What follows belongs to an exercise in optimizing a design on an open flow for small area, a short achievable clock period and few clock cycles; a production flow would make more cautious choices.
Where RTL was checked, it was by simulation tests only, not by an equivalence proof against the original.
The series may have gaps, and a smaller design here may also do less where the tests do not look.
For runs 2 to 6, only the layout was checked, not whether the RTL still works.

[design/flow/run.sh]
#!/bin/bash
# synth_recipe.tcl (not shown) runs the flow's synth.tcl, then flattens the netlist and writes it again
# the make line also repeats each setting of config.mk as NAME=value (left out here)
make -C /OpenROAD-flow-scripts/flow DESIGN_CONFIG=/design/flow/config.mk WORK_HOME=/design/flow/orfs CLKGATE_MAP_FILE= SYNTH_SCRIPT=/design/flow/synth_recipe.tcl finish
[design/flow/config.mk]
export PLATFORM = sky130hd
export DESIGN_NAME = qr_decode
export DESIGN_NICKNAME = qr_decode
export VERILOG_FILES = /design/flow/design.v
export SDC_FILE = /design/flow/constraint.sdc
export NUM_CORES = 4
export LEC_CHECK = 0
export CAP_MARGIN = 20
export CORE_MARGIN = 2
export CORE_UTILIZATION = 40
export SLEW_MARGIN = 20
[design/flow/constraint.sdc]
create_clock -name core_clock -period 9.0 [get_ports {clk}]
set_input_delay 1.8000 -clock core_clock [delete_from_list [all_inputs] [get_ports {clk}]]
set_output_delay 1.8000 -clock core_clock [all_outputs]
set_load 0.01 [all_outputs]
[design/flow/design.v]
module qr_decode(
    input clk,
    input srstn,
    input qr_decode_start,
    input sram_rdata,
    output [11:0] sram_raddr,
    output reg decode_valid,
    output reg [7:0] decode_jis8_code,
    output reg qr_decode_finish
  );
  reg [4:0] r, c;       
  reg [2:0] m;          
  reg [2:0] b;          
  reg [4:0] nb;         
  reg hdr;              
  assign sram_raddr = {1'b0, r, 1'b0, c};
  wire fmt = ~c[4] & ~c[3];
  function [1:0] mod3;
    input [4:0] x;
    mod3 = x % 3;
  endfunction
  wire [1:0] rm = mod3(r);
  wire [1:0] cm = mod3(c);
  wire c3odd = ((c / 3) % 2) == 1;
  wire [2:0] pat = m ^ 3'b101;
  wire a  = r[0] & c[0];                         
  wire s  = r[0] ^ c[0];                         
  wire q0 = (rm == 2'd0) | (cm == 2'd0);         
  wire q1 = (rm == cm) & (rm != 2'd0);           
  reg mk;
  always @* begin
    case (pat)
      3'd0: mk = ~s;
      3'd1: mk = ~r[0];
      3'd2: mk = (cm == 2'd0);
      3'd3: mk = (rm == 2'd0 && cm == 2'd0) || (rm == 2'd1 && cm == 2'd2) || (rm == 2'd2 && cm == 2'd1);
      3'd4: mk = ~(r[1] ^ c3odd);
      3'd5: mk = ~a & q0;
      3'd6: mk = ~(a ^ q1);
      default: mk = ~(s ^ q1);
    endcase
  end
  wire bit_in = sram_rdata ^ mk;
  reg [4:0] nr, nc;
  always @* begin
    nr = r;
    nc = c;
    if (fmt) begin
      if (c[2]) begin nr = 5'd22; nc = 5'd24; end       
      else if (c[0]) nc = 5'd4;                          
      else if (qr_decode_start) nc = 5'd3;               
    end else if (~c[0]) begin
      nc = c - 5'd1;                                     
    end else if (c[1]) begin                             
      if (r == (c[4] ? 5'd9 : 5'd0))
        nc = c - 5'd1;                                   
      else begin
        nr = r - 5'd1;
        if (r == 5'd7) nr = 5'd5;                        
        if (r == 5'd21 && c == 5'd19) nr = 5'd15;        
        nc = c + 5'd1;
        if (c == 5'd15 && r >= 5'd17 && r <= 5'd21) nc = c;    
      end
    end else begin                                       
      if (r == 5'd24)
        nc = c - 5'd1;                                   
      else begin
        nr = r + 5'd1;
        if (r == 5'd5) nr = 5'd7;
        if (r == 5'd15 && c == 5'd17) nr = 5'd21;
        nc = c + 5'd1;
      end
    end
  end
  wire last_bit = (b == 3'd7);
  always @(posedge clk) begin
    if (~srstn) begin
      r <= 5'd8;
      c <= 5'd2;
      hdr <= 1'b1;
      decode_valid <= 1'b0;
      qr_decode_finish <= 1'b0;
    end else begin
      r <= nr;
      c <= nc;
      if (~fmt && last_bit) hdr <= 1'b0;
      decode_valid <= ~hdr & last_bit;
      qr_decode_finish <= ~hdr & ((last_bit & (nb == 5'd1)) | (nb == 5'd0));
    end
    if (fmt) m <= {m[1:0], sram_rdata};
    b <= fmt ? 3'd0 : b + 3'd1;
    if (hdr) nb <= {decode_jis8_code[3:0], bit_in};
    else if (last_bit) nb <= nb - 5'd1;
    decode_jis8_code <= {decode_jis8_code[6:0], bit_in};
  end
endmodule
Figure 1. Selected gate families (run 1).
Scale: 6 px per micron.
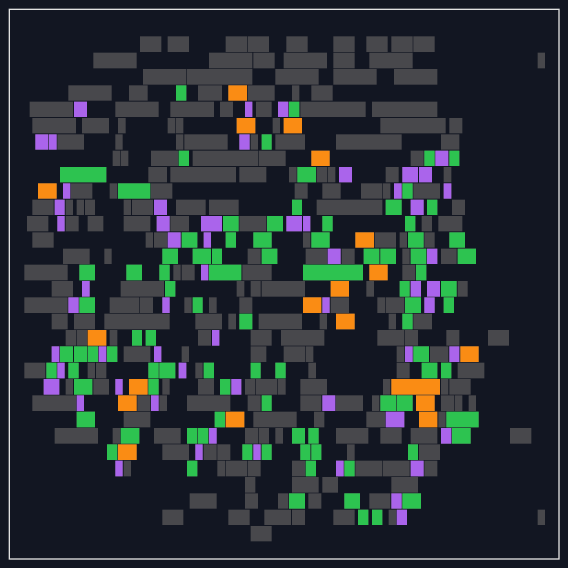
Key: orange = XOR/XNOR gates [cells 19, most used xnor2_1]; green = inverting AOI/OAI gates [cells 91, most used a21oi_1]; purple = NOR gates [cells 57, most used nor2_1]

Figure 2. Clock network drawn from the DEF (run 1).
Scale: 8 px per micron.
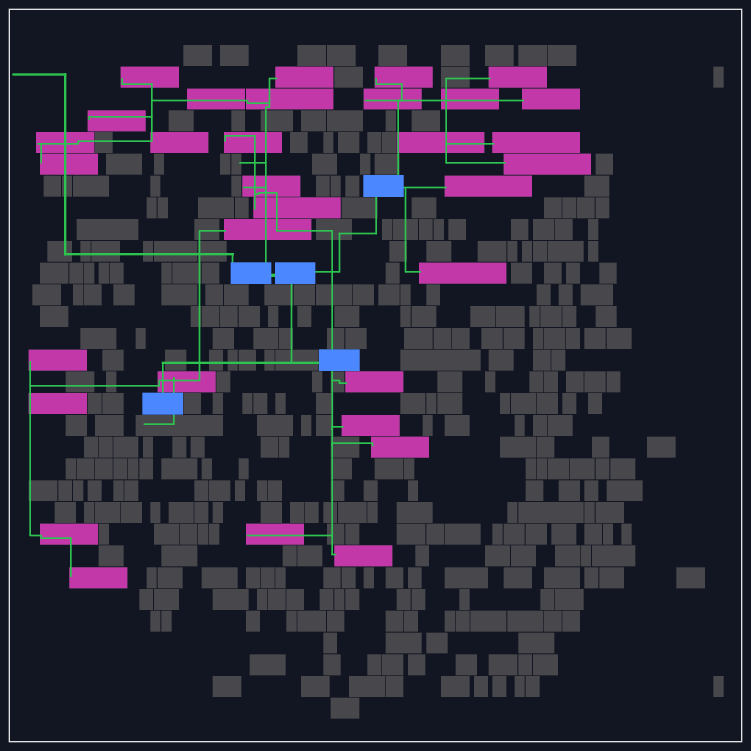
Key: blue = clock drivers [count 5]; green = clock wires [length 472 microns]; magenta = flip-flops [count 32]
Position of the flops: widely spread.

Figure 3. Worst path highlighted (run 1).
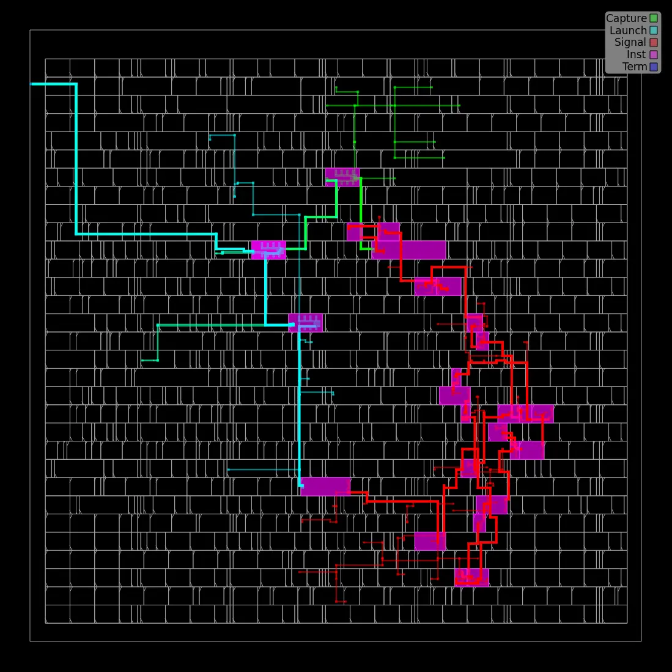
Fin Setup TNS: 0 ns
min Tclk post-route: 5.71 ns

==> run summary, run 1 <==
Worst-Margin Slew=0.905 ns; Std-Cell Rows=31; worst r2r path cells=21; # hold bufs at CTS=0; largest net degree at the start of global routing=26; area of the multi-input gates=~0.0021 sq mm; # setup viols final=0; Max stage delay on crit path=between 0.7 and 0.8 ns; H-tree depth=2; worst reg-to-reg setup slack=3.29 ns; min-delay src=decode_jis8_code[5]; Avg Inst Size Synth=between 7 and 8 sq um; fin. max-slew vios=0; post-cts repair resize count=0; Layout area overhead=11.5%; Port-buffer cells=23; vias per std cell=~5.7; max-cap violations=0; diode count=0; Placed Cells=483; clk buf depth=2; Die W=91.4 microns; crit-path max FO=19; Main synth FF type=dfxtp_1; Initial Util=41.6%; Via Count=2,821; Rel. slew slack=39.6%; Total GRT Usage=17.1%; DRT Wirelength=about 7000 microns; most frequent cells in the layout=nand2_1, nor2_1, ha_1; classification of the worst setup path=flop to flop; DRT iter0 DRCs=123; outcome=no timing/DRC/antenna violations; Unique masters post-synth=75; Core Box Area=0.00733 sq mm; Async SR Flop Fraction=0%; die area=around 0.0083 sq mm; routed length per placed instance=14.6 microns; Area after DPL=0.00330 sq mm; Min-Delay Path Depth=0; EDFF count, synth=8; Final Non-Filler Cells=slightly below 500; critical path data arrival time=5.75 ns; crit path capture type=flop; delay-heaviest family, CP=simple AND/OR/NAND/NOR gates; CTS tree=yes; clk root buf=clkbuf_8; HPWL after detailed placement=5190 microns; drt first pass iters=4; # fillers=roughly 740; fmax=about 0.18 GHz; first-pass GRT wire length=11,900 microns; Startpoint Class=flop; Tcrit/Tclk final=63.5%; die height=91.4 microns; Hold Crit Class=flop to flop; vias in the first global route=between 2,000 and 3,000; nets@finish=between 400 and 500; gr ovfl total=0; Post-Syn Area=0.00305 sq mm; RSZ-0062 raised after global routing=false; fraction of layout cells with a size suffix above 1=6.89%; Yosys Warn Count=1; GP Congestion=approximately 0.86; WP data required=9.03 ns; endpoints failing hold=0; cells along the critical path=ha_1, nor3_1, a41oi_1, o21ai_0, ha_1, inv_1, o211ai_1, a221o_1, xnor2_1, inv_1, ha_1, inv_1, o211ai_1, or3b_1, nor3_1, nor3_1, or2_1, xor2_1, a311o_1, a211o_1, and3_1; CTS buffer count=5; Boundary Pins=26; worst flop-to-flop path endpoint=nb[0]; clock transition at the registers of the reported paths=0.07 ns; Final WS setup=between 3 and 4 ns; Syn Inst Count=382
Testbench counts for the RTL of run 1, summed over its fixed seeds: cycles 16,184.
[run 1: stage by stage]
stage / hold slack (ns) / util (%)
2_1_floorplan: 0.382 / -
3_3_place_gp: 0.333 / 45.0
3_5_place_dp: 0.340 / 45.0
4_1_cts: 0.353 / 46.4
5_1_grt: 0.361 / 46.4
6_report: 0.351 / 46.4
[run 1: synth_stat cells, types with 7 or more instances]
cell type,instances,area [sq um]
nand2_1,33,124
nor2_1,27,101
ha_1,26,325
dfxtp_1,24,480
a21oi_1,23,115
o21ai_0,22,110
inv_1,18,67.6
nand3_1,13,65.1
clkbuf_1,12,45.0
nor3_1,12,60.1
xnor2_1,11,96.3
a211oi_1,9,67.6
and3_1,9,56.3
edfxtp_1,8,240
nor2b_1,8,50.1
o211ai_1,8,60.1
xor2_1,7,61.3
[run 1: worst max-delay path by stage]
| stage | to | slack [ns] | start | cells after the start |
|---|---|---|---|---|
| 2_1_floorplan | nb[0] | 4.20 | r[3] | 22 |
| 3_3_place_gp | nb[0] | 3.56 | r[3] | 21 |
| 3_5_place_dp | nb[0] | 3.35 | r[3] | 21 |
| 4_1_cts | nb[0] | 3.32 | r[3] | 21 |
| 5_1_grt | nb[0] | 2.83 | r[3] | 21 |
| 6_report | nb[0] | 3.29 | r[3] | 21 |
[run 1: layout make-up]
class                   count  area share [%]
clock inverters             2            1.03
flip-flops and latches     32            21.2
repair buffers             24            6.98
multi-input cells         307            62.7
inverters                  21            2.32
well taps                  99            3.64
clock buffers               6            2.13
[run 1: logic make-up after synthesis]
kind of cell / synth area share [%]
xor gates and xnor gates: 5.90
muxes: 2.01
and+or+nand+nor: 24.9
AOI/OAI and AO/OA: 26.2
DFF: 23.6
buffers and inverters: 6.56
other: 0.123
adders and majority gates: 10.7
[run 1: routing by layer]
metal	wire length (microns)	GRT usage (%)
met1	3530	23.6
met2	3270	27.8
met3	329	3.32
met4	29	3.16
met5	0	0
[run 1: sequential cells by signal (all words and copies together), names as in the netlist]
register and cells:
b 3, c 5, decode_jis8_code 8, decode_valid 1, hdr 1, m 3
nb 5, qr_decode_finish 1, r 5
Figure 4. Routed metal per tile (run 1).
Scale: 4 px per micron. 18 x 18 tiles, from dark blue (low) to red (high), scaled to the fullest tile. Values are wire area over tile area, all layers added.
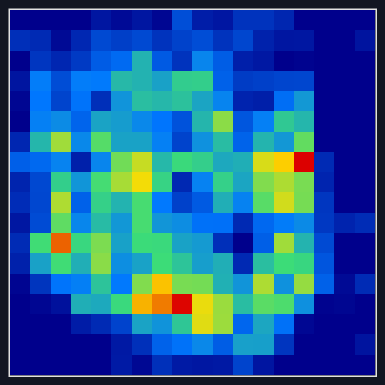

## Run 2: what changed since run 1
==> design/flow/design.v (replaced) <==
module qr_decode(
    input clk,
    input srstn,
    input qr_decode_start,
    input sram_rdata,
    output [11:0] sram_raddr,
    output reg decode_valid,
    output reg [7:0] decode_jis8_code,
    output reg qr_decode_finish
  );
  reg [4:0] r, c;       
  reg R1, R2;           
  reg [2:0] m;          
  reg [2:0] b;          
  reg [4:0] nb;         
  reg hdr;              
  assign sram_raddr = {1'b0, r, 1'b0, c};
  wire fmt = ~c[4] & ~c[3];
  wire up = c[1];
  wire at_top = c[4] ? (~r[4] & ~r[2] & ~r[1]) : (r == 5'd0);    
  wire at_bot = r[4] & r[3];                                      
  wire turn = up ? at_top : at_bot;
  wire sk6 = ~r[4] & ~r[3] & r[2] & r[0] & (r[1] == up);         
  wire al  = c[4] & ~c[2] & (up ? (r == 5'd21) : (r == 5'd15));  
  wire [4:0] d = r ^ {5{up}};
  wire [4:0] tr = {d[3] & d[2] & d[1] & d[0], d[2] & d[1] & d[0], d[1] & d[0], d[0], 1'b1};
  wire [4:0] rt = al ? 5'b11010 : sk6 ? 5'b00010 : tr;            
  wire [4:0] e = c ^ {5{~c[0]}};
  wire [4:0] tc = {e[3] & e[2] & e[1], e[2] & e[1], e[1], 1'b1, 1'b1};  
  wire alc = ~c[4] & c[3] & c[2] & c[1] & c[0] & r[4] & ~r[3] & ~(r[2] & r[1]) & (r[2] | r[1] | r[0]);
  wire rowmove = ~fmt & c[0] & ~turn;
  reg [4:0] tcol, frow;
  always @* begin
    frow = 5'd0;
    if (fmt) begin
      if (c[2]) begin frow = 5'b11110; tcol = 5'b11100; end      
      else if (c[0]) tcol = 5'b00111;                             
      else tcol = {4'b0, qr_decode_start};                        
    end else if (~c[0]) tcol = tc;
    else if (turn) tcol = 5'b00001;
    else if (alc) tcol = 5'b00000;
    else tcol = tc;
  end
  wire [4:0] nr = r ^ (rowmove ? rt : frow);
  wire [4:0] nc = c ^ tcol;
  wire R0 = ~R1 & ~R2;
  wire rdn = up ^ sk6;
  wire nR1 = fmt ? (R1 | c[2]) : (rowmove & ~al) ? (rdn ? R2 : R0) : R1;
  wire nR2 = fmt ? R2 & ~c[2] : (rowmove & ~al) ? (rdn ? R0 : R1) : R2;
  wire C0 = (~c[0] & ~c[1] & c[3]) | (~c[0] & c[1] & ~c[2]) | (c[0] & c[1] & c[2] & ~c[4]) | (c[0] & ~c[1] & c[2] & ~c[3]);
  wire C1 = (c[0] & ~c[1] & c[3]) | (~c[0] & c[1] & c[2] & c[4]) | (c[0] & c[1] & ~c[2] & c[4]) | (~c[0] & ~c[1] & ~c[2] & ~c[3]);
  wire C2 = ~C0 & ~C1;
  wire C3o = (c[1] & c[2] & ~c[3]) | (~c[1] & ~c[2] & ~c[3]) | (c[0] & c[1] & c[3]) | (c[0] & ~c[1] & ~c[3]);   
  wire a = r[0] & c[0];
  wire s = r[0] ^ c[0];
  wire q0 = R0 | C0;
  wire q1 = (R1 & C1) | (R2 & C2);
  wire z3 = (R0 & C0) | (R1 & C2) | (R2 & C1);
  reg mk;
  always @* begin
    case (m ^ 3'b101)
      3'd0: mk = ~s;
      3'd1: mk = ~r[0];
      3'd2: mk = C0;
      3'd3: mk = z3;
      3'd4: mk = ~(r[1] ^ C3o);
      3'd5: mk = ~a & q0;
      3'd6: mk = ~(a ^ q1);
      default: mk = ~(s ^ q1);
    endcase
  end
  wire bit_in = sram_rdata ^ mk;
  wire last_bit = (b == 3'd7);
  always @(posedge clk) begin
    if (~srstn) begin
      r <= 5'd8;
      c <= 5'd2;
      R1 <= 1'b0;
      R2 <= 1'b1;
      hdr <= 1'b1;
      decode_valid <= 1'b0;
      qr_decode_finish <= 1'b0;
    end else begin
      r <= nr;
      c <= nc;
      R1 <= nR1;
      R2 <= nR2;
      if (~fmt && last_bit) hdr <= 1'b0;
      decode_valid <= ~hdr & last_bit;
      qr_decode_finish <= ~hdr & ((last_bit & (nb == 5'd1)) | (nb == 5'd0));
    end
    if (fmt) m <= {m[1:0], sram_rdata};
    b <= fmt ? 3'd0 : b + 3'd1;
    if (hdr) nb <= {decode_jis8_code[3:0], bit_in};
    else if (last_bit) nb <= nb - 5'd1;
    decode_jis8_code <= {decode_jis8_code[6:0], bit_in};
  end
endmodule
Figure 5. Routed metal per tile (run 2).
Scale: 4 px per micron. 15 x 15 tiles, from dark blue (low) to red (high), scaled to the fullest tile. Values are wire area over tile area, all layers added.
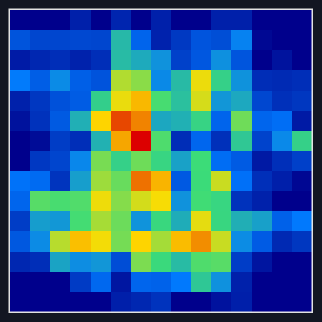
The fullest tile reaches 0.41. 20% of the tiles are over half the peak. The densest ninth of the die: center.

Figure 6. Selected gate families (run 2).
Scale: 8 px per micron.
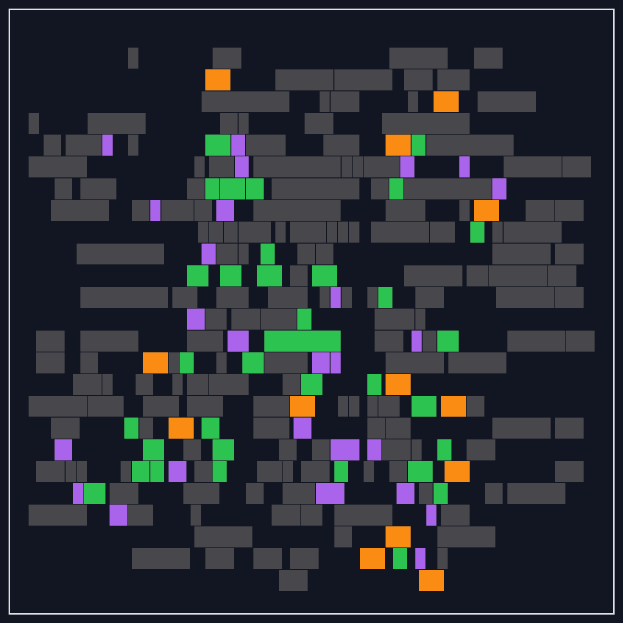
Key: purple = NOR gates [cells 26, most used nor2_1]; orange = XOR/XNOR gates [cells 13, most used xor2_1]; green = inverting AOI/OAI gates [cells 34, most used o21ai_0]

==> run 2 against run 1 <==
Still clean. Wire length shrank 43%. Synthesized area down 33%. Maximum frequency increased by 68%.
==> run summary, run 2 <==
DRT Wirelength=4070 microns; clk root buf=clkbuf_8; drt first pass iters=4; largest net degree at the start of global routing=18; fmax=0.294 GHz; # hold bufs at CTS=0; HPWL after detailed placement=between 2000 and 3000 microns; classification of the worst setup path=flop to primary output; Tcrit/Tclk final=37.8%; CTS tree=yes; crit-path max FO=14; Worst-Margin Slew=0.535 ns; Unique masters post-synth=57; Placed Cells=299; Layout area overhead=17.4%; # fillers=476; Die W=75.4 microns; M1 WL=2110 microns; most frequent cells in the layout=dfxtp_1, nand2_1, clkdlybuf4s50_1; Rel. slew slack=between 60 and 70%; EDFF count, synth=8; Fin Setup TNS=0 ns; clk buf depth=2; Yosys Warn Count=1; most frequent cell after synthesis=dfxtp_1; Std-Cell Rows=25; Port-buffer cells=23; die height=approximately 75 microns; max-cap violations=0; Final Util=49.7%; post-cts repair resize count=0; Async SR Flop Fraction=0%; crit path capture type=primary output; delay-heaviest family, CP=flip-flops; CTS buffer count=5; top cells by count, synth=dfxtp_1, nand2_1, ha_1; routed length per placed instance=about 13 microns; area fraction of the dominant cell type after synthesis=25.5%; H-tree depth=2; fin. max-slew vios=0; RSZ-0062 raised after global routing=false; Hold WS=between 0.3 and 0.4 ns; vias in the first global route=between 1,000 and 1,500; # setup viols final=0; Initial Util=42.3%; outcome=no timing/DRC/antenna violations; vias per std cell=~5.2; Via Count=1,587; die area=0.00568 sq mm; Core Box Area=0.00482 sq mm; Synth area leader=dfxtp_1; fraction of layout cells with a size suffix above 1=between 7 and 8%; GP Congestion=0.842; worst reg-to-reg setup slack=6.01 ns; max FFs per register=8; Final Non-Filler Cells=307; DR top layer=met4; Hold Crit Class=flop to flop; first-pass GRT wire length=~6600 microns; Boundary Pins=26; Syn Inst Count=223; diode count=0; met2 routed WL=between 1500 and 2000 microns; ranking of synthesized cells by area=dfxtp_1, edfxtp_1, ha_1; area of the multi-input gates=~0.0012 sq mm; register bank with the most flops=decode_jis8_code; Avg Inst Size Synth=9.14 sq um; cells along the critical path=clkdlybuf4s50_1; nets@finish=255; Max stage delay on crit path=approximately 0.66 ns; endpoints failing hold=0; min Tclk post-route=approximately 3.4 ns
run 2: cell types whose count changed after synthesis, moves of 5 or more:
cell | before | now
xnor2_1 | 11 | 6
o211ai_1 | 8 | 2
nand2_1 | 33 | 23
nor2_1 | 27 | 9
inv_1 | 18 | 11
ha_1 | 26 | 12
a211oi_1 | 9 | 3
and3_1 | 9 | 2
nor3_1 | 12 | 6
and2_1 | 3 | 9
o21ai_0 | 22 | 8
a21oi_1 | 23 | 6
nand3_1 | 13 | 5
run 2: routing by layer:
layer  GRT usage, %  vias to the layer above
met1           21.2                      741
met5              0                        -
li1               -                      816
met4           4.68                        0
met2           23.7                       26
met3           3.70                        4
run 2: area by class of cell:
type	instances	area share, %
Clock buffer	5	2.88
Timing Repair Buffer	23	9.62
Sequential cell	34	31.8
Tap cell	67	3.50
Clock inverter	3	1.88
Inverter	11	1.73
Multi-Input combinational cell	164	48.6
run 2: cell families (layout without fill, tap and decap cells):
kind of cell / Yosys count / count (layout) / synth area share [%]
buffers and inverters: 26 / 42 / 5.83
XOR/XNOR: 13 / 13 / 5.59
multiplexers: 5 / 5 / 2.76
AO/OA/AOI/OAI: 44 / 44 / 16.5
other: 1 / 2 / 0.184
flip-flops: 34 / 34 / 37.3
AND/OR/NAND/NOR: 88 / 88 / 24.4
adder cells (fa/ha/maj): 12 / 12 / 7.37
run 2: through the flow:
step / cell area (sq um) / setup WS, ns
2_1_floorplan: 2040 / 6.17
3_3_place_gp: 2280 / 5.86
3_5_place_dp: 2280 / 5.84
4_1_cts: 2390 / 5.59
5_1_grt: 2390 / 5.54
6_report: 2390 / 5.60
run 2: worst paths after layout:
check | startpoint | to | cells past startpoint
min | decode_jis8_code[4] | decode_jis8_code[5] | 0
min reg2reg | decode_jis8_code[4] | decode_jis8_code[5] | 0
max reg2reg | c[0] | nb[0] | 9
max | c[3] | sram_raddr[3] | 1
## Run 3: what changed since run 2
--- a/design/flow/config.mk
+++ b/design/flow/config.mk
@@ -10,2 +10,3 @@
 export CORE_UTILIZATION = 40
+export SETUP_SLACK_MARGIN = 5
 export SLEW_MARGIN = 20
Figure 7. Cells by drive strength (run 3).
Scale: 6 px per micron.
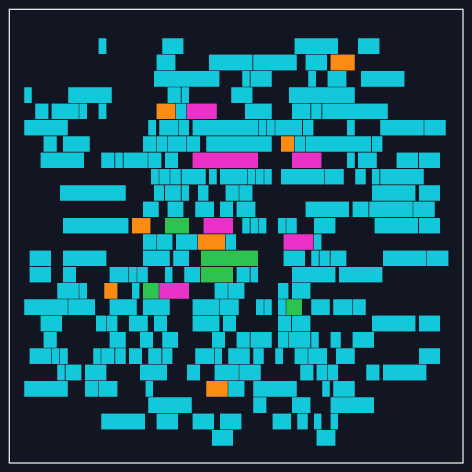
Key: magenta = _6 and larger [cells 6, share 2.5%, most used clkbuf_8]; cyan = _0 and _1 cells [cells 222, share 93%, most used dfxtp_1]; orange = _2 cells [cells 7, share 2.9%, most used or2_2]; green = _3 and _4 cells [cells 5, share 2.1%, most used clkinvlp_4]

==> run 3 against run 2 <==
Clock-buffer cell count is the same. Final area is the same. Final cell count is the same. Critical path type unchanged. Largest cell class unchanged.
==> run summary, run 3 <==
fraction of layout cells with a size suffix above 1=7.50%; GP Congestion=0.842; Tcrit/Tclk final=37.8%; Core Box Area=0.00482 sq mm; Seq/Total Area, Yosys=a little under two fifths; die area=around 0.0057 sq mm; RSZ-0062 raised after global routing=false; Fin Setup TNS=0 ns; most frequent cell after synthesis=dfxtp_1; # hold bufs at CTS=0; # setup viols final=0; fin. max-slew vios=0; Total GRT Usage=15.3%; Synth area leader=dfxtp_1; # fillers=476; R2R Path Start=c[0]; Worst-Margin Slew=0.535 ns; endpoints failing hold=0; area fraction of the dominant cell type after synthesis=25.5%; Startpoint Class=flop; Async SR Flop Fraction=0%; cells along the critical path=clkdlybuf4s50_1; CTS buffer count=5; DRT Wirelength=4070 microns; crit-path max FO=14; Syn Inst Count=223; die height=75.4 microns; top cells by count, synth=dfxtp_1, nand2_1, ha_1; Unique masters post-synth=between 50 and 60; Die W=75.4 microns; min-delay src=decode_jis8_code[4]; Boundary Pins=26; drt first pass iters=4; delay-heaviest family, CP=flip-flops; Max stage delay on crit path=0.66 ns; first-pass GRT wire length=around 6600 microns; most common cell after layout, fill and taps aside=dfxtp_1; largest net degree at the start of global routing=18; Initial Util=42.3%; EDFF count, synth=8; max-cap violations=0; classification of the worst setup path=flop to primary output; Port-buffer cells=23; WP data required=around 7 ns; Min-Delay Path Depth=0; nets@finish=roughly 260; worst r2r path cells=9; worst reg-to-reg setup slack=around 6 ns; CTS tree=yes; Layout area overhead=17.4%; Post-Syn Area=0.00204 sq mm; HPWL after detailed placement=2880 microns; gr ovfl total=0; crit path capture type=primary output; Yosys Warn Count=1; critical path data arrival time=1.60 ns; max FFs per register=8; Std-Cell Rows=25; Main synth FF type=dfxtp_1; worst flop-to-flop path endpoint=nb[0]; clk buf depth=2; routed length per placed instance=13.2 microns; Avg Inst Size Synth=9.14 sq um; diode count=0; ranking of synthesized cells by area=dfxtp_1, edfxtp_1, ha_1; register bank with the most flops=decode_jis8_code; Hold EP=decode_jis8_code[5]; Hold Crit Class=flop to flop; clk root buf=clkbuf_8; outcome=no timing/DRC/antenna violations; Rel. slew slack=64.3%; vias per std cell=5.17; Via Count=approximately 1,600; H-tree depth=2; clock transition at the registers of the reported paths=0.08 ns; vias in the first global route=1,432; most frequent cells in the layout=dfxtp_1, nand2_1, clkdlybuf4s50_1; post-cts repair resize count=0; DRT iter0 DRCs=73
Figure 8. Worst path highlighted (run 3).
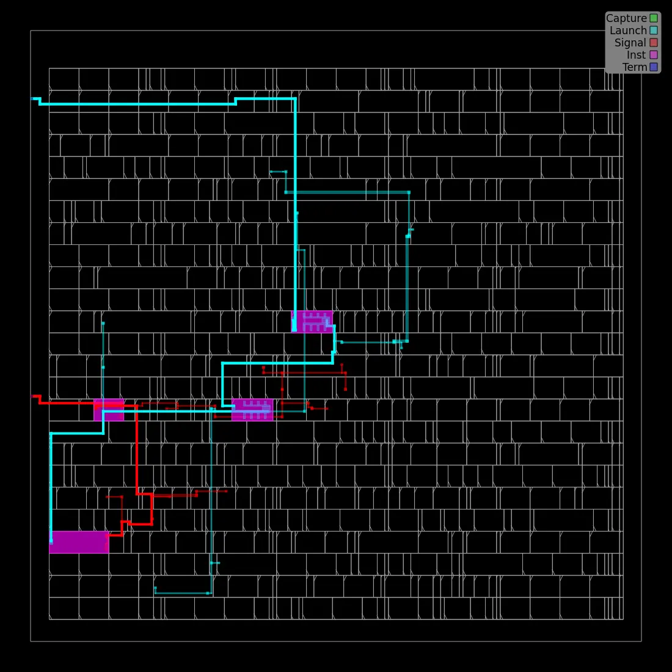
Final WS setup: 5.60 ns
min Tclk post-route: 3.40 ns
Final Non-Filler Cells: 307

## run 3: area by class of cell
type	count	area, sq um	share of cell area (%)
Multi-Input combinational cell	164	1160	48.6
Clock inverter	3	45.0	1.88
Inverter	11	41.3	1.73
Clock buffer	5	68.8	2.88
Tap cell	67	83.8	3.50
Timing Repair Buffer	23	230	9.62
Sequential cell	34	761	31.8
## run 3: cell families (layout without fill, tap and decap cells)
logic type / count (synthesis) / after routing / share of synthesized area [%]
simple gates: 88 / 88 / 24.4
mux: 5 / 5 / 2.76
compound gates: 44 / 44 / 16.5
buf+inv: 26 / 42 / 5.83
other cells: 1 / 2 / 0.184
xor+xnor: 13 / 13 / 5.59
flops: 34 / 34 / 37.3
fa+ha+maj: 12 / 12 / 7.37
## run 3: worst max-delay path by stage
stage                     from             to  slack, ns  depth (start not counted)
floorplan                 c[0]          nb[0]       6.17                         10
global placement    sram_rdata          nb[0]       5.86                          5
detailed placement  sram_rdata          nb[0]       5.84                          5
CTS                       c[0]  sram_raddr[0]       5.59                          1
global route              c[1]  sram_raddr[1]       5.54                          1
finish                    c[3]  sram_raddr[3]       5.60                          1
## run 3: through the flow
stage / util (%) / hold slack [ns] / worst slack [ns] / instance area [sq um] / cells
finish: 49.7 / 0.353 / 5.60 / 2390 / 307
global route: 49.7 / 0.366 / 5.54 / 2390 / 307
CTS: 49.7 / 0.357 / 5.59 / 2390 / 307
detailed placement: 47.3 / 0.343 / 5.84 / 2280 / 299
global placement: 47.3 / 0.340 / 5.86 / 2280 / 299
floorplan: - / 0.382 / 6.17 / 2040 / 224
## run 3: routing by layer
metal	GRT usage [%]	routed length, microns	up-vias
li1	-	-	816
met1	21.2	2110	741
met2	23.7	1780	26
met3	3.70	132	4
met4	4.68	41	0
met5	0	0	-
Figure 9. Clock network drawn from the DEF (run 3).
Scale: 10 px per micron.
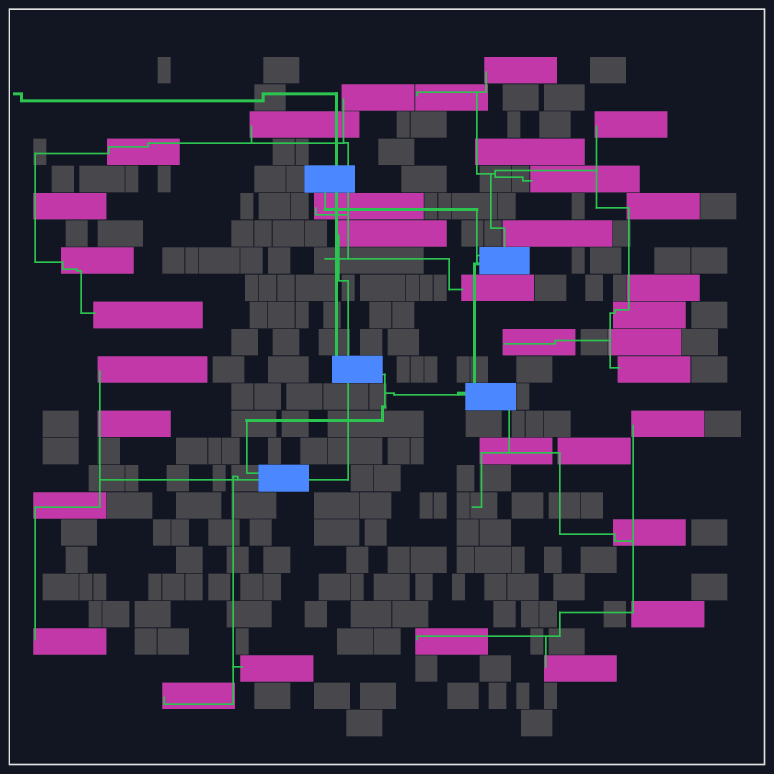

## Run 4: what changed since run 3
==> design/flow/flow/run.sh (new file) <==
#!/bin/bash
# Standard ORFS layout, with faster port buffers and timing repair aimed
# past the clock period (the constraints themselves are unchanged).
set -euo pipefail
export BUFFER_PORTS_ARGS="-buffer_cell sky130_fd_sc_hd__buf_4"
export SETUP_SLACK_MARGIN=6.5
bash standard.sh > standard.log 2>&1
==> design/flow/standard.sh (new file) <==
#!/bin/bash
# synth_recipe.tcl (not shown) runs the flow's synth.tcl, then flattens the netlist and writes it again
# the make line also repeats each setting of config.mk as NAME=value (left out here)
make -C /OpenROAD-flow-scripts/flow DESIGN_CONFIG=/design/flow/config.mk WORK_HOME=/design/flow/orfs CLKGATE_MAP_FILE= SYNTH_SCRIPT=/design/flow/synth_recipe.tcl "${@:-finish}"
--- a/design/flow/config.mk
+++ b/design/flow/config.mk
@@ -10,3 +10,2 @@
 export CORE_UTILIZATION = 40
-export SETUP_SLACK_MARGIN = 5
 export SLEW_MARGIN = 20
removed: design/flow/run.sh
Figure 10. Clock network drawn from the DEF (run 4).
Scale: 10 px per micron.
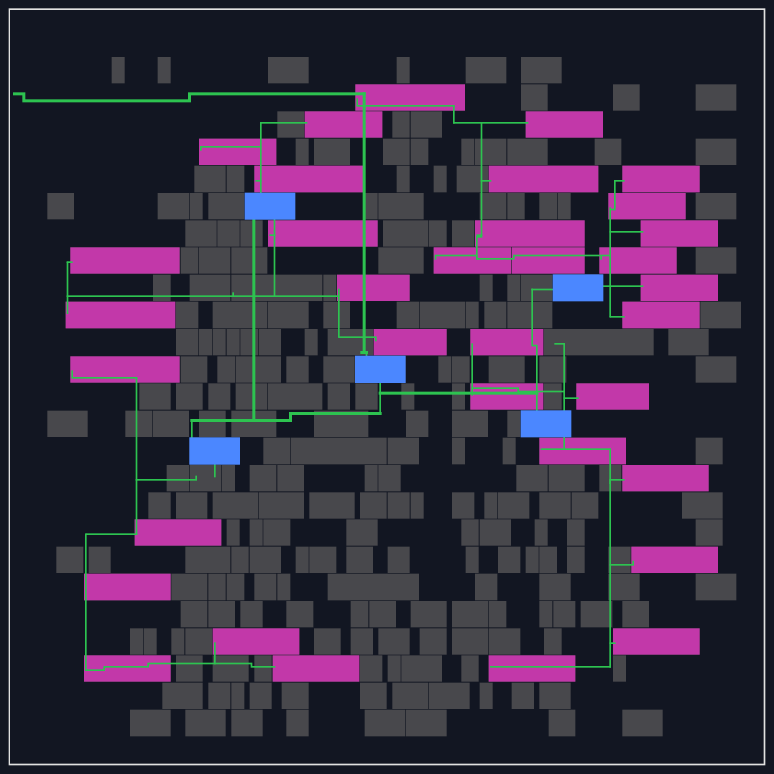
Key: magenta = flip-flops [count 34]; green = clock wires [length 446 microns]; blue = clock drivers [count 5]
There are 6 routed clock nets. Position of the flops: widely spread.

==> run 4 against run 3 <==
Critical path depth is the same. First-iteration DRC count grew 59%. Setup slack gained 0.84 ns. Die area unchanged. Utilization is 5.6 points higher. Maximum frequency grew 33%. Critical path type unchanged. Highest routed layer unchanged.
==> run summary, run 4 <==
Area after DPL=~0.0022 sq mm; critical path data arrival time=0.76 ns; H-tree depth=2; most common cell after layout, fill and taps aside=buf_4; Startpoint Class=flop; register bank with the most flops=decode_jis8_code; # setup viols final=0; Core Box Area=0.00482 sq mm; largest net degree at the start of global routing=16; DRT Wirelength=4370 microns; vias per std cell=5.16; clk root buf=clkbuf_8; Hold Crit Class=flop to flop; routed length per placed instance=13.3 microns; Die W=75.4 microns; clock transition at the registers of the reported paths=roughly 0.070 ns; classification of the worst setup path=flop to primary output; first-pass GRT wire length=7510 microns; Syn Inst Count=223; vias in the first global route=1,588; fraction of layout cells with a size suffix above 1=33.0%; die height=75.4 microns; crit-path max FO=5; HPWL after detailed placement=2890 microns; Initial Util=42.3%; EDFF count, synth=8; endpoints failing hold=0; GP Congestion=0.840; Max stage delay on crit path=0.36 ns; Post-Syn Area=0.00204 sq mm; Main synth FF type=dfxtp_1; Via Count=between 1,500 and 2,000; CTS buffer count=5; outcome=no timing/DRC/antenna violations; max FFs per register=8; crit path capture type=primary output; Async SR Flop Fraction=0%; Fin Setup TNS=0 ns; Total GRT Usage=between 10% and 20%; delay-heaviest family, CP=flip-flops; top cells by count, synth=dfxtp_1, nand2_1, ha_1; Avg Inst Size Synth=9.14 sq um; Port-buffer cells=23; nets@finish=between 200 and 300; Tcrit/Tclk final=28.5%; Layout area overhead=30.5%; R2R Path Start=c[0]; Boundary Pins=26; Std-Cell Rows=25; ranking of synthesized cells by area=dfxtp_1, edfxtp_1, ha_1; area fraction of the dominant cell type after synthesis=25.5%; die area=0.00568 sq mm; WP data required=7.20 ns; cells along the critical path=buf_6; drt first pass iters=4; Unique masters post-synth=57; CTS tree=yes; diode count=0; gr ovfl total=0; worst setup path startpoint=c[1]; Synth area leader=dfxtp_1; fin. max-slew vios=0; min-delay src=decode_jis8_code[6]; Seq/Total Area, Yosys=37.3%
Figure 11. Worst path highlighted (run 4).
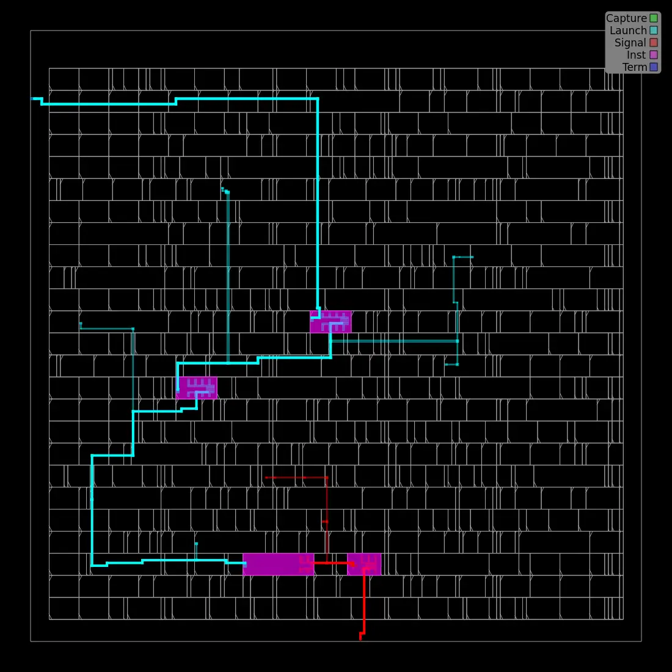
Final Util: 55.2%
min Tclk post-route: 2.56 ns
Final WS setup: 6.44 ns
Final Non-Filler Cells: 328

[run 4: cell counts after synthesis]
Identical to the previous run, type by type.
[run 4: metrics by stage]
| stage | hold WS, ns | utilization, % | setup slack (ns) | cells |
|---|---|---|---|---|
| finish | 0.359 | 55.2 | 6.44 | 328 |
| floorplan | 0.382 | - | 6.44 | 224 |
| global route | 0.362 | 55.2 | 6.41 | 328 |
| global placement | 0.343 | 46.2 | 6.24 | 299 |
| detailed placement | 0.341 | 46.2 | 6.15 | 299 |
| CTS | 0.363 | 54.7 | 6.43 | 326 |
[run 4: routing by layer]
| layer | track usage (%) | share of wire [%] | vias to the layer above |
|---|---|---|---|
| li1 | - | - | 870 |
| met1 | 24.4 | 51 | 791 |
| met2 | 26.3 | 45 | 26 |
| met3 | 3.97 | 2.9 | 4 |
| met4 | 6.04 | 1.1 | 0 |
| met5 | 0 | 0 | - |
[run 4: cell type report]
cell class | instances | area (sq um)
clock inverters | 2 | 38.8
flip-flops and latches | 34 | 811
repair buffers | 44 | 405
multi-input cells | 164 | 1190
clock buffers | 6 | 93.8
inverters | 11 | 41.3
fillers | 461 | 2160
well taps | 67 | 83.8
[run 4: final timing paths]
check / endpoint / cells past startpoint
worst max-delay path: sram_raddr[1] / 1
worst min-delay path: decode_jis8_code[7] / 0
worst max register to register: nb[0] / 9
worst min register to register: decode_jis8_code[7] / 0
[run 4: cell families (layout without fill, tap and decap cells)]
group / Yosys count / after routing / share of synthesized area [%]
other cells: 1 / 2 / 0.184
compound gates: 44 / 44 / 16.5
flops: 34 / 34 / 37.3
fa+ha+maj: 12 / 12 / 7.37
buf+inv: 26 / 63 / 5.83
simple gates: 88 / 88 / 24.4
mux: 5 / 5 / 2.76
xor+xnor: 13 / 13 / 5.59
[run 4: timing repair]
action | 4_1_cts | 5_1_grt
buffers inserted | 19 | 2
gates resized for setup | 49 | 4
pin swaps | 3 | 2
endpoints found under the setup margin | 22 | 22
cloned | 0 | 0
Figure 12. Cells by drive strength (run 4).
Scale: 6 px per micron.
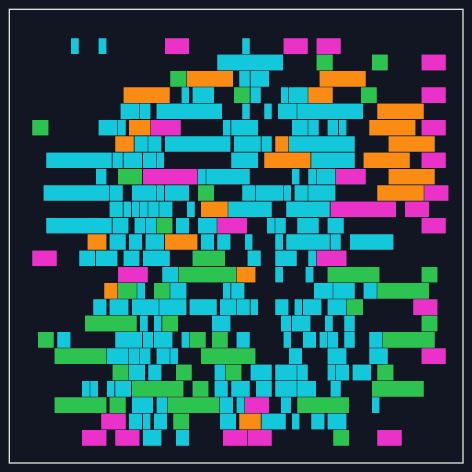

## Run 5: what changed since run 4
--- a/design/flow/config.mk
+++ b/design/flow/config.mk
@@ -10,2 +10,5 @@
 export CORE_UTILIZATION = 40
+export CTS_BUF_LIST = sky130_fd_sc_hd__clkbuf_16
+export CTS_CLUSTER_DIAMETER = 200
+export CTS_CLUSTER_SIZE = 60
 export SLEW_MARGIN = 20
Figure 13. Cells by drive strength (run 5).
Scale: 6 px per micron.
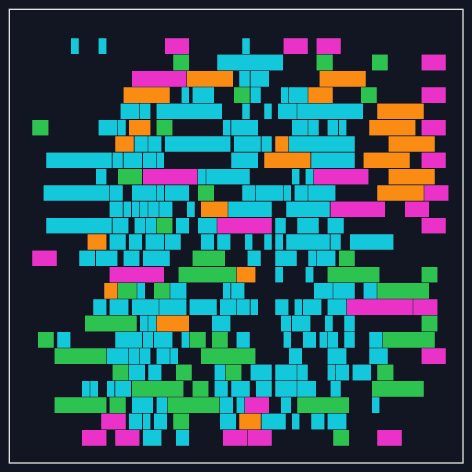
Key: magenta = _6 and larger [cells 27, share 10%, most used buf_6]; cyan = _0 and _1 cells [cells 175, share 67%, most used nand2_1]; green = _3 and _4 cells [cells 39, share 15%, most used buf_4]; orange = _2 cells [cells 20, share 7.7%, most used dfxtp_2]

==> run 5 against run 4 <==
Critical endpoint unchanged. Wire length up 1.8%. Hold slack worse by 0.0027 ns. Still clean on timing, DRC and antenna. Synthesized area unchanged.
==> run summary, run 5 <==
HPWL after detailed placement=2890 microns; Yosys Warn Count=1; Layout area overhead=33.3%; initial antenna violation count=0; H-tree depth=2; met3 wire length=140 microns; Final Non-Filler Cells=between 300 and 400; cells along the critical path=buf_6; Unique masters post-synth=between 50 and 60; EDFF count, synth=8; Total GRT Usage=approximately 17%; register bank with the most flops=decode_jis8_code; DRT iter0 DRCs=92; fraction of layout cells with a size suffix above 1=about a third; Async SR Flop Fraction=0%; CTS tree=yes; Port-buffer cells=23; gr ovfl total=0; endpoints failing hold=0; Max stage delay on crit path=0.36 ns; Std-Cell Rows=25; skew final=0.00193 ns; ranking of synthesized cells by area=dfxtp_1, edfxtp_1, ha_1; Core Box Area=0.00482 sq mm; most frequent cell after synthesis=dfxtp_1; crit path buf inv count=1; clock transition at the registers of the reported paths=around 0.050 ns; Post-Syn Area=0.00204 sq mm; max FFs per register=8; Seq/Total Area, Yosys=37.3%; nets@finish=276; Syn Inst Count=223; fmax=0.392 GHz; critical path data arrival time=0.75 ns; Die W=about 75 microns; crit-path max FO=5; first-pass GRT wire length=7590 microns; Fin Setup TNS=0 ns; die area=around 0.0057 sq mm; #FFs+latches synth=34; Final Util=56.4%; max-cap violations=0; vias per std cell=5.16; RSZ-0062 raised after global routing=true; top cells by count, synth=dfxtp_1, nand2_1, ha_1; outcome=no timing/DRC/antenna violations; diode count=0; ANT nets after route=0; # fillers=around 450; Startpoint Class=flop; # setup viols final=0; crit path capture type=primary output; Remaining DRCs=0; Avg Inst Size Synth=slightly above 9 sq um; Hold WS=0.356 ns; Boundary Pins=26; delay-heaviest family, CP=flip-flops; area fraction of the dominant cell type after synthesis=25.5%; GP Congestion=0.840; M1 WL=2220 microns; drt first pass iters=4; classification of the worst setup path=flop to primary output; clk root buf=clkbuf_16; most frequent cells in the layout=buf_4, nand2_1, buf_6; Hold Crit Class=flop to flop; clk latency of the worst-skew pair=0.27 ns; vias in the first global route=approximately 1,600; Placed Cells=299; routed length per placed instance=13.6 microns; die height=75.4 microns; DRT Wirelength=4450 microns; Synth area leader=dfxtp_1; largest net degree at the start of global routing=16; most common cell after layout, fill and taps aside=buf_4; Main synth FF type=dfxtp_1; met2 routed WL=2040 microns; fin. max-slew vios=0; Via Count=1,694; DR top layer=met4; Initial Util=42.3%; clk buf depth=2; clk sinks=34; min Tclk post-route=2.55 ns; Tcrit/Tclk final=28.3%; CTS buffer count=5; WP data required=7.20 ns; slowest CP cell=dfxtp_4
Figure 14. Clock network drawn from the DEF (run 5).
Scale: 10 px per micron.
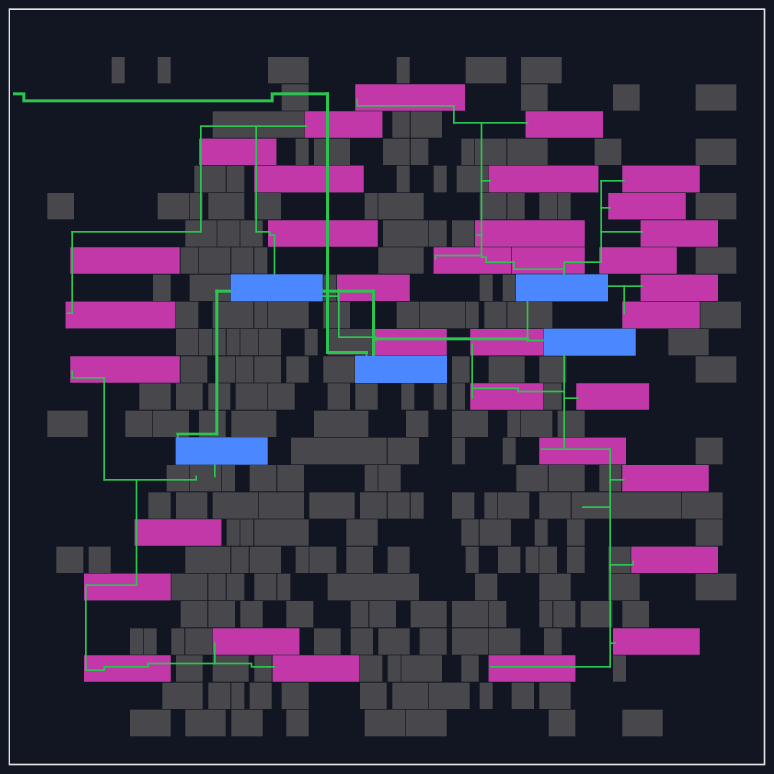
Key: magenta = flip-flops [count 34]; green = clock wires [length 442 microns]; blue = clock drivers [count 5]
Position of the flops: widely spread. There are 6 routed clock nets.

## run 5: cell counts after synthesis
Identical to the previous run, type by type.
## run 5: metal layers
layer / vias to the layer above / track usage [%]
met2: 25 / 27.3
li1: 866 / -
met4: 0 / 4.29
met1: 796 / 24.3
met5: - / 0
met3: 7 / 3.97
## run 5: cell type report
class                           count  area, sq um  area share (%)
Multi-Input combinational cell    164         1190            43.7
Sequential cell                    34          811            29.8
Timing Repair Buffer               44          405            14.9
Clock buffer                        6          150            5.53
Tap cell                           67         83.8            3.09
Inverter                           11         41.3            1.52
Clock inverter                      2         38.8            1.43
## run 5: logic make-up (layout without fill, tap and decap cells)
kind of cell	count (synthesis)	after routing	share of synthesized area, %
AOI/OAI and AO/OA	44	44	16.5
DFF	34	34	37.3
xor gates and xnor gates	13	13	5.59
adders and majority gates	12	12	7.37
muxes	5	5	2.76
buffers and inverters	26	63	5.83
and+or+nand+nor	88	88	24.4
other	1	2	0.184
## run 5: stage by stage
stage / worst slack, ns / area, sq um
floorplan: 6.44 / 2060
global placement: 6.24 / 2220
detailed placement: 6.15 / 2220
CTS: 6.45 / 2690
global route: 6.44 / 2720
finish: 6.45 / 2720
## run 5: timing repair
action | in CTS | in global routing
pin swaps | 3 | 2
resized for setup | 49 | 4
setup buffers | 19 | 2
hold buffers | 0 | 0
setup endpoints to repair | 22 | 22
## run 5: final timing paths
path	cells after the start	slack (ns)	from	to
worst min-delay path	0	0.36	decode_jis8_code[6]	decode_jis8_code[7]
worst min register to register	0	0.36	decode_jis8_code[6]	decode_jis8_code[7]
worst max-delay path	1	6.45	c[1]	sram_raddr[1]
worst max register to register	9	6.51	c[0]	nb[0]
Figure 15. Selected gate families (run 5).
Scale: 8 px per micron.
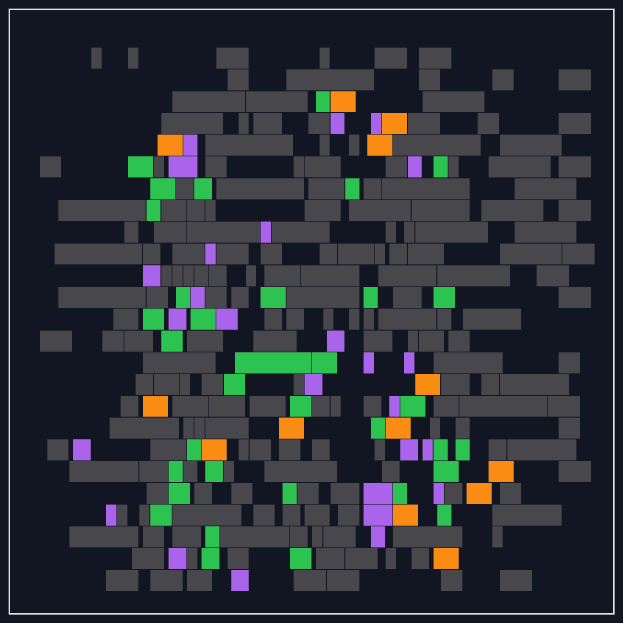

## Run 6: what changed since run 5
--- a/design/flow/flow/run.sh
+++ b/design/flow/flow/run.sh
@@ -4,3 +4,3 @@
 set -euo pipefail
-export BUFFER_PORTS_ARGS="-buffer_cell sky130_fd_sc_hd__buf_4"
+export BUFFER_PORTS_ARGS="-buffer_cell sky130_fd_sc_hd__buf_2"
 export SETUP_SLACK_MARGIN=6.5
--- a/design/flow/config.mk
+++ b/design/flow/config.mk
@@ -10,5 +10,2 @@
 export CORE_UTILIZATION = 40
-export CTS_BUF_LIST = sky130_fd_sc_hd__clkbuf_16
-export CTS_CLUSTER_DIAMETER = 200
-export CTS_CLUSTER_SIZE = 60
 export SLEW_MARGIN = 20
Figure 16. Selected gate families (run 6).
Scale: 8 px per micron.
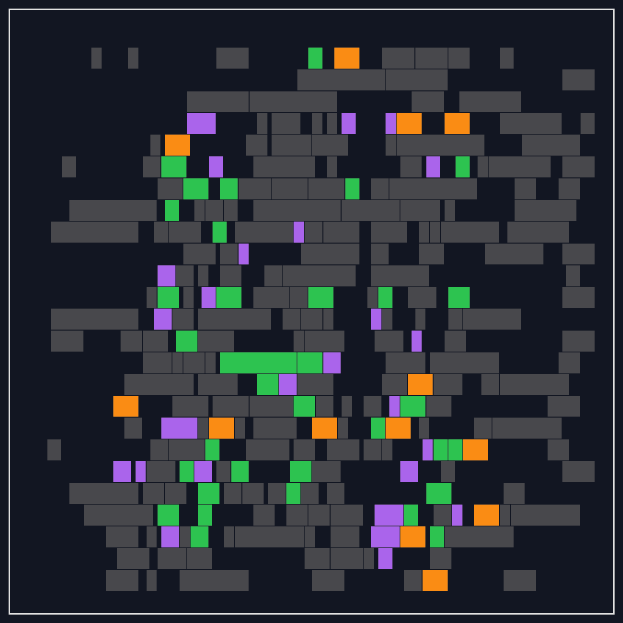
Key: purple = NOR gates [cells 26, most used nor2_1]; orange = XOR/XNOR gates [cells 13, most used xor2_1]; green = inverting AOI/OAI gates [cells 34, most used o21ai_0]

==> run 6 against run 5 <==
Clock-buffer cell count grew 1. Synthesized cell count is the same. First-iteration DRC count is 26% lower. Critical path depth unchanged. Sequential share of layout area increased by 1.2 points. Setup slack got worse by 0.035 ns. Utilization is 2.3 points lower. Largest cell class unchanged. Highest routed layer unchanged.
==> run summary, run 6 <==
outcome=no timing/DRC/antenna violations; WP depth=1; die area=around 0.0057 sq mm; cells along the critical path=buf_6; Tcrit/Tclk final=28.7%; Port-buffer cells=23; Std-Cell Rows=25; Main synth FF type=dfxtp_1; drt first pass iters=4; # hold bufs at CTS=0; Die W=75.4 microns; complex-gate fraction of the synthesized area=16.5%; fraction of layout cells with a size suffix above 1=31.8%; Initial Util=42.3%; Hold Crit Class=flop to flop; clk sinks=34; Avg Inst Size Synth=9.14 sq um; Unique masters post-synth=57; max FFs per register=8; crit path buf inv count=1; clk buf depth=2; most frequent cells in the layout=nand2_1, buf_6, buf_4; Placed Cells=around 300; RSZ-0062 raised after global routing=true; Min-Delay Path Depth=0; Fin Setup TNS=0 ns; largest family of logic cells by synthesized area=simple AND/OR/NAND/NOR gates; DRT iter0 DRCs=slightly below 70; diode count=0; Total GRT Usage=17.2%; register bank with the most flops=decode_jis8_code; most common cell after layout, fill and taps aside=nand2_1; top cells by count, synth=dfxtp_1, nand2_1, ha_1; Remaining DRCs=0; crit path capture type=primary output; slowest CP cell=dfxtp_4; ANT nets after route=0; Yosys Warn Count=1; critical path data arrival time=0.78 ns; #FFs+latches synth=34; Layout area overhead=27.8%; Synth area leader=dfxtp_1; DRT Wirelength=4410 microns; Startpoint Class=flop; Area after DPL=0.00217 sq mm; Syn Inst Count=223; HPWL after detailed placement=2860 microns; GP Congestion=0.846; skew final=0.00756 ns; CTS tree=yes; clk root buf=clkbuf_8; endpoints failing hold=0; Synth Area in XOR/XNOR=approximately 5.6%; routed length per placed instance=13.6 microns; Seq/Total Area, Yosys=37.3%; max-cap violations=0; Via Count=1,689; die height=75.4 microns; Async SR Flop Fraction=0%; vias per std cell=5.20; WP data required=~7.2 ns; pre-CTS setup slack=6.17 ns; classification of the worst setup path=flop to primary output; gr ovfl total=0; ranking of synthesized cells by area=dfxtp_1, edfxtp_1, ha_1; Boundary Pins=26; fmax=between 0.3 and 0.4 GHz; clk latency of the worst-skew pair=0.29 ns; crit-path max FO=6; Max stage delay on crit path=0.39 ns; multiplexer share of the synthesized area=2.76%; first-pass GRT wire length=7420 microns; fin. max-slew vios=0; worst r2r path cells=9; Core Box Area=0.00482 sq mm; clock transition at the registers of the reported paths=~0.08 ns; Post-Syn Area=0.00204 sq mm; # fillers=448; Post-Synth Adder-Cell Area=approximately 7.4%; H-tree depth=2; nets@finish=roughly 270; area fraction of the dominant cell type after synthesis=~26%; delay-heaviest family, CP=flip-flops; Synth Area in Simple Gates=approximately 24%; CTS buffer count=5; Final Non-Filler Cells=325; min Tclk post-route=2.58 ns; # setup viols final=0
Figure 17. Cells by drive strength (run 6).
Scale: 6 px per micron.
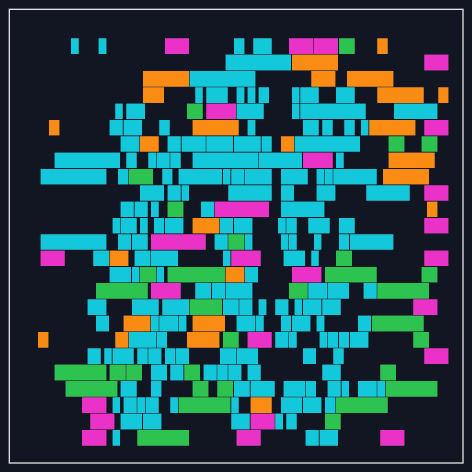
Key: cyan = _0 and _1 cells [cells 176, share 68%, most used nand2_1]; orange = _2 cells [cells 25, share 9.7%, most used dfxtp_2]; green = _3 and _4 cells [cells 32, share 12%, most used buf_4]; magenta = _6 and larger [cells 25, share 9.7%, most used buf_6]

## run 6: cell counts after synthesis
Identical to the previous run, type by type.
## run 6: logic make-up (layout without fill, tap and decap cells)
kind of cell,Yosys count,count (layout)
AOI/OAI and AO/OA,44,44
xor gates and xnor gates,13,13
adders and majority gates,12,12
buffers and inverters,26,60
DFF,34,34
muxes,5,5
other,1,2
and+or+nand+nor,88,88
## run 6: layer usage
| metal | up-vias | global-route usage, % | wire, microns |
|---|---|---|---|
| met5 | - | 0 | 0 |
| met4 | 0 | 5.26 | 59 |
| met3 | 5 | 4.37 | 187 |
| met2 | 33 | 26.8 | 2100 |
| met1 | 794 | 23.5 | 2060 |
| li1 | 857 | - | - |
## run 6: per-stage QoR
stage / hold slack, ns / utilization, %
final: 0.361 / 54.1
after global routing: 0.369 / 54.1
after CTS: 0.364 / 53.6
after detailed placement: 0.344 / 45.0
after global placement: 0.336 / 45.0
after floorplan: 0.382 / -
## run 6: final cells by class
class	count	area, sq um	share of cell area (%)
multi-input cells	164	1180	45.3
repair buffers	41	363	13.9
inverters	11	41.3	1.59
well taps	67	83.8	3.22
flip-flops and latches	34	808	31.0
clock buffers	7	119	4.56
clock inverters	1	8.76	0.336
## run 6: repair_timing
action	in CTS	in global routing
resized for setup	44	5
endpoints found under the setup margin	22	22
pin swaps	5	5
buffers inserted	18	0
## run 6: final timing paths
check                              to                 from  slack [ns]
setup / recovery        sram_raddr[0]                 c[0]        6.42
hold / removal    decode_jis8_code[6]  decode_jis8_code[5]        0.36
setup reg to reg                nb[0]                 c[0]        6.56
hold reg to reg   decode_jis8_code[6]  decode_jis8_code[5]        0.36
Figure 18. Worst path highlighted (run 6).
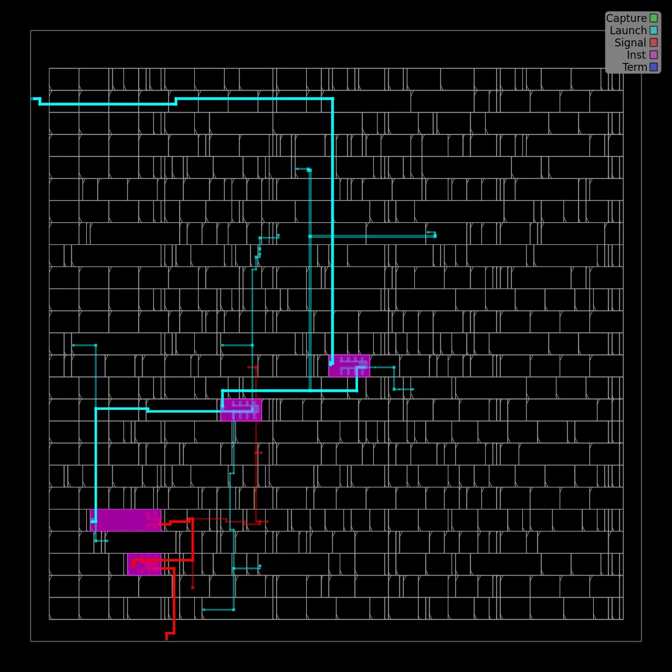

## Run 7: what changed since run 6
--- a/design/flow/design.v
+++ b/design/flow/design.v
@@ -19,27 +19,22 @@
   wire up = c[1];
-  wire at_top = c[4] ? (~r[4] & ~r[2] & ~r[1]) : (r == 5'd0);    
-  wire at_bot = r[4] & r[3];                                      
-  wire turn = up ? at_top : at_bot;
-  wire sk6 = ~r[4] & ~r[3] & r[2] & r[0] & (r[1] == up);         
-  wire al  = c[4] & ~c[2] & (up ? (r == 5'd21) : (r == 5'd15));  
-  wire [4:0] d = r ^ {5{up}};
-  wire [4:0] tr = {d[3] & d[2] & d[1] & d[0], d[2] & d[1] & d[0], d[1] & d[0], d[0], 1'b1};
-  wire [4:0] rt = al ? 5'b11010 : sk6 ? 5'b00010 : tr;            
-  wire [4:0] e = c ^ {5{~c[0]}};
-  wire [4:0] tc = {e[3] & e[2] & e[1], e[2] & e[1], e[1], 1'b1, 1'b1};  
+  wire at_top = c[4] ? (~r[4] & ~r[2] & ~r[1]) : ~(r[4] | r[3] | r[2] | r[1] | r[0]);   
+  wire at_bot = r[4] & r[3];                                                           
+  wire turn = c[0] & (up ? at_top : at_bot);
+  wire sk6 = ~r[4] & ~r[3] & r[2] & r[0] & ~(r[1] ^ up);                  
+  wire al_up = c[4] & ~c[2] & up & r[4] & ~r[3] & r[2] & ~r[1] & r[0];     
+  wire al_dn = c[4] & ~c[2] & ~up & ~r[4] & r[3] & r[2] & r[1] & r[0];    
+  wire al = al_up | al_dn;
+  wire x = sk6 | al;
+  wire [3:0] d = r[3:0] ^ {4{up}};
+  wire t1 = d[0], t2 = d[1] & d[0], t3 = d[2] & t2, t4 = d[3] & t3;      
+  wire [4:0] rt = {t4 | al, t3 | al, t2 & ~x, t1 | x, ~x};                
+  wire rowmove = ~fmt & c[0] & ~turn;
+  wire [4:0] frow = {{4{fmt & c[2]}}, 1'b0};                                
+  wire [4:0] nr = r ^ (rowmove ? rt : frow);
   wire alc = ~c[4] & c[3] & c[2] & c[1] & c[0] & r[4] & ~r[3] & ~(r[2] & r[1]) & (r[2] | r[1] | r[0]);
-  wire rowmove = ~fmt & c[0] & ~turn;
-  reg [4:0] tcol, frow;
-  always @* begin
-    frow = 5'd0;
-    if (fmt) begin
-      if (c[2]) begin frow = 5'b11110; tcol = 5'b11100; end      
-      else if (c[0]) tcol = 5'b00111;                             
-      else tcol = {4'b0, qr_decode_start};                        
-    end else if (~c[0]) tcol = tc;
-    else if (turn) tcol = 5'b00001;
-    else if (alc) tcol = 5'b00000;
-    else tcol = tc;
-  end
-  wire [4:0] nr = r ^ (rowmove ? rt : frow);
+  wire hold = c[0] & (turn | alc);
+  wire [3:1] e = c[3:1] ^ {3{~c[0]}};
+  wire [4:0] tc = {e[3] & e[2] & e[1], e[2] & e[1], e[1], 1'b1, 1'b1};   
+  wire [4:0] tf = c[2] ? 5'b11100 : c[0] ? 5'b00111 : {4'b0, qr_decode_start};
+  wire [4:0] tcol = fmt ? tf : hold ? {4'b0, ~alc} : tc;
   wire [4:0] nc = c ^ tcol;
Figure 19. Worst path highlighted (run 7).
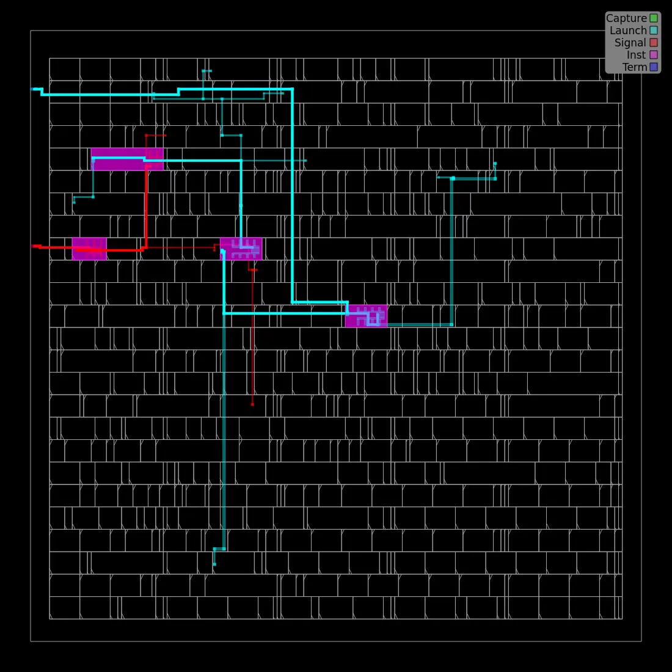
Final Util: 54.7%
min Tclk post-route: 2.61 ns
Final Non-Filler Cells: 326
Final WS setup: 6.39 ns

==> run 7 against run 6 <==
Final cell count is 0.31% higher. Critical endpoint unchanged. Synthesized area is 3.6% lower. Still clean. Highest routed layer unchanged. Non-clock buffer count is 5 higher. Critical path type unchanged. Setup slack worse by 0.031 ns. Die area is 3.4% lower.
==> run summary, run 7 <==
largest family of logic cells by synthesized area=simple AND/OR/NAND/NOR gates; Std-Cell Rows=25; EDFF count, synth=8; GP Congestion=0.819; Remaining DRCs=0; most common cell after layout, fill and taps aside=buf_4; Fin Setup TNS=0 ns; die area=0.00549 sq mm; endpoints failing hold=0; Initial Util=41.6%; top cells by count, synth=dfxtp_1, nor2_1, nand2_1; crit path buf inv count=1; vias per std cell=5.12; classification of the worst setup path=flop to primary output; clock transition at the registers of the reported paths=~0.070 ns; Total GRT Usage=17.1%; clk latency of the worst-skew pair=0.29 ns; # setup viols final=0; Synth Area in Simple Gates=20.1%; max-cap violations=0; register bank with the most flops=decode_jis8_code; min-delay src=decode_jis8_code[5]; Max stage delay on crit path=a little over 0.4 ns; ANT nets after route=0; CTS buffer count=5; gr ovfl total=0; routed length per placed instance=13.6 microns; Tcrit/Tclk final=between 20% and 30%; Core Box Area=0.00472 sq mm; Port-buffer cells=23; RSZ-0062 raised after global routing=true; delay-heaviest family, CP=flip-flops; most frequent cell after synthesis=dfxtp_1; # fillers=421; vias in the first global route=around 1,600; critical path data arrival time=0.81 ns; HPWL after detailed placement=2890 microns; crit-path max FO=6; fin. max-slew vios=0; DRT Wirelength=approximately 4400 microns; #FFs+latches synth=34; slowest CP cell=dfxtp_4; Rel. slew slack=58.3%; cells along the critical path=buf_6; skew final=between 0.003 and 0.004 ns; clk root buf=clkbuf_8; outcome=no timing/DRC/antenna violations; Synth area leader=dfxtp_1; Async SR Flop Fraction=0%; crit path capture type=primary output; Main synth FF type=dfxtp_1; max FFs per register=8; nets@finish=around 270; fmax=approximately 0.38 GHz; Seq/Total Area, Yosys=38.7%; CTS tree=yes; Synth Area in XOR/XNOR=5.80%; drt first pass iters=4; complex-gate fraction of the synthesized area=17.1%; area fraction of the dominant cell type after synthesis=26.5%; Syn Inst Count=214; DRT iter0 DRCs=87; WP data required=7.20 ns; Post-Syn Area=0.00196 sq mm; initial antenna violation count=0
Testbench counts for the RTL of run 7, summed over its fixed seeds: cycles 16,184.
Figure 20. Clock network drawn from the DEF (run 7).
Scale: 10 px per micron.
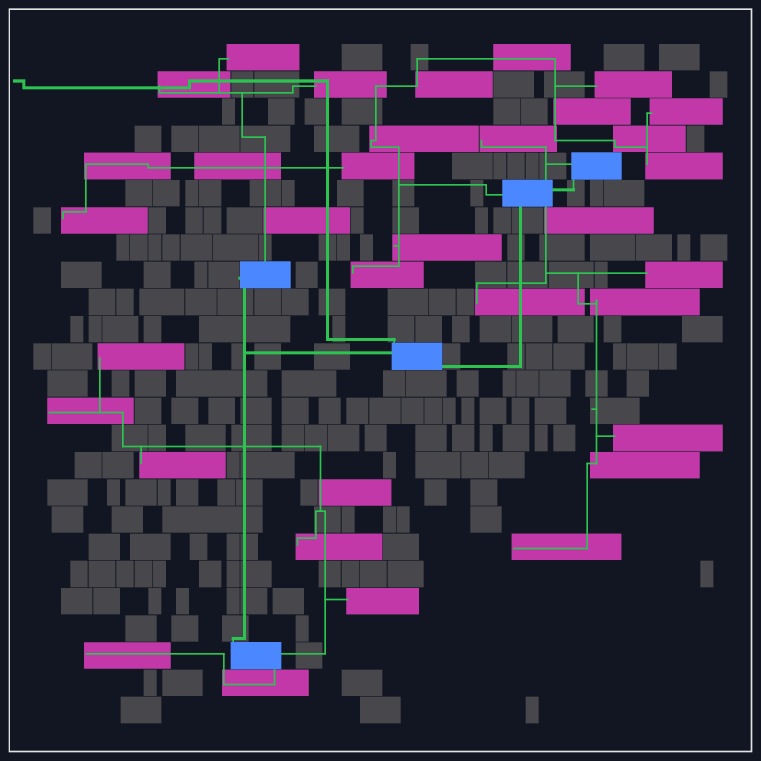
Key: blue = clock drivers [count 5]; magenta = flip-flops [count 34]; green = clock wires [length 514 microns]
Position of the flops: widely spread.

run 7: changes by cell type after synthesis, sizes merged, moves of 3 or more:
cell	change
nor2	+9
nand2	-8
and2	-7
nor3	+4
clkbuf	-3
mux2i	+3
o31ai	+3
run 7: layer usage:
layer / vias to the layer above / part of all wire, % / routed length [microns] / GRT usage (%)
met2: 29 / 47 / 2060 / 26.8
met5: - / 0 / 0 / 0
li1: 848 / - / - / -
met3: 7 / 3.2 / 140 / 4.07
met4: 0 / 1.8 / 79 / 6.87
met1: 784 / 48 / 2140 / 22.8
run 7: stage by stage:
stage	utilization (%)	hold slack (ns)	std cells
after floorplan	-	0.382	215
after global placement	45.2	0.328	295
after detailed placement	45.2	0.334	295
after CTS	53.2	0.359	321
after global routing	54.7	0.363	326
final	54.7	0.358	326
run 7: final cells by class:
| type | count | area, sq um | share of cell area [%] |
|---|---|---|---|
| inverters | 13 | 53.8 | 2.08 |
| flip-flops and latches | 34 | 807 | 31.2 |
| well taps | 67 | 83.8 | 3.25 |
| repair buffers | 46 | 398 | 15.4 |
| clock inverters | 1 | 3.75 | 0.145 |
| clock buffers | 7 | 96.3 | 3.73 |
| multi-input cells | 158 | 1140 | 44.1 |
run 7: final timing paths:
path	to	slack (ns)	depth (start not counted)
worst max-delay path	sram_raddr[0]	6.39	1
worst min-delay path	decode_jis8_code[6]	0.36	0
worst min register to register	decode_jis8_code[6]	0.36	0
worst max register to register	nb[0]	6.51	10
run 7: what timing repair did:
item,4_1_cts,5_1_grt
setup endpoints to repair,22,27
setup buffers,18,5
pin swaps,2,6
endpoints found under the hold margin,0,0
gates resized for setup,41,7
Figure 21. Cells by drive strength (run 7).
Scale: 6 px per micron.
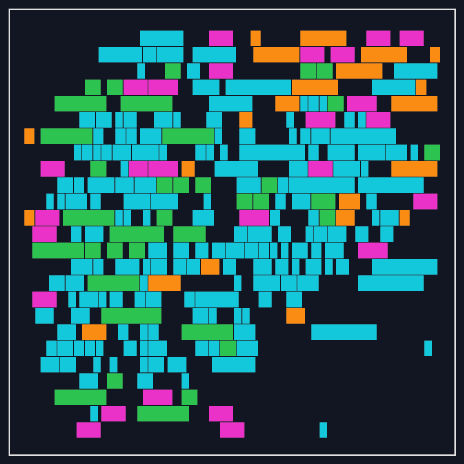

## Run 8: what changed since run 7
==> design/flow/flow/run.sh (replaced) <==
#!/bin/bash
# ORFS layout of the design with three changes to how it is made (the
# constraints are unchanged):
#  - synthesis maps the logic with an area-oriented ABC script and without
#    half/full-adder extraction (registers are mapped exactly as before);
#  - ports are buffered with buf_2 instead of the slow delay buffer;
#  - timing repair aims for more setup slack than the clock period needs.
set -euo pipefail
rm -rf myscripts
cp -r "$FLOW_HOME/scripts" myscripts
printf 'strash\ndch -f\namap\ntopo\n' > myscripts/abc_speed.script
export SCRIPTS_DIR="$PWD/myscripts"
export ADDER_MAP_FILE=
export BUFFER_PORTS_ARGS="-buffer_cell sky130_fd_sc_hd__buf_2"
export SETUP_SLACK_MARGIN=6.5
bash standard.sh > standard.log 2>&1
Figure 22. Cells by drive strength (run 8).
Scale: 6 px per micron.
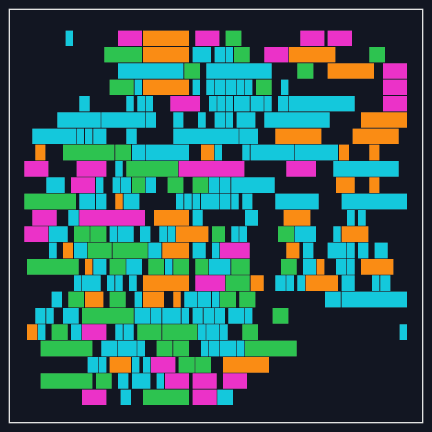
Key: orange = _2 cells [cells 34, share 13%, most used dfxtp_2]; cyan = _0 and _1 cells [cells 156, share 59%, most used nor2_1]; magenta = _6 and larger [cells 26, share 9.8%, most used buf_6]; green = _3 and _4 cells [cells 48, share 18%, most used buf_4]

==> run 8 against run 7 <==
Highest routed layer unchanged. Utilization is 7.4 points higher. Non-clock buffer count increased by 2. Synthesized cell count down 1.9%. Clock-buffer cell count is 2 lower. Flip-flop and latch count is the same. Via count is 4.7% higher. Maximum frequency fell by 1.3%. Still clean on timing, DRC and antenna. Critical path depth unchanged. Synthesized area shrank 15%. Final cell count fell by 3.7%.
==> run summary, run 8 <==
clk buf depth=2; Remaining DRCs=0; critical path data arrival time=between 0.8 and 0.9 ns; Synth Area in Simple Gates=17.9%; top cells by count, synth=clkinv_1, nor2_1, dfxtp_1; die height=68.6 microns; register bank with the most flops=decode_jis8_code; skew final=0.00620 ns; Unique masters post-synth=34; Post-Syn Area=0.00167 sq mm; H-tree depth=2; first-pass GRT wire length=7040 microns; Async SR Flop Fraction=0%; vias per std cell=5.56; die area=0.00471 sq mm; largest net degree at the start of global routing=15; Std-Cell Rows=23; crit path capture type=primary output; crit path buf inv count=1; nets@finish=between 200 and 300; delay-heaviest family, CP=flip-flops; Max stage delay on crit path=0.44 ns; Hold Crit Class=flop to flop; Die W=68.6 microns; ANT nets after route=0; # setup viols final=0; most frequent cells in the layout=nor2_1, buf_4, clkinv_1; clk sinks=34; clk root buf=clkbuf_8; Boundary Pins=26; most frequent cell after synthesis=clkinv_1; cells along the critical path=buf_6; Port-buffer cells=23; fmax=0.378 GHz; max FFs per register=8; Main synth FF type=dfxtp_1; outcome=no timing/DRC/antenna violations; Tcrit/Tclk final=roughly 30%; Rel. slew slack=65.3%; vias in the first global route=1,444; clk latency of the worst-skew pair=0.29 ns; diode count=0; Yosys Warn Count=1; routed length per placed instance=15.1 microns; # hold bufs at CTS=0; Startpoint Class=flop; complex-gate fraction of the synthesized area=27.6%; Via Count=1,747; clock transition at the registers of the reported paths=0.07 ns; Layout area overhead=48.4%; max-cap violations=0; Worst-Margin Slew=between 0.5 and 0.6 ns; CTS buffer count=5; DRT iter0 DRCs=81; Syn Inst Count=210; fraction of layout cells with a size suffix above 1=around 40%; multiplexer share of the synthesized area=0%; HPWL after detailed placement=2940 microns; DRT Wirelength=4740 microns; crit-path max FO=6; Fin Setup TNS=0 ns; EDFF count, synth=8; gr ovfl total=0; #FFs+latches synth=34; fin. max-slew vios=0; largest family of logic cells by synthesized area=compound AO/OA/AOI/OAI gates; GP Congestion=0.918; Avg Inst Size Synth=roughly 8.0 sq um; Total GRT Usage=20.5%; Post-Synth Adder-Cell Area=0%; area fraction of the dominant cell type after synthesis=31.1%; slowest CP cell=dfxtp_4; Final Util=between 60% and 70%; CTS tree=yes; initial antenna violation count=0; Seq/Total Area, Yosys=45.5%; RSZ-0062 raised after global routing=true; drt first pass iters=4; Synth Area in XOR/XNOR=0%; ranking of synthesized cells by area=dfxtp_1, edfxtp_1, clkinv_1; WP data required=7.20 ns; Core Box Area=~0.0040 sq mm; Synth area leader=dfxtp_1; Initial Util=around two fifths; min Tclk post-route=2.65 ns; endpoints failing hold=0
Figure 23. Routed metal per tile (run 8).
Scale: 6 px per micron. 14 x 14 tiles, from dark blue (low) to red (high), scaled to the fullest tile. Values are wire area over tile area, all layers added.
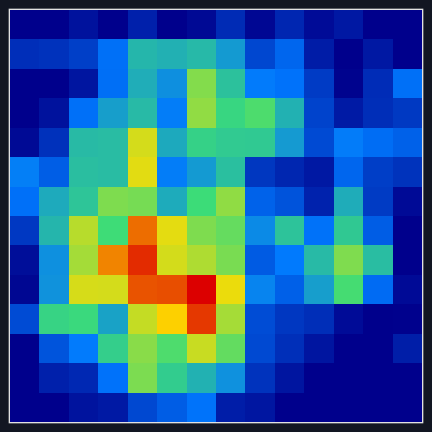
The fullest tile reaches 0.59. 17% of the tiles are nearly empty. 19% of the tiles are over half the peak.

[run 8: timing repair]
action,CTS,global route
setup endpoints to repair,28,29
gates resized for setup,50,41
buffers inserted,18,7
pin swaps,2,9
[run 8: final cells by class]
type | count | area [sq um]
fill | 329 | 1520
multi-input combinational | 141 | 911
sequential | 34 | 803
timing repair buffer | 48 | 415
inverter | 33 | 151
clock buffer | 5 | 68.8
clock inverter | 3 | 68.8
tap | 50 | 62.6
[run 8: kinds of logic (layout without fill, tap and decap cells)]
family                 count (synthesis)  after routing
other                                  1              2
AOI/OAI and AO/OA                     70             70
buffers and inverters                 36             89
DFF                                   34             34
and+or+nand+nor                       69             69
[run 8: layer usage]
metal	wire (microns)	global-route usage, %
met2	2220	29.7
met4	108	7.50
met5	0	0
met3	271	4.38
met1	2140	29.6
[run 8: final timing paths]
| check | startpoint | to | slack (ns) | cells after the start |
|---|---|---|---|---|
| setup reg to reg | r[2] | r[1] | 6.46 | 13 |
| setup / recovery | c[0] | sram_raddr[0] | 6.35 | 1 |
| hold reg to reg | decode_jis8_code[4] | decode_jis8_code[5] | 0.36 | 0 |
| hold / removal | decode_jis8_code[4] | decode_jis8_code[5] | 0.36 | 0 |
[run 8: metrics by stage]
step | setup WS (ns) | area [sq um] | hold WS, ns | cells
final | 6.35 | 2480 | 0.358 | 314
after global routing | 6.29 | 2480 | 0.365 | 314
after CTS | 6.37 | 2280 | 0.360 | 307
after detailed placement | 5.97 | 1840 | 0.335 | 281
after global placement | 5.96 | 1840 | 0.329 | 281
after floorplan | 6.51 | 1680 | 0.382 | 211
Figure 24. Selected gate families (run 8).
Scale: 8 px per micron.
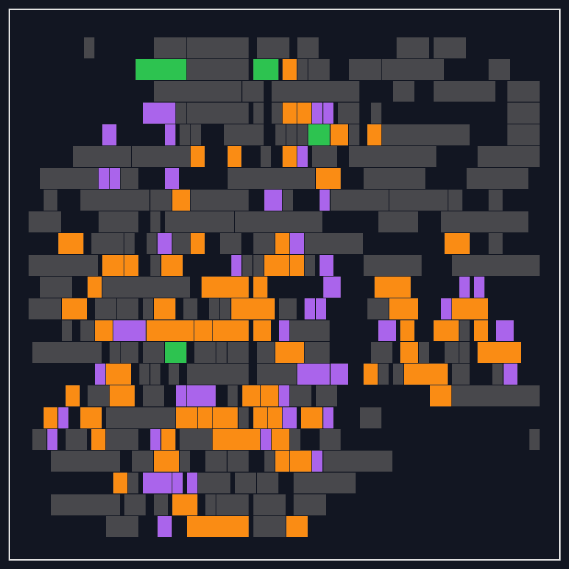

## Run 9: what changed since run 8
--- a/design/flow/flow/run.sh
+++ b/design/flow/flow/run.sh
@@ -14,3 +14,3 @@
 export BUFFER_PORTS_ARGS="-buffer_cell sky130_fd_sc_hd__buf_2"
-export SETUP_SLACK_MARGIN=6.5
+export SETUP_SLACK_MARGIN=6.0
 bash standard.sh > standard.log 2>&1
Figure 25. Selected gate families (run 9).
Scale: 8 px per micron.
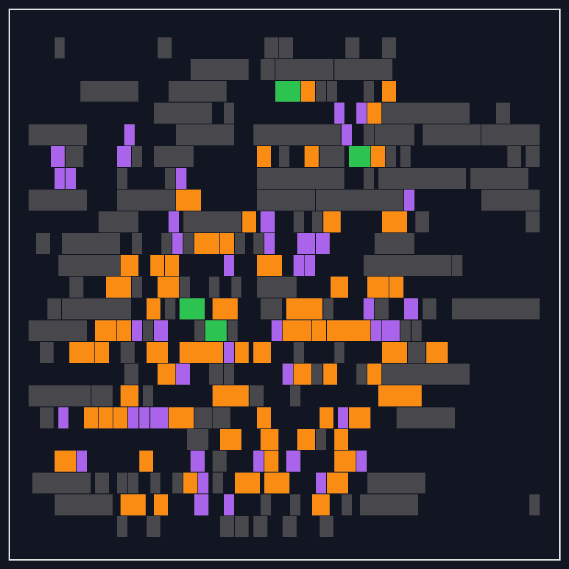
Key: green = AND-OR and OR-AND gates [cells 4, most used o21a_1]; purple = NOR gates [cells 43, most used nor2_1]; orange = inverting AOI/OAI gates [cells 66, most used o21ai_0]

==> run 9 against run 8 <==
Final cell count down 7.6%. Setup slack worse by 0.12 ns. Hold slack worse by 0.0096 ns. Final area down 21%. Clock-buffer cell count up 1. Critical path depth unchanged. Non-clock buffer count down 24. Critical path type unchanged. Critical endpoint is now sram_raddr[3].
==> run summary, run 9 <==
Via Count=1,579; Unique masters post-synth=34; crit path buf inv count=1; DRT Wirelength=around 4000 microns; Area after DPL=about 0.0018 sq mm; first-pass GRT wire length=~6700 microns; H-tree depth=2; complex-gate fraction of the synthesized area=between 20 and 30%; RSZ-0062 raised after global routing=false; critical path data arrival time=between 0.9 and 1 ns; largest net degree at the start of global routing=15; Max stage delay on crit path=0.49 ns; Synth area leader=dfxtp_1; clk latency of the worst-skew pair=~0.28 ns; ranking of synthesized cells by area=dfxtp_1, edfxtp_1, clkinv_1; Rel. slew slack=56.4%; fmax=0.362 GHz; cells along the critical path=buf_2; DRT iter0 DRCs=86; fin. max-slew vios=0; most frequent cell after synthesis=clkinv_1; Syn Inst Count=210; register bank with the most flops=decode_jis8_code; die area=0.00471 sq mm; slowest CP cell=dfxtp_1; clk buf depth=2; Port-buffer cells=23; multiplexer share of the synthesized area=0%; die height=68.6 microns; #FFs+latches synth=34; max FFs per register=8; # setup viols final=0; final non-filler cell area=0.00197 sq mm; nets@finish=between 200 and 250; outcome=no timing/DRC/antenna violations; Layout area overhead=17.8%; routed length per placed instance=13.6 microns; max-cap violations=0; vias per std cell=5.44; Hold Crit Class=flop to flop; ANT nets after route=0; Boundary Pins=26; met1 usage=28.2%
Figure 26. Worst path highlighted (run 9).
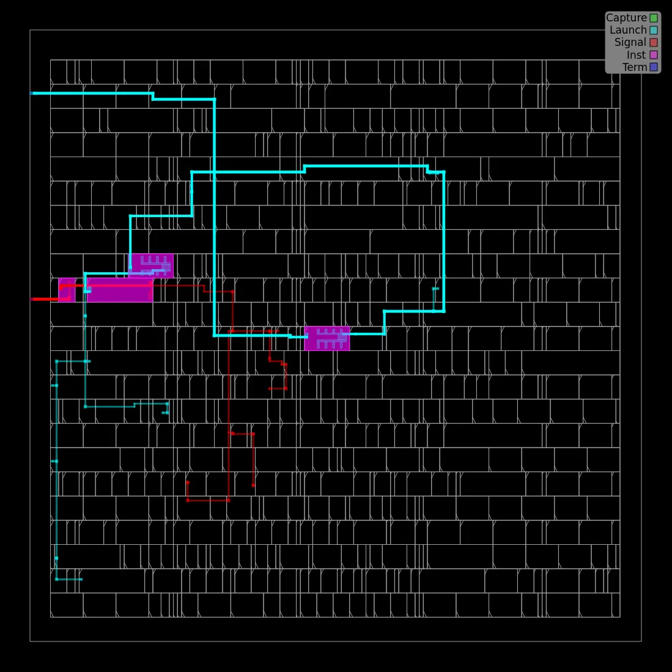
Final WS setup: 6.24 ns
min Tclk post-route: 2.76 ns
Final Non-Filler Cells: 290

-- run 9: changes by cell type in the layout (fill, tap and decap cells not counted), sizes merged --
cell      before  now
buf           48   24
clkbuf         5    6
clkinvlp       3    1
clkinv        23   34
bufinv         2    0
inv            8    0
-- run 9: layout make-up --
type	count	area (sq um)	share of cell area [%]
Clock buffer	6	72.6	3.68
Clock inverter	2	10.0	0.508
Inverter	33	130	6.61
Multi-Input combinational cell	141	805	40.9
Sequential cell	34	767	38.9
Tap cell	50	62.6	3.18
Timing Repair Buffer	24	123	6.23
-- run 9: timing repair --
item / CTS / global route
gates resized for setup: 3 / 13
buffers inserted: 0 / 1
hold buffers: 0 / 0
setup endpoints to repair: 3 / 4
pin swaps: 0 / 1
-- run 9: layer usage --
| layer | wire length [microns] | share of wire (%) | vias to the layer above |
|---|---|---|---|
| li1 | - | - | 823 |
| met4 | 42 | 1.1 | 0 |
| met3 | 191 | 4.8 | 4 |
| met5 | 0 | 0 | - |
| met1 | 2040 | 51 | 712 |
| met2 | 1690 | 43 | 40 |
-- run 9: cells by family (layout without fill, tap and decap cells) --
logic type | after synthesis | in the layout
AOI/OAI and AO/OA | 70 | 70
buffers and inverters | 36 | 65
DFF | 34 | 34
other | 1 | 2
and+or+nand+nor | 69 | 69
-- run 9: worst paths after layout --
path,slack [ns],cells past startpoint,to,from
setup / recovery,6.24,1,sram_raddr[3],c[3]
setup reg to reg,6.30,13,nb[0],c[1]
hold / removal,0.35,0,decode_jis8_code[5],decode_jis8_code[4]
hold reg to reg,0.35,0,decode_jis8_code[5],decode_jis8_code[4]
-- run 9: metrics by stage --
step	instances	hold WS [ns]	util [%]
6_report	290	0.348	49.2
5_1_grt	290	0.359	49.2
4_1_cts	289	0.350	47.9
3_5_place_dp	281	0.333	45.8
3_3_place_gp	281	0.333	45.8
2_1_floorplan	211	0.382	-
-- run 9: worst register-to-register path, delay by kind of cell, from the launching register on --
kind,cells,cell delay (ns)
simple gates,1,0.16
buf+inv,3,0.50
compound gates,9,1.31
flops,1,0.48
Figure 27. Routed metal per tile (run 9).
Scale: 6 px per micron. 14 x 14 tiles, from dark blue (low) to red (high), scaled to the fullest tile. Values are wire area over tile area, all layers added.
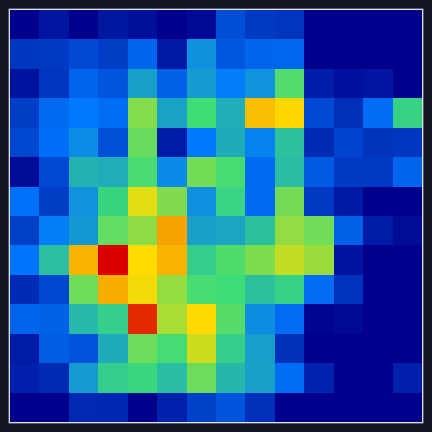

## Run 10: what changed since run 9
--- a/design/flow/flow/run.sh
+++ b/design/flow/flow/run.sh
@@ -14,3 +14,3 @@
 export BUFFER_PORTS_ARGS="-buffer_cell sky130_fd_sc_hd__buf_2"
-export SETUP_SLACK_MARGIN=6.0
+export SETUP_SLACK_MARGIN=6.25
 bash standard.sh > standard.log 2>&1
Figure 28. Routed metal per tile (run 10).
Scale: 6 px per micron. 14 x 14 tiles, from dark blue (low) to red (high), scaled to the fullest tile. Values are wire area over tile area, all layers added.
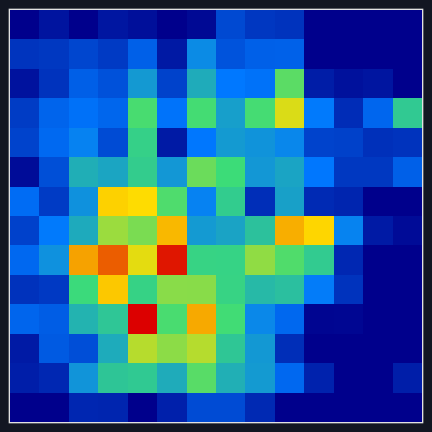
19% of the tiles are nearly empty. The densest ninth of the die: center. The mean over all tiles is 0.13.

==> run 10 against run 9 <==
Hold slack is essentially flat. First-iteration DRC count is 14% higher. Clock skew up 0.0013 ns. Critical path depth unchanged. Synthesized area did not move. Synthesized cell count did not move. Clock-buffer cell count unchanged. Utilization up 0.66 points. Non-clock buffer count stayed put.
==> run summary, run 10 <==
outcome=no timing/DRC/antenna violations; Initial Util=41.8%; Via Count=1,614; nets@finish=~240; Tcrit/Tclk final=29.6%; clock transition at the registers of the reported paths=about 0.070 ns; gr ovfl total=0; initial antenna violation count=0; max-cap violations=0; die area=around 0.0047 sq mm; Total GRT Usage=19.2%; Hold WS=0.348 ns; classification of the worst setup path=flop to primary output; EDFF count, synth=8; Post-Syn Area=~0.0017 sq mm; ANT nets after route=0; most frequent cell after synthesis=clkinv_1; Worst-Margin Slew=0.627 ns; vias in the first global route=between 1,000 and 1,500; CTS tree=yes; Avg Inst Size Synth=7.96 sq um; cells along the critical path=buf_2; RSZ-0062 raised after global routing=true; Seq/Total Area, Yosys=45.5%; Max stage delay on crit path=between 0.4 and 0.5 ns; area fraction of the dominant cell type after synthesis=31.1%; #FFs+latches synth=34; clk latency of the worst-skew pair=0.28 ns; fmax=0.375 GHz; CTS buffer count=5; crit-path max FO=13; fin. max-slew vios=0; Boundary Pins=26; Syn Inst Count=between 200 and 250; Async SR Flop Fraction=0%; Core Box Area=0.00400 sq mm; Fin Setup TNS=0 ns; delay-heaviest family, CP=flip-flops; crit path capture type=primary output; HPWL after detailed placement=about 2900 microns; routed length per placed instance=13.8 microns; clk sinks=34; worst setup path startpoint=c[1]; Layout area overhead=19.4%; endpoints failing hold=0; Synth area leader=dfxtp_1; register bank with the most flops=decode_jis8_code; skew final=0.00765 ns; clk root buf=clkbuf_8; GP Congestion=0.869; Unique masters post-synth=34; crit path buf inv count=1; Rel. slew slack=58.2%; # hold bufs at CTS=0; largest net degree at the start of global routing=15; Port-buffer cells=23; H-tree depth=2; DRT iter0 DRCs=98; Hold Crit Class=flop to flop; slowest CP cell=dfxtp_4; critical path data arrival time=0.86 ns; most frequent cells in the layout=nor2_1, clkinv_1, buf_2; ranking of synthesized cells by area=dfxtp_1, edfxtp_1, clkinv_1; min-delay src=decode_jis8_code[4]; die height=68.6 microns; Yosys Warn Count=1; # setup viols final=0; Die W=68.6 microns; Main synth FF type=dfxtp_1; diode count=0; max FFs per register=8; most common cell after layout, fill and taps aside=nor2_1; pre-CTS setup slack=about 6 ns; Final WS setup=6.34 ns; R2R Path Start=c[0]; min Tclk post-route=2.66 ns
Figure 29. Clock network drawn from the DEF (run 10).
Scale: 10 px per micron.
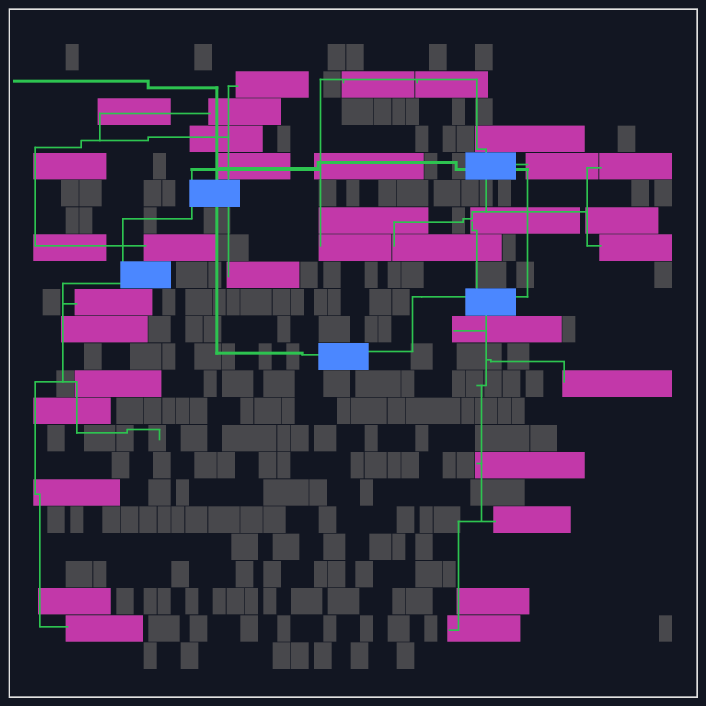
Key: magenta = flip-flops [count 34]; green = clock wires [length 448 microns]; blue = clock drivers [count 5]
Position of the flops: widely spread. There are 6 routed clock nets.

-- run 10: cell types whose count changed in the layout (fill, tap and decap cells not counted), moves of 2 or more --
cell / before / now
clkinv_1: 30 / 25
dfxtp_2: 2 / 4
dfxtp_4: 1 / 3
dfxtp_1: 23 / 19
inv_2: 0 / 4
-- run 10: metrics by stage --
step | std cells | utilization [%] | cell area, sq um
2_1_floorplan | 211 | - | 1680
3_3_place_gp | 281 | 45.8 | 1830
3_5_place_dp | 281 | 45.8 | 1830
4_1_cts | 289 | 48.2 | 1930
5_1_grt | 290 | 49.9 | 2000
6_report | 290 | 49.9 | 2000
-- run 10: final timing paths --
kind | endpoint | slack (ns) | cells past startpoint
worst max-delay path | sram_raddr[1] | 6.34 | 1
worst max register to register | nb[0] | 6.37 | 14
worst min register to register | decode_jis8_code[5] | 0.35 | 0
worst min-delay path | decode_jis8_code[5] | 0.35 | 0
-- run 10: repair_timing --
action                                 in CTS  in global routing
pin swaps                                   0                  3
setup buffers                               0                  1
resized for setup                           9                 22
endpoints found under the hold margin       0                  0
setup endpoints to repair                   7                 12
-- run 10: cells by family (layout without fill, tap and decap cells) --
kind of cell	count (synthesis)	in the layout	share of synthesized area (%)
flops	34	34	45.5
buf+inv	36	65	8.76
simple gates	69	69	17.9
compound gates	70	70	27.6
other cells	1	2	0.224
-- run 10: area by class of cell --
| class | count | area, sq um |
|---|---|---|
| Fill cell | 414 | 2000 |
| Multi-Input combinational cell | 141 | 820 |
| Sequential cell | 34 | 777 |
| Inverter | 33 | 131 |
| Timing Repair Buffer | 24 | 123 |
| Clock buffer | 6 | 72.6 |
| Tap cell | 50 | 62.6 |
| Clock inverter | 2 | 10.0 |
-- run 10: routing by layer --
metal  wire length [microns]  GRT usage, %  up-vias
met1                    1990          28.2      741
met5                       0             0        -
li1                        -             -      824
met4                      26          7.00        0
met3                     234          5.03        2
met2                    1740          26.6       47
Figure 30. Selected gate families (run 10).
Scale: 8 px per micron.
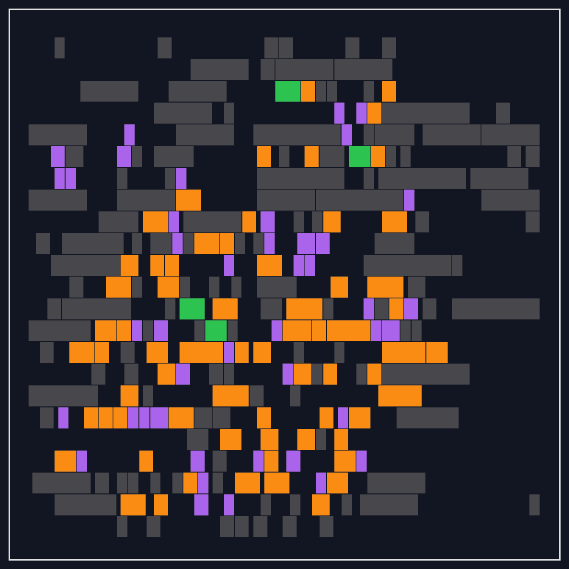

## Run 11: what changed since run 10
--- a/design/flow/flow/run.sh
+++ b/design/flow/flow/run.sh
@@ -14,3 +14,3 @@
 export BUFFER_PORTS_ARGS="-buffer_cell sky130_fd_sc_hd__buf_2"
-export SETUP_SLACK_MARGIN=6.25
+export SETUP_SLACK_MARGIN=6.35
 bash standard.sh > standard.log 2>&1
Figure 31. Selected gate families (run 11).
Scale: 8 px per micron.
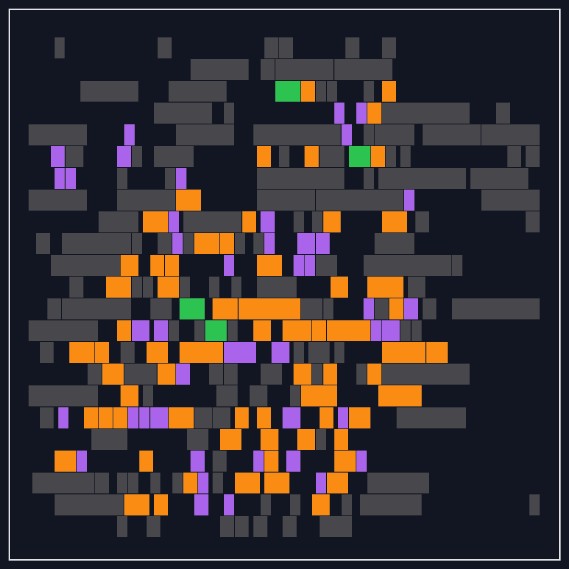
Key: purple = NOR gates [cells 43, most used nor2_1]; orange = inverting AOI/OAI gates [cells 66, most used o21ai_0]; green = AND-OR and OR-AND gates [cells 4, most used o21a_1]

Figure 32. Cells by drive strength (run 11).
Scale: 6 px per micron.
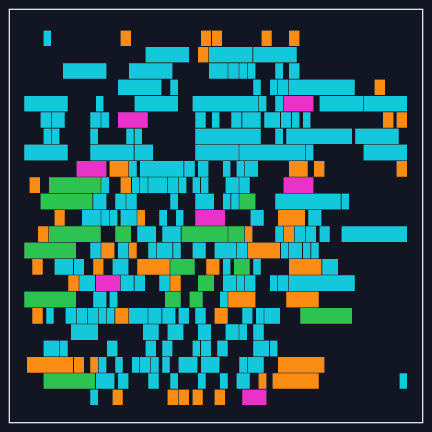
Key: orange = _2 cells [cells 47, share 19%, most used buf_2]; magenta = _6 and larger [cells 7, share 2.8%, most used clkbuf_8]; cyan = _0 and _1 cells [cells 176, share 72%, most used nor2_1]; green = _3 and _4 cells [cells 16, share 6.5%, most used dfxtp_4]

==> run 11 against run 10 <==
Via count is 1.9% higher. Synthesized cell count stayed put. Clock skew hardly changed. Synthesized area stayed put. Global-route usage is 1.0 points higher. Final cell count is 2.1% higher. Highest routed layer unchanged.
==> run summary, run 11 <==
outcome=no timing/DRC/antenna violations; min Tclk post-route=2.65 ns; clk root buf=clkbuf_8; Yosys Warn Count=1; CTS buffer count=5; gr ovfl total=0; vias per std cell=5.56; Tcrit/Tclk final=29.5%; nets@finish=249; Std-Cell Rows=23; Post-Syn Area=0.00167 sq mm; most frequent cell after synthesis=clkinv_1; initial antenna violation count=0; most frequent cells in the layout=nor2_1, clkinv_1, buf_2; drt first pass iters=4; endpoints failing hold=0; vias in the first global route=roughly 1,500; worst reg-to-reg setup slack=~6.5 ns; Final Non-Filler Cells=296; Rel. slew slack=58.0%; crit path buf inv count=1; register bank with the most flops=decode_jis8_code; cells along the critical path=buf_2; delay-heaviest family, CP=flip-flops; # fillers=403; final non-filler cell area=0.00210 sq mm; Unique masters post-synth=34; Hold EP=decode_jis8_code[5]; die area=0.00471 sq mm; Seq/Total Area, Yosys=a little under half; crit path capture type=primary output; classification of the worst setup path=flop to primary output; Hold Crit Class=flop to flop; area of the multi-input gates=roughly 840 sq um; Placed Cells=281; Fin Setup TNS=0 ns; clock transition at the registers of the reported paths=0.07 ns; max FFs per register=8; WP data required=~7.2 ns; Hold WS=around 0.35 ns; Initial Util=41.8%; diode count=0; ANT nets after route=0; first-pass GRT wire length=6980 microns; top cells by count, synth=clkinv_1, nor2_1, dfxtp_1; met1 usage=28.5%; met2 Track Usage GR=29.7%; Port-buffer cells=23; fmax=0.377 GHz; worst r2r path cells=14; H-tree depth=2; critical path data arrival time=0.85 ns; EDFF count, synth=8; GR peak layer=met2; Synth area leader=dfxtp_1; Syn Inst Count=210; CTS tree=yes; worst flop-to-flop path endpoint=nb[0]; Main synth FF type=dfxtp_1; Total GRT Usage=20.2%; Layout area overhead=25.4%; max-cap violations=0; most common cell after layout, fill and taps aside=nor2_1; pre-CTS setup slack=5.98 ns; GP Congestion=0.869; area fraction of the dominant cell type after synthesis=between 30% and 40%; sequential cell area=791 sq um; Core Box Area=0.00400 sq mm; Startpoint Class=flop; Avg Inst Size Synth=about 8.0 sq um; min-delay src=decode_jis8_code[4]; ranking of synthesized cells by area=dfxtp_1, edfxtp_1, clkinv_1; met3 usage=under 10%; Final WS setup=6.35 ns; clk latency of the worst-skew pair=0.28 ns; slowest CP cell=dfxtp_4; fraction of layout cells with a size suffix above 1=28.5%; Boundary Pins=26; Area after DPL=0.00183 sq mm; clk sinks=34; #FFs+latches synth=34; die height=68.6 microns; skew final=0.00730 ns; Min-Delay Path Depth=0; R2R Path Start=c[0]; HPWL after detailed placement=2860 microns; # setup viols final=0; RSZ-0062 raised after global routing=true; fin. max-slew vios=0; largest net degree at the start of global routing=15; DRT Wirelength=between 4000 and 5000 microns; crit-path max FO=6; Final Util=52.4%; Worst-Margin Slew=around 0.62 ns; Via Count=1,645; Die W=between 60 and 70 microns; Max stage delay on crit path=0.42 ns; routed length per placed instance=~14 microns; clk buf depth=2; Async SR Flop Fraction=0%
## run 11: cell families after synthesis
| kind of cell | count (synthesis) | synth area share, % |
|---|---|---|
| compound gates | 70 | 27.6 |
| simple gates | 69 | 17.9 |
| buf+inv | 36 | 8.76 |
| flops | 34 | 45.5 |
| other cells | 1 | 0.224 |
## run 11: per-layer routing
| layer | wire length, microns | up-vias |
|---|---|---|
| li1 | - | 836 |
| met1 | 2030 | 750 |
| met2 | 1920 | 55 |
| met3 | 243 | 4 |
| met4 | 40 | 0 |
| met5 | 0 | - |
## run 11: what timing repair did
item | CTS | global route
gates resized for setup | 22 | 29
hold buffers | 0 | 0
setup buffers | 3 | 4
endpoints found under the setup margin | 15 | 17
pin swaps | 1 | 4
## run 11: area by class of cell
cell class,instances,area share (%)
Clock buffer,6,3.46
Inverter,33,6.57
Sequential cell,34,37.7
Multi-Input combinational cell,141,40.2
Clock inverter,2,0.478
Timing Repair Buffer,30,8.54
Tap cell,50,2.99
## run 11: worst max path at each step
| stage | slack, ns | to | startpoint | cells past startpoint |
|---|---|---|---|---|
| 3_3_place_gp | 5.96 | r[4] | c[1] | 11 |
| 5_1_grt | 6.30 | nb[0] | c[0] | 14 |
| 3_5_place_dp | 5.98 | r[4] | c[1] | 11 |
| 4_1_cts | 6.26 | nb[0] | c[0] | 13 |
| 2_1_floorplan | 6.39 | nb[0] | c[0] | 14 |
| 6_report | 6.35 | sram_raddr[0] | c[0] | 1 |
## run 11: worst reg2reg max path, stage by stage, from the launching register on
cell       delay (ns)
dfxtp_4          0.39
inv_8            0.09
nor2_2           0.06
a21oi_2          0.15
inv_2            0.05
a31o_1           0.25
buf_4            0.15
a22oi_2          0.24
a221oi_2         0.12
a2111oi_2        0.24
o21ai_1          0.13
o31ai_2          0.10
nor2_1           0.08
a21oi_2          0.14
o22ai_1          0.08
## Run 12: what changed since run 11
--- a/design/flow/flow/run.sh
+++ b/design/flow/flow/run.sh
@@ -14,3 +14,3 @@
 export BUFFER_PORTS_ARGS="-buffer_cell sky130_fd_sc_hd__buf_2"
-export SETUP_SLACK_MARGIN=6.35
+export SETUP_SLACK_MARGIN=6.3
 bash standard.sh > standard.log 2>&1
--- a/design/flow/config.mk
+++ b/design/flow/config.mk
@@ -9,3 +9,3 @@
 export CORE_MARGIN = 2
-export CORE_UTILIZATION = 40
+export CORE_UTILIZATION = 75
 export SLEW_MARGIN = 20
==> run 12 against run 11 <==
The flow now stops in 5_1_grt. Synthesized area unchanged. Synthesized cell count stayed put.
==> run summary, run 12 <==
Post-Syn Area=~0.0017 sq mm; most frequent cell after synthesis=clkinv_1; #FFs+latches synth=34; clk sinks=34; failing step=5_1_grt; CTS buffer count=5; Yosys Warn Count=1; HPWL after detailed placement=3100 microns; Port-buffer cells=23; Die W=51.2 microns; clk root buf=clkbuf_4; largest net degree at the start of global routing=15; clk buf depth=2; area fraction of the dominant cell type after synthesis=31.1%; top cells by count, synth=clkinv_1, nor2_1, dfxtp_1; Boundary Pins=26; Unique masters post-synth=34; ranking of synthesized cells by area=dfxtp_1, edfxtp_1, clkinv_1; Synth area leader=dfxtp_1; EDFF count, synth=8; die height=51.2 microns; outcome=stopped before the end; Worst-path end type=sequential cell input; Avg Inst Size Synth=7.96 sq um; pre-CTS setup slack=5.89 ns; Syn Inst Count=210; tool error=[ERROR DPL-0038] Utilization greater than 100%, impossible to legalize; Main synth FF type=dfxtp_1; worst_ep grt=nb[0]$_DFFE_PP_/D; GP Congestion=0.948; H-tree depth=2; Seq/Total Area, Yosys=45.5%; Initial Util=77.8%; Std-Cell Rows=17; Async SR Flop Fraction=0%; # hold bufs at CTS=0
[run 12: cell counts after synthesis]
No cell type changed its count.
[run 12: metrics by stage]
stage | instance area (sq um) | util [%] | hold WS [ns] | std cells
global placement | 1800 | 83.9 | 0.338 | 259
CTS | 1960 | 91.1 | 0.355 | 274
floorplan | 1680 | - | 0.382 | 211
detailed placement | 1800 | 83.9 | 0.336 | 259
[run 12: cells by family after synthesis]
kind of cell	after synthesis	synth area share (%)
AND/OR/NAND/NOR	69	17.9
AO/OA/AOI/OAI	70	27.6
other	1	0.224
flip-flops	34	45.5
buffers and inverters	36	8.76
[run 12: worst min-delay path by stage]
stage                              startpoint             endpoint  slack (ns)  cells past startpoint
after floorplan           decode_jis8_code[4]  decode_jis8_code[5]        0.38                      0
after global placement    decode_jis8_code[6]  decode_jis8_code[7]        0.34                      0
after detailed placement  decode_jis8_code[6]  decode_jis8_code[7]        0.34                      0
after CTS                 decode_jis8_code[6]  decode_jis8_code[7]        0.36                      0
[run 12: repair_timing]
action	in CTS
endpoints found under the setup margin	11
setup buffers	7
resized for setup	21
pin swaps	0
gates cloned	0
## Run 13: what changed since run 12
--- a/design/flow/config.mk
+++ b/design/flow/config.mk
@@ -9,3 +9,3 @@
 export CORE_MARGIN = 2
-export CORE_UTILIZATION = 75
+export CORE_UTILIZATION = 60
 export SLEW_MARGIN = 20
Figure 33. Clock network drawn from the DEF (run 13).
Scale: 12 px per micron.
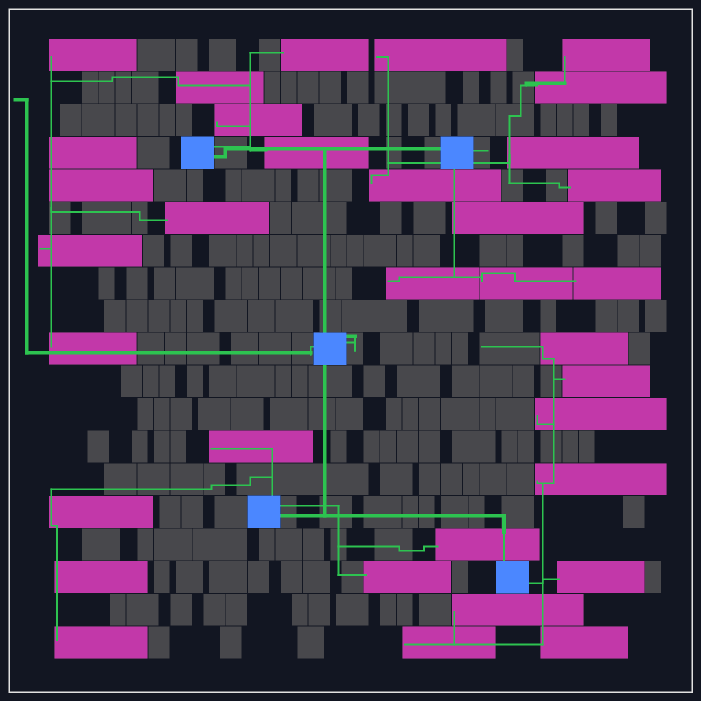
Key: green = clock wires [length 396 microns]; magenta = flip-flops [count 34]; blue = clock drivers [count 5]
There are 6 routed clock nets. Position of the flops: widely spread.

==> run 13 against run 12 <==
Synthesized cell count unchanged. Synthesized area is the same. Now clean on timing, DRC and antenna.
==> run summary, run 13 <==
outcome=no timing/DRC/antenna violations; CTS tree=yes; Core Box Area=0.00271 sq mm; multiplexer share of the synthesized area=0%; Syn Inst Count=210; Via Count=1,833; crit-path max FO=6; Yosys Warn Count=1; EDFF count, synth=8; Std-Cell Rows=19; #FFs+latches synth=34; Worst-Margin Slew=0.663 ns; initial antenna violation count=0; critical path data arrival time=2.81 ns; most frequent cell after synthesis=clkinv_1; clock transition at the registers of the reported paths=0.11 ns; vias per std cell=6.43; ranking of synthesized cells by area=dfxtp_1, edfxtp_1, clkinv_1; # setup viols final=0; vias in the first global route=1,613; clk sinks=34; GP Congestion=0.917; clk buf depth=2; Avg Inst Size Synth=7.96 sq um; crit path capture type=flop; register bank with the most flops=decode_jis8_code; Port-buffer cells=23; Synth Area in XOR/XNOR=0%; Initial Util=61.7%; Placed Cells=roughly 260; Seq/Total Area, Yosys=45.5%; Main synth FF type=dfxtp_1; Rel. slew slack=55.7%; Synth area leader=dfxtp_1; cells along the critical path=nor2_2, inv_2, o32ai_2, a31o_1, nor2_2, buf_4, a222oi_1, nor2_1, a311oi_1, o21ai_1, o31ai_1, nor2_1, a21oi_2, o22ai_1; Layout area overhead=25.4%; HPWL after detailed placement=roughly 3000 microns; WP data required=9.10 ns; fmax=0.368 GHz; largest net degree at the start of global routing=15; worst reg-to-reg setup slack=6.29 ns; fraction of layout cells with a size suffix above 1=29.5%; H-tree depth=2; most common cell after layout, fill and taps aside=nor2_1; Post-Syn Area=0.00167 sq mm; Final Non-Filler Cells=between 200 and 300; Fin Setup TNS=0 ns; CTS buffer count=5; endpoints failing hold=0
Figure 34. Selected gate families (run 13).
Scale: 10 px per micron.
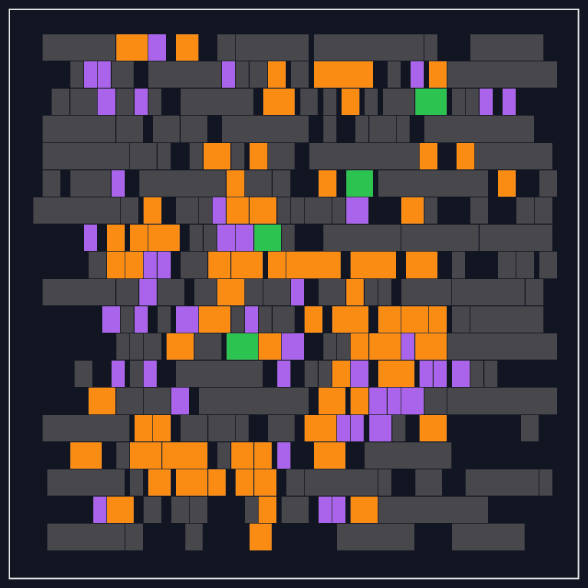
Key: green = AND-OR and OR-AND gates [cells 4, most used o21a_1]; purple = NOR gates [cells 43, most used nor2_1]; orange = inverting AOI/OAI gates [cells 66, most used o21ai_0]

[run 13: cell counts after synthesis]
Identical to the previous run, type by type.
[run 13: cells by family after synthesis]
logic type,count (synthesis)
simple gates,69
flops,34
buf+inv,36
other cells,1
compound gates,70
[run 13: layout make-up]
cell class / instances / area (sq um)
clock buffers: 7 / 55.1
clock inverters: 1 / 30.0
fillers: 198 / 614
inverters: 33 / 134
multi-input cells: 141 / 812
flip-flops and latches: 34 / 795
well taps: 31 / 38.8
repair buffers: 38 / 231
[run 13: final timing paths]
path,startpoint,to
worst min register to register,decode_jis8_code[4],decode_jis8_code[5]
worst min-delay path,decode_jis8_code[4],decode_jis8_code[5]
worst max register to register,c[0],nb[0]
worst max-delay path,c[0],nb[0]
[run 13: repair_timing]
action | 4_1_cts | 5_1_grt
pin swaps | 1 | 2
resized for setup | 21 | 22
buffers inserted | 5 | 10
hold buffers | 0 | 0
cloned | 0 | 0
endpoints found under the setup margin | 12 | 19
[run 13: routing by layer]
layer  GRT usage, %  part of all wire, %
met2           46.3                   48
met4           13.6                  4.3
met5              0                    0
met1           36.6                   38
met3           7.37                  9.6
[run 13: per-stage QoR]
stage | cell area, sq um | setup slack (ns)
3_3_place_gp | 1810 | 6.05
2_1_floorplan | 1680 | 6.39
6_report | 2100 | 6.29
5_1_grt | 2100 | 6.16
3_5_place_dp | 1810 | 6.01
4_1_cts | 1970 | 6.23
[run 13: critical path, delay by kind of cell, from the launching register on]
kind                   cells  cell delay (ns)
buffers and inverters      2             0.22
DFF                        1             0.39
and+or+nand+nor            4             0.41
AOI/OAI and AO/OA          8             1.45
Figure 35. Routed metal per tile (run 13).
Scale: 6 px per micron. 11 x 11 tiles, from dark blue (low) to red (high), scaled to the fullest tile. Values are wire area over tile area, all layers added.
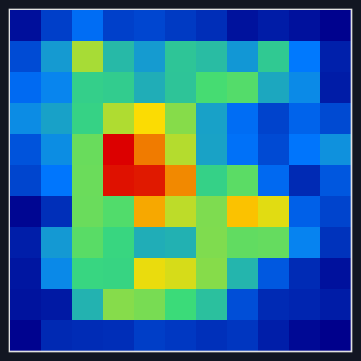

## Run 14: what changed since run 13
--- a/design/flow/config.mk
+++ b/design/flow/config.mk
@@ -9,3 +9,3 @@
 export CORE_MARGIN = 2
-export CORE_UTILIZATION = 60
+export CORE_UTILIZATION = 30
 export SLEW_MARGIN = 20
Figure 36. Routed metal per tile (run 14).
Scale: 4 px per micron. 16 x 16 tiles, from dark blue (low) to red (high), scaled to the fullest tile. Values are wire area over tile area, all layers added.
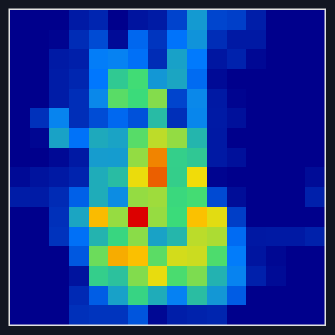
The fullest tile reaches 0.54. 37% of the tiles are nearly empty. The mean over all tiles is 0.10.

==> run 14 against run 13 <==
Via count is 13% lower. Sequential share of layout area is 0.23 points higher. Critical path depth shrank 13. Flip-flop and latch count did not move.
==> run summary, run 14 <==
max-cap violations=0; critical path data arrival time=0.89 ns; Synth area leader=dfxtp_1; Layout area overhead=21.9%; most frequent cell after synthesis=clkinv_1; outcome=no timing/DRC/antenna violations; Startpoint Class=flop; RSZ-0062 raised after global routing=true; Syn Inst Count=210; Tcrit/Tclk final=between 20% and 30%; GP Congestion=around 0.92; # setup viols final=0; classification of the worst setup path=flop to primary output; crit path buf inv count=1; most frequent cells in the layout=nor2_1, clkinv_1, buf_2; area of the multi-input gates=806 sq um; Total GRT Usage=about an eighth; die area=0.00619 sq mm; #FFs+latches synth=34; worst reg-to-reg setup slack=6.48 ns; skew final=0.00868 ns; endpoints failing hold=0; area fraction of the dominant cell type after synthesis=31.1%; clk latency of the worst-skew pair=0.28 ns; min Tclk post-route=approximately 2.7 ns; Core Box Area=0.00544 sq mm; nets@finish=244; pre-CTS setup slack=approximately 6 ns; CTS buffer count=5; Unique masters post-synth=34; fin. max-slew vios=0; Async SR Flop Fraction=0%; die height=78.6 microns; drt first pass iters=4; Avg Inst Size Synth=7.96 sq um; clock transition at the registers of the reported paths=0.08 ns; vias per std cell=5.12; sequential cell area=777 sq um; Final WS setup=6.31 ns; initial antenna violation count=0; # fillers=~560; worst r2r path cells=14; Seq/Total Area, Yosys=45.5%; first-pass GRT wire length=6590 microns; DRT iter0 DRCs=101; crit-path max FO=13; R2R Path Start=c[0]; clk root buf=clkbuf_8; Initial Util=30.7%; delay-heaviest family, CP=flip-flops; # hold bufs at CTS=0; Via Count=1,602; EDFF count, synth=8; fmax=0.372 GHz; CTS tree=yes; Post-Syn Area=0.00167 sq mm; H-tree depth=2; max FFs per register=8; diode count=0; Die W=78.6 microns; Fin Setup TNS=0 ns; ranking of synthesized cells by area=dfxtp_1, edfxtp_1, clkinv_1; Worst-Margin Slew=0.643 ns; top cells by count, synth=clkinv_1, nor2_1, dfxtp_1; Port-buffer cells=23; WP data required=7.20 ns; cells along the critical path=buf_2; worst flop-to-flop path endpoint=nb[0]; min-delay src=decode_jis8_code[5]; fraction of layout cells with a size suffix above 1=roughly 23%; most common cell after layout, fill and taps aside=nor2_1; slowest CP cell=dfxtp_4; Boundary Pins=26; DRT Wirelength=between 3000 and 4000 microns; gr ovfl total=0; Min-Delay Path Depth=0; Main synth FF type=dfxtp_1; largest net degree at the start of global routing=15; routed length per placed instance=12.6 microns; Hold Crit Class=flop to flop; HPWL after detailed placement=2840 microns; Std-Cell Rows=27; Hold EP=decode_jis8_code[6]; Rel. slew slack=57.1%; register bank with the most flops=decode_jis8_code; vias in the first global route=1,445; Remaining DRCs=0; Max stage delay on crit path=0.45 ns; clk sinks=34; Yosys Warn Count=1; ANT nets after route=0; clk buf depth=2; crit path capture type=primary output
Figure 37. Clock network drawn from the DEF (run 14).
Scale: 8 px per micron.
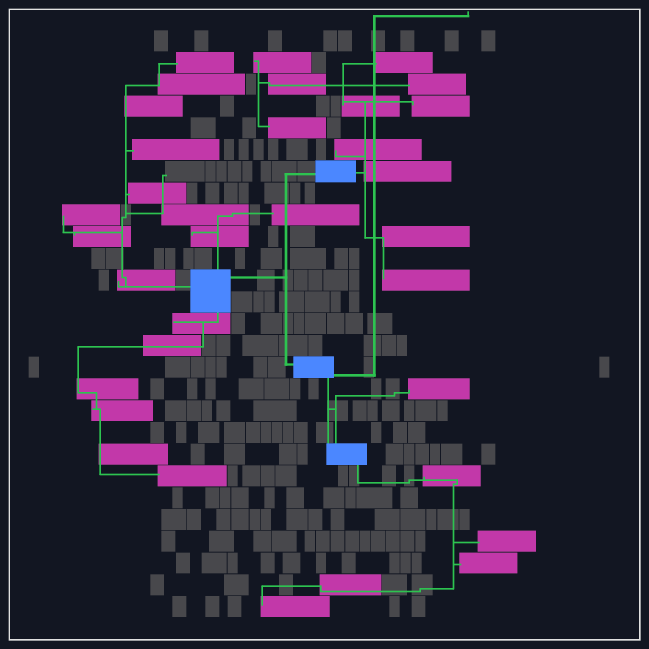
Key: blue = clock drivers [count 5]; magenta = flip-flops [count 34]; green = clock wires [length 435 microns]
There are 6 routed clock nets.

==> run 14: per-layer routing <==
layer	vias up	wire length [microns]	GRT usage [%]
met5	-	0	0
met4	0	74	6.32
met3	7	164	1.84
met2	37	1800	19.6
met1	722	1910	18.4
li1	836	-	-
==> run 14: worst max-delay path by stage <==
| stage | start | end | slack, ns | depth (start not counted) |
|---|---|---|---|---|
| 3_5_place_dp | srstn | qr_decode_finish | 6.00 | 5 |
| 4_1_cts | c[2] | nb[0] | 6.25 | 13 |
| 2_1_floorplan | c[0] | nb[0] | 6.39 | 14 |
| 3_3_place_gp | srstn | qr_decode_finish | 5.99 | 5 |
| 6_report | c[1] | sram_raddr[1] | 6.31 | 1 |
| 5_1_grt | r[2] | r[4] | 6.26 | 13 |
==> run 14: area by class of cell <==
type / instances / share of cell area [%]
well taps: 72 / 4.42
inverters: 33 / 6.82
clock inverters: 2 / 0.614
flip-flops and latches: 34 / 38.1
repair buffers: 25 / 6.39
multi-input cells: 141 / 39.6
clock buffers: 6 / 4.05
==> run 14: cell families (layout without fill, tap and decap cells) <==
family	Yosys count	in the layout	synth area share [%]
AOI/OAI and AO/OA	70	70	27.6
other	1	2	0.224
buffers and inverters	36	66	8.76
and+or+nand+nor	69	69	17.9
DFF	34	34	45.5
==> run 14: per-stage QoR <==
| stage | area, sq um | hold WS (ns) | util, % | instances |
|---|---|---|---|---|
| 5_1_grt | 2040 | 0.361 | 37.5 | 313 |
| 6_report | 2040 | 0.351 | 37.5 | 313 |
| 3_3_place_gp | 1860 | 0.329 | 34.2 | 303 |
| 2_1_floorplan | 1680 | 0.382 | - | 211 |
| 3_5_place_dp | 1860 | 0.337 | 34.2 | 303 |
| 4_1_cts | 1970 | 0.353 | 36.2 | 311 |
==> run 14: timing repair <==
item,in CTS,in global routing
gates cloned,0,0
endpoints found under the setup margin,11,8
pin swaps,0,5
resized for setup,10,21
setup buffers,0,2
==> run 14: worst register-to-register path, delay by kind of cell (launching register included) <==
kind	cells	cell delay [ns]
compound gates	8	1.32
buf+inv	3	0.34
simple gates	3	0.23
flops	1	0.39

==> screenshots <==
Clock network drawn from the DEF.
Scale: 10 px per micron.
shot_01.png
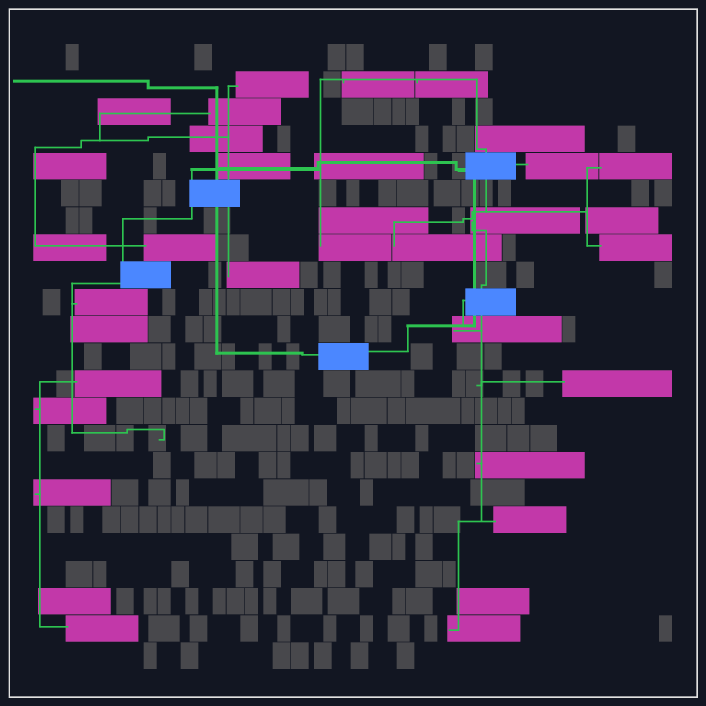
shot_02.png
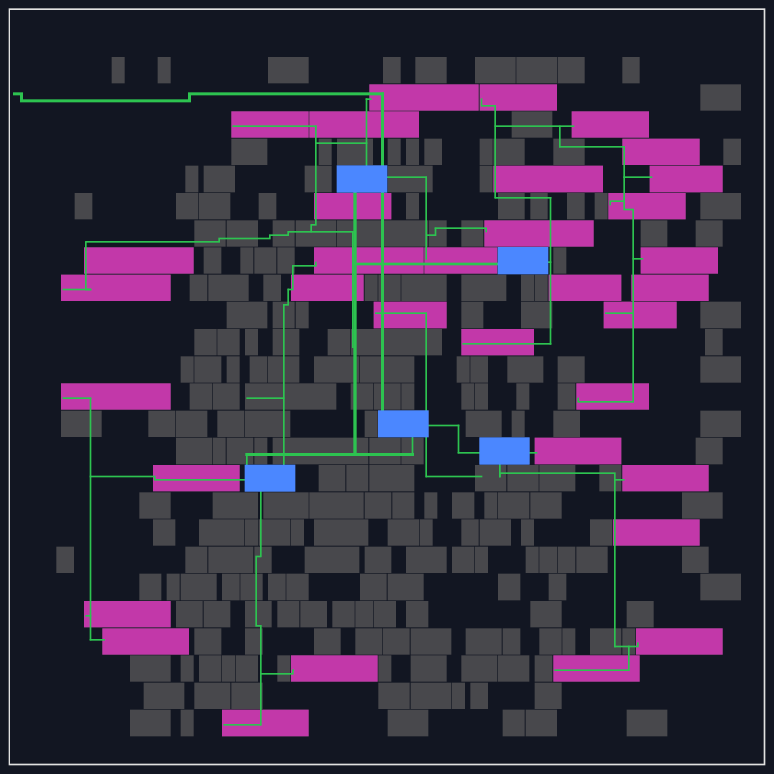
shot_03.png
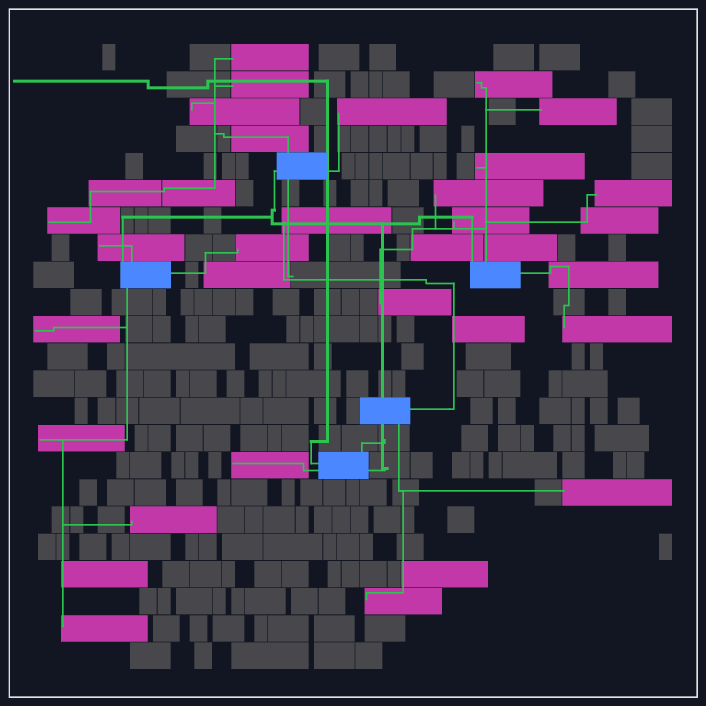
| from | picture |
|---|---|
| run 6 | shot_02.png |
| run 8 | shot_03.png |
| run 9 | shot_01.png |
- largest die: shot_02.png


==> layout pictures side by side <==
Routed metal per tile.
panel A
Scale: 6 px per micron. 14 x 14 tiles, from dark blue (low) to red (high), scaled to the fullest tile. Values are wire area over tile area, all layers added.
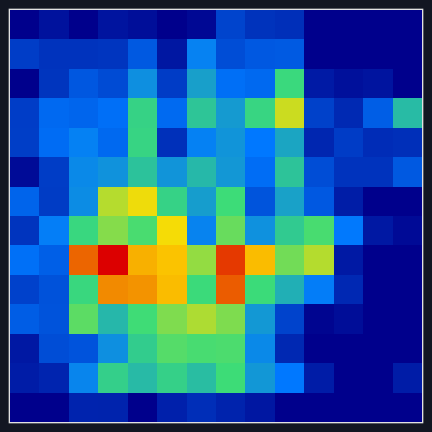
panel B
Scale: 4 px per micron. 15 x 15 tiles, from dark blue (low) to red (high), scaled to the fullest tile. Values are wire area over tile area, all layers added.
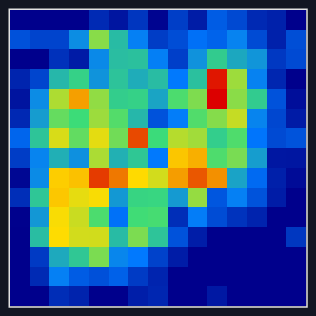
panel C
Scale: 4 px per micron. 15 x 15 tiles, from dark blue (low) to red (high), scaled to the fullest tile. Values are wire area over tile area, all layers added.
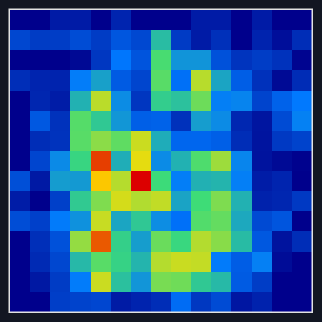
Panel B comes from run 7.
Panel A comes from run 11.
Panel C comes from run 4.

-- re-timing with driven ports --
The results above use ideal ports. As a check the final layouts listed here were re-extracted and re-timed, cells and wires unchanged.
Step 1 sets driving cells, clkbuf_16 on the clock port and buf_2 on the other inputs (assumed; they add their load-dependent delay and slew).
Step 2 also shifts input and output timing later by t, the mid clock arrival at the registers, as if the neighbouring blocks saw the same clock.
Three values: no drivers, after step 1, after step 2; two values: the first two.
| run | t (ns) | setup WS [ns] | worst setup path after step 2 | slew at the worst register clock pin (ns) | pins driven straight from the clock port |
|---|---|---|---|---|---|
| run 1 | 0.303 | 3.288 / 3.288 / 3.288 | register to register | 0.07 / 0.07 | 1 |
| run 2 | 0.314 | 5.595 / 5.568 / 5.828 | input to register | 0.08 / 0.08 | 1 |
| run 3 | 0.314 | 5.595 / 5.568 / 5.828 | input to register | 0.08 / 0.08 | 1 |
| run 4 | 0.310 | 6.437 / 6.411 / 6.220 | input to register | 0.07 / 0.07 | 1 |
| run 5 | 0.304 | 6.452 / 6.421 / 6.216 | input to register | 0.05 / 0.05 | 1 |
| run 6 | 0.312 | 6.417 / 6.390 / 6.238 | input to register | 0.08 / 0.08 | 1 |
| run 7 | 0.317 | 6.386 / 6.358 / 6.232 | input to register | 0.07 / 0.07 | 1 |
| run 8 | 0.317 | 6.352 / 6.322 / 6.346 | input to register | 0.08 / 0.08 | 1 |
| run 9 | 0.306 | 6.237 / 6.210 / 6.033 | input to register | 0.07 / 0.07 | 1 |
| run 10 | 0.306 | 6.335 / 6.308 / 6.104 | input to register | 0.07 / 0.07 | 1 |
| run 11 | 0.306 | 6.349 / 6.322 / 6.190 | input to register | 0.07 / 0.07 | 1 |
| run 13 | 0.358 | 6.286 / 6.286 / 6.054 | input to register | 0.11 / 0.11 | 1 |
| run 14 | 0.308 | 6.311 / 6.282 / 6.260 | input to register | 0.08 / 0.08 | 1 |
After both steps every run listed still meets setup and hold. For run 5, which loses most, drivers alone change the setup slack by -0.031 ns; drivers and shift together by -0.236 ns.
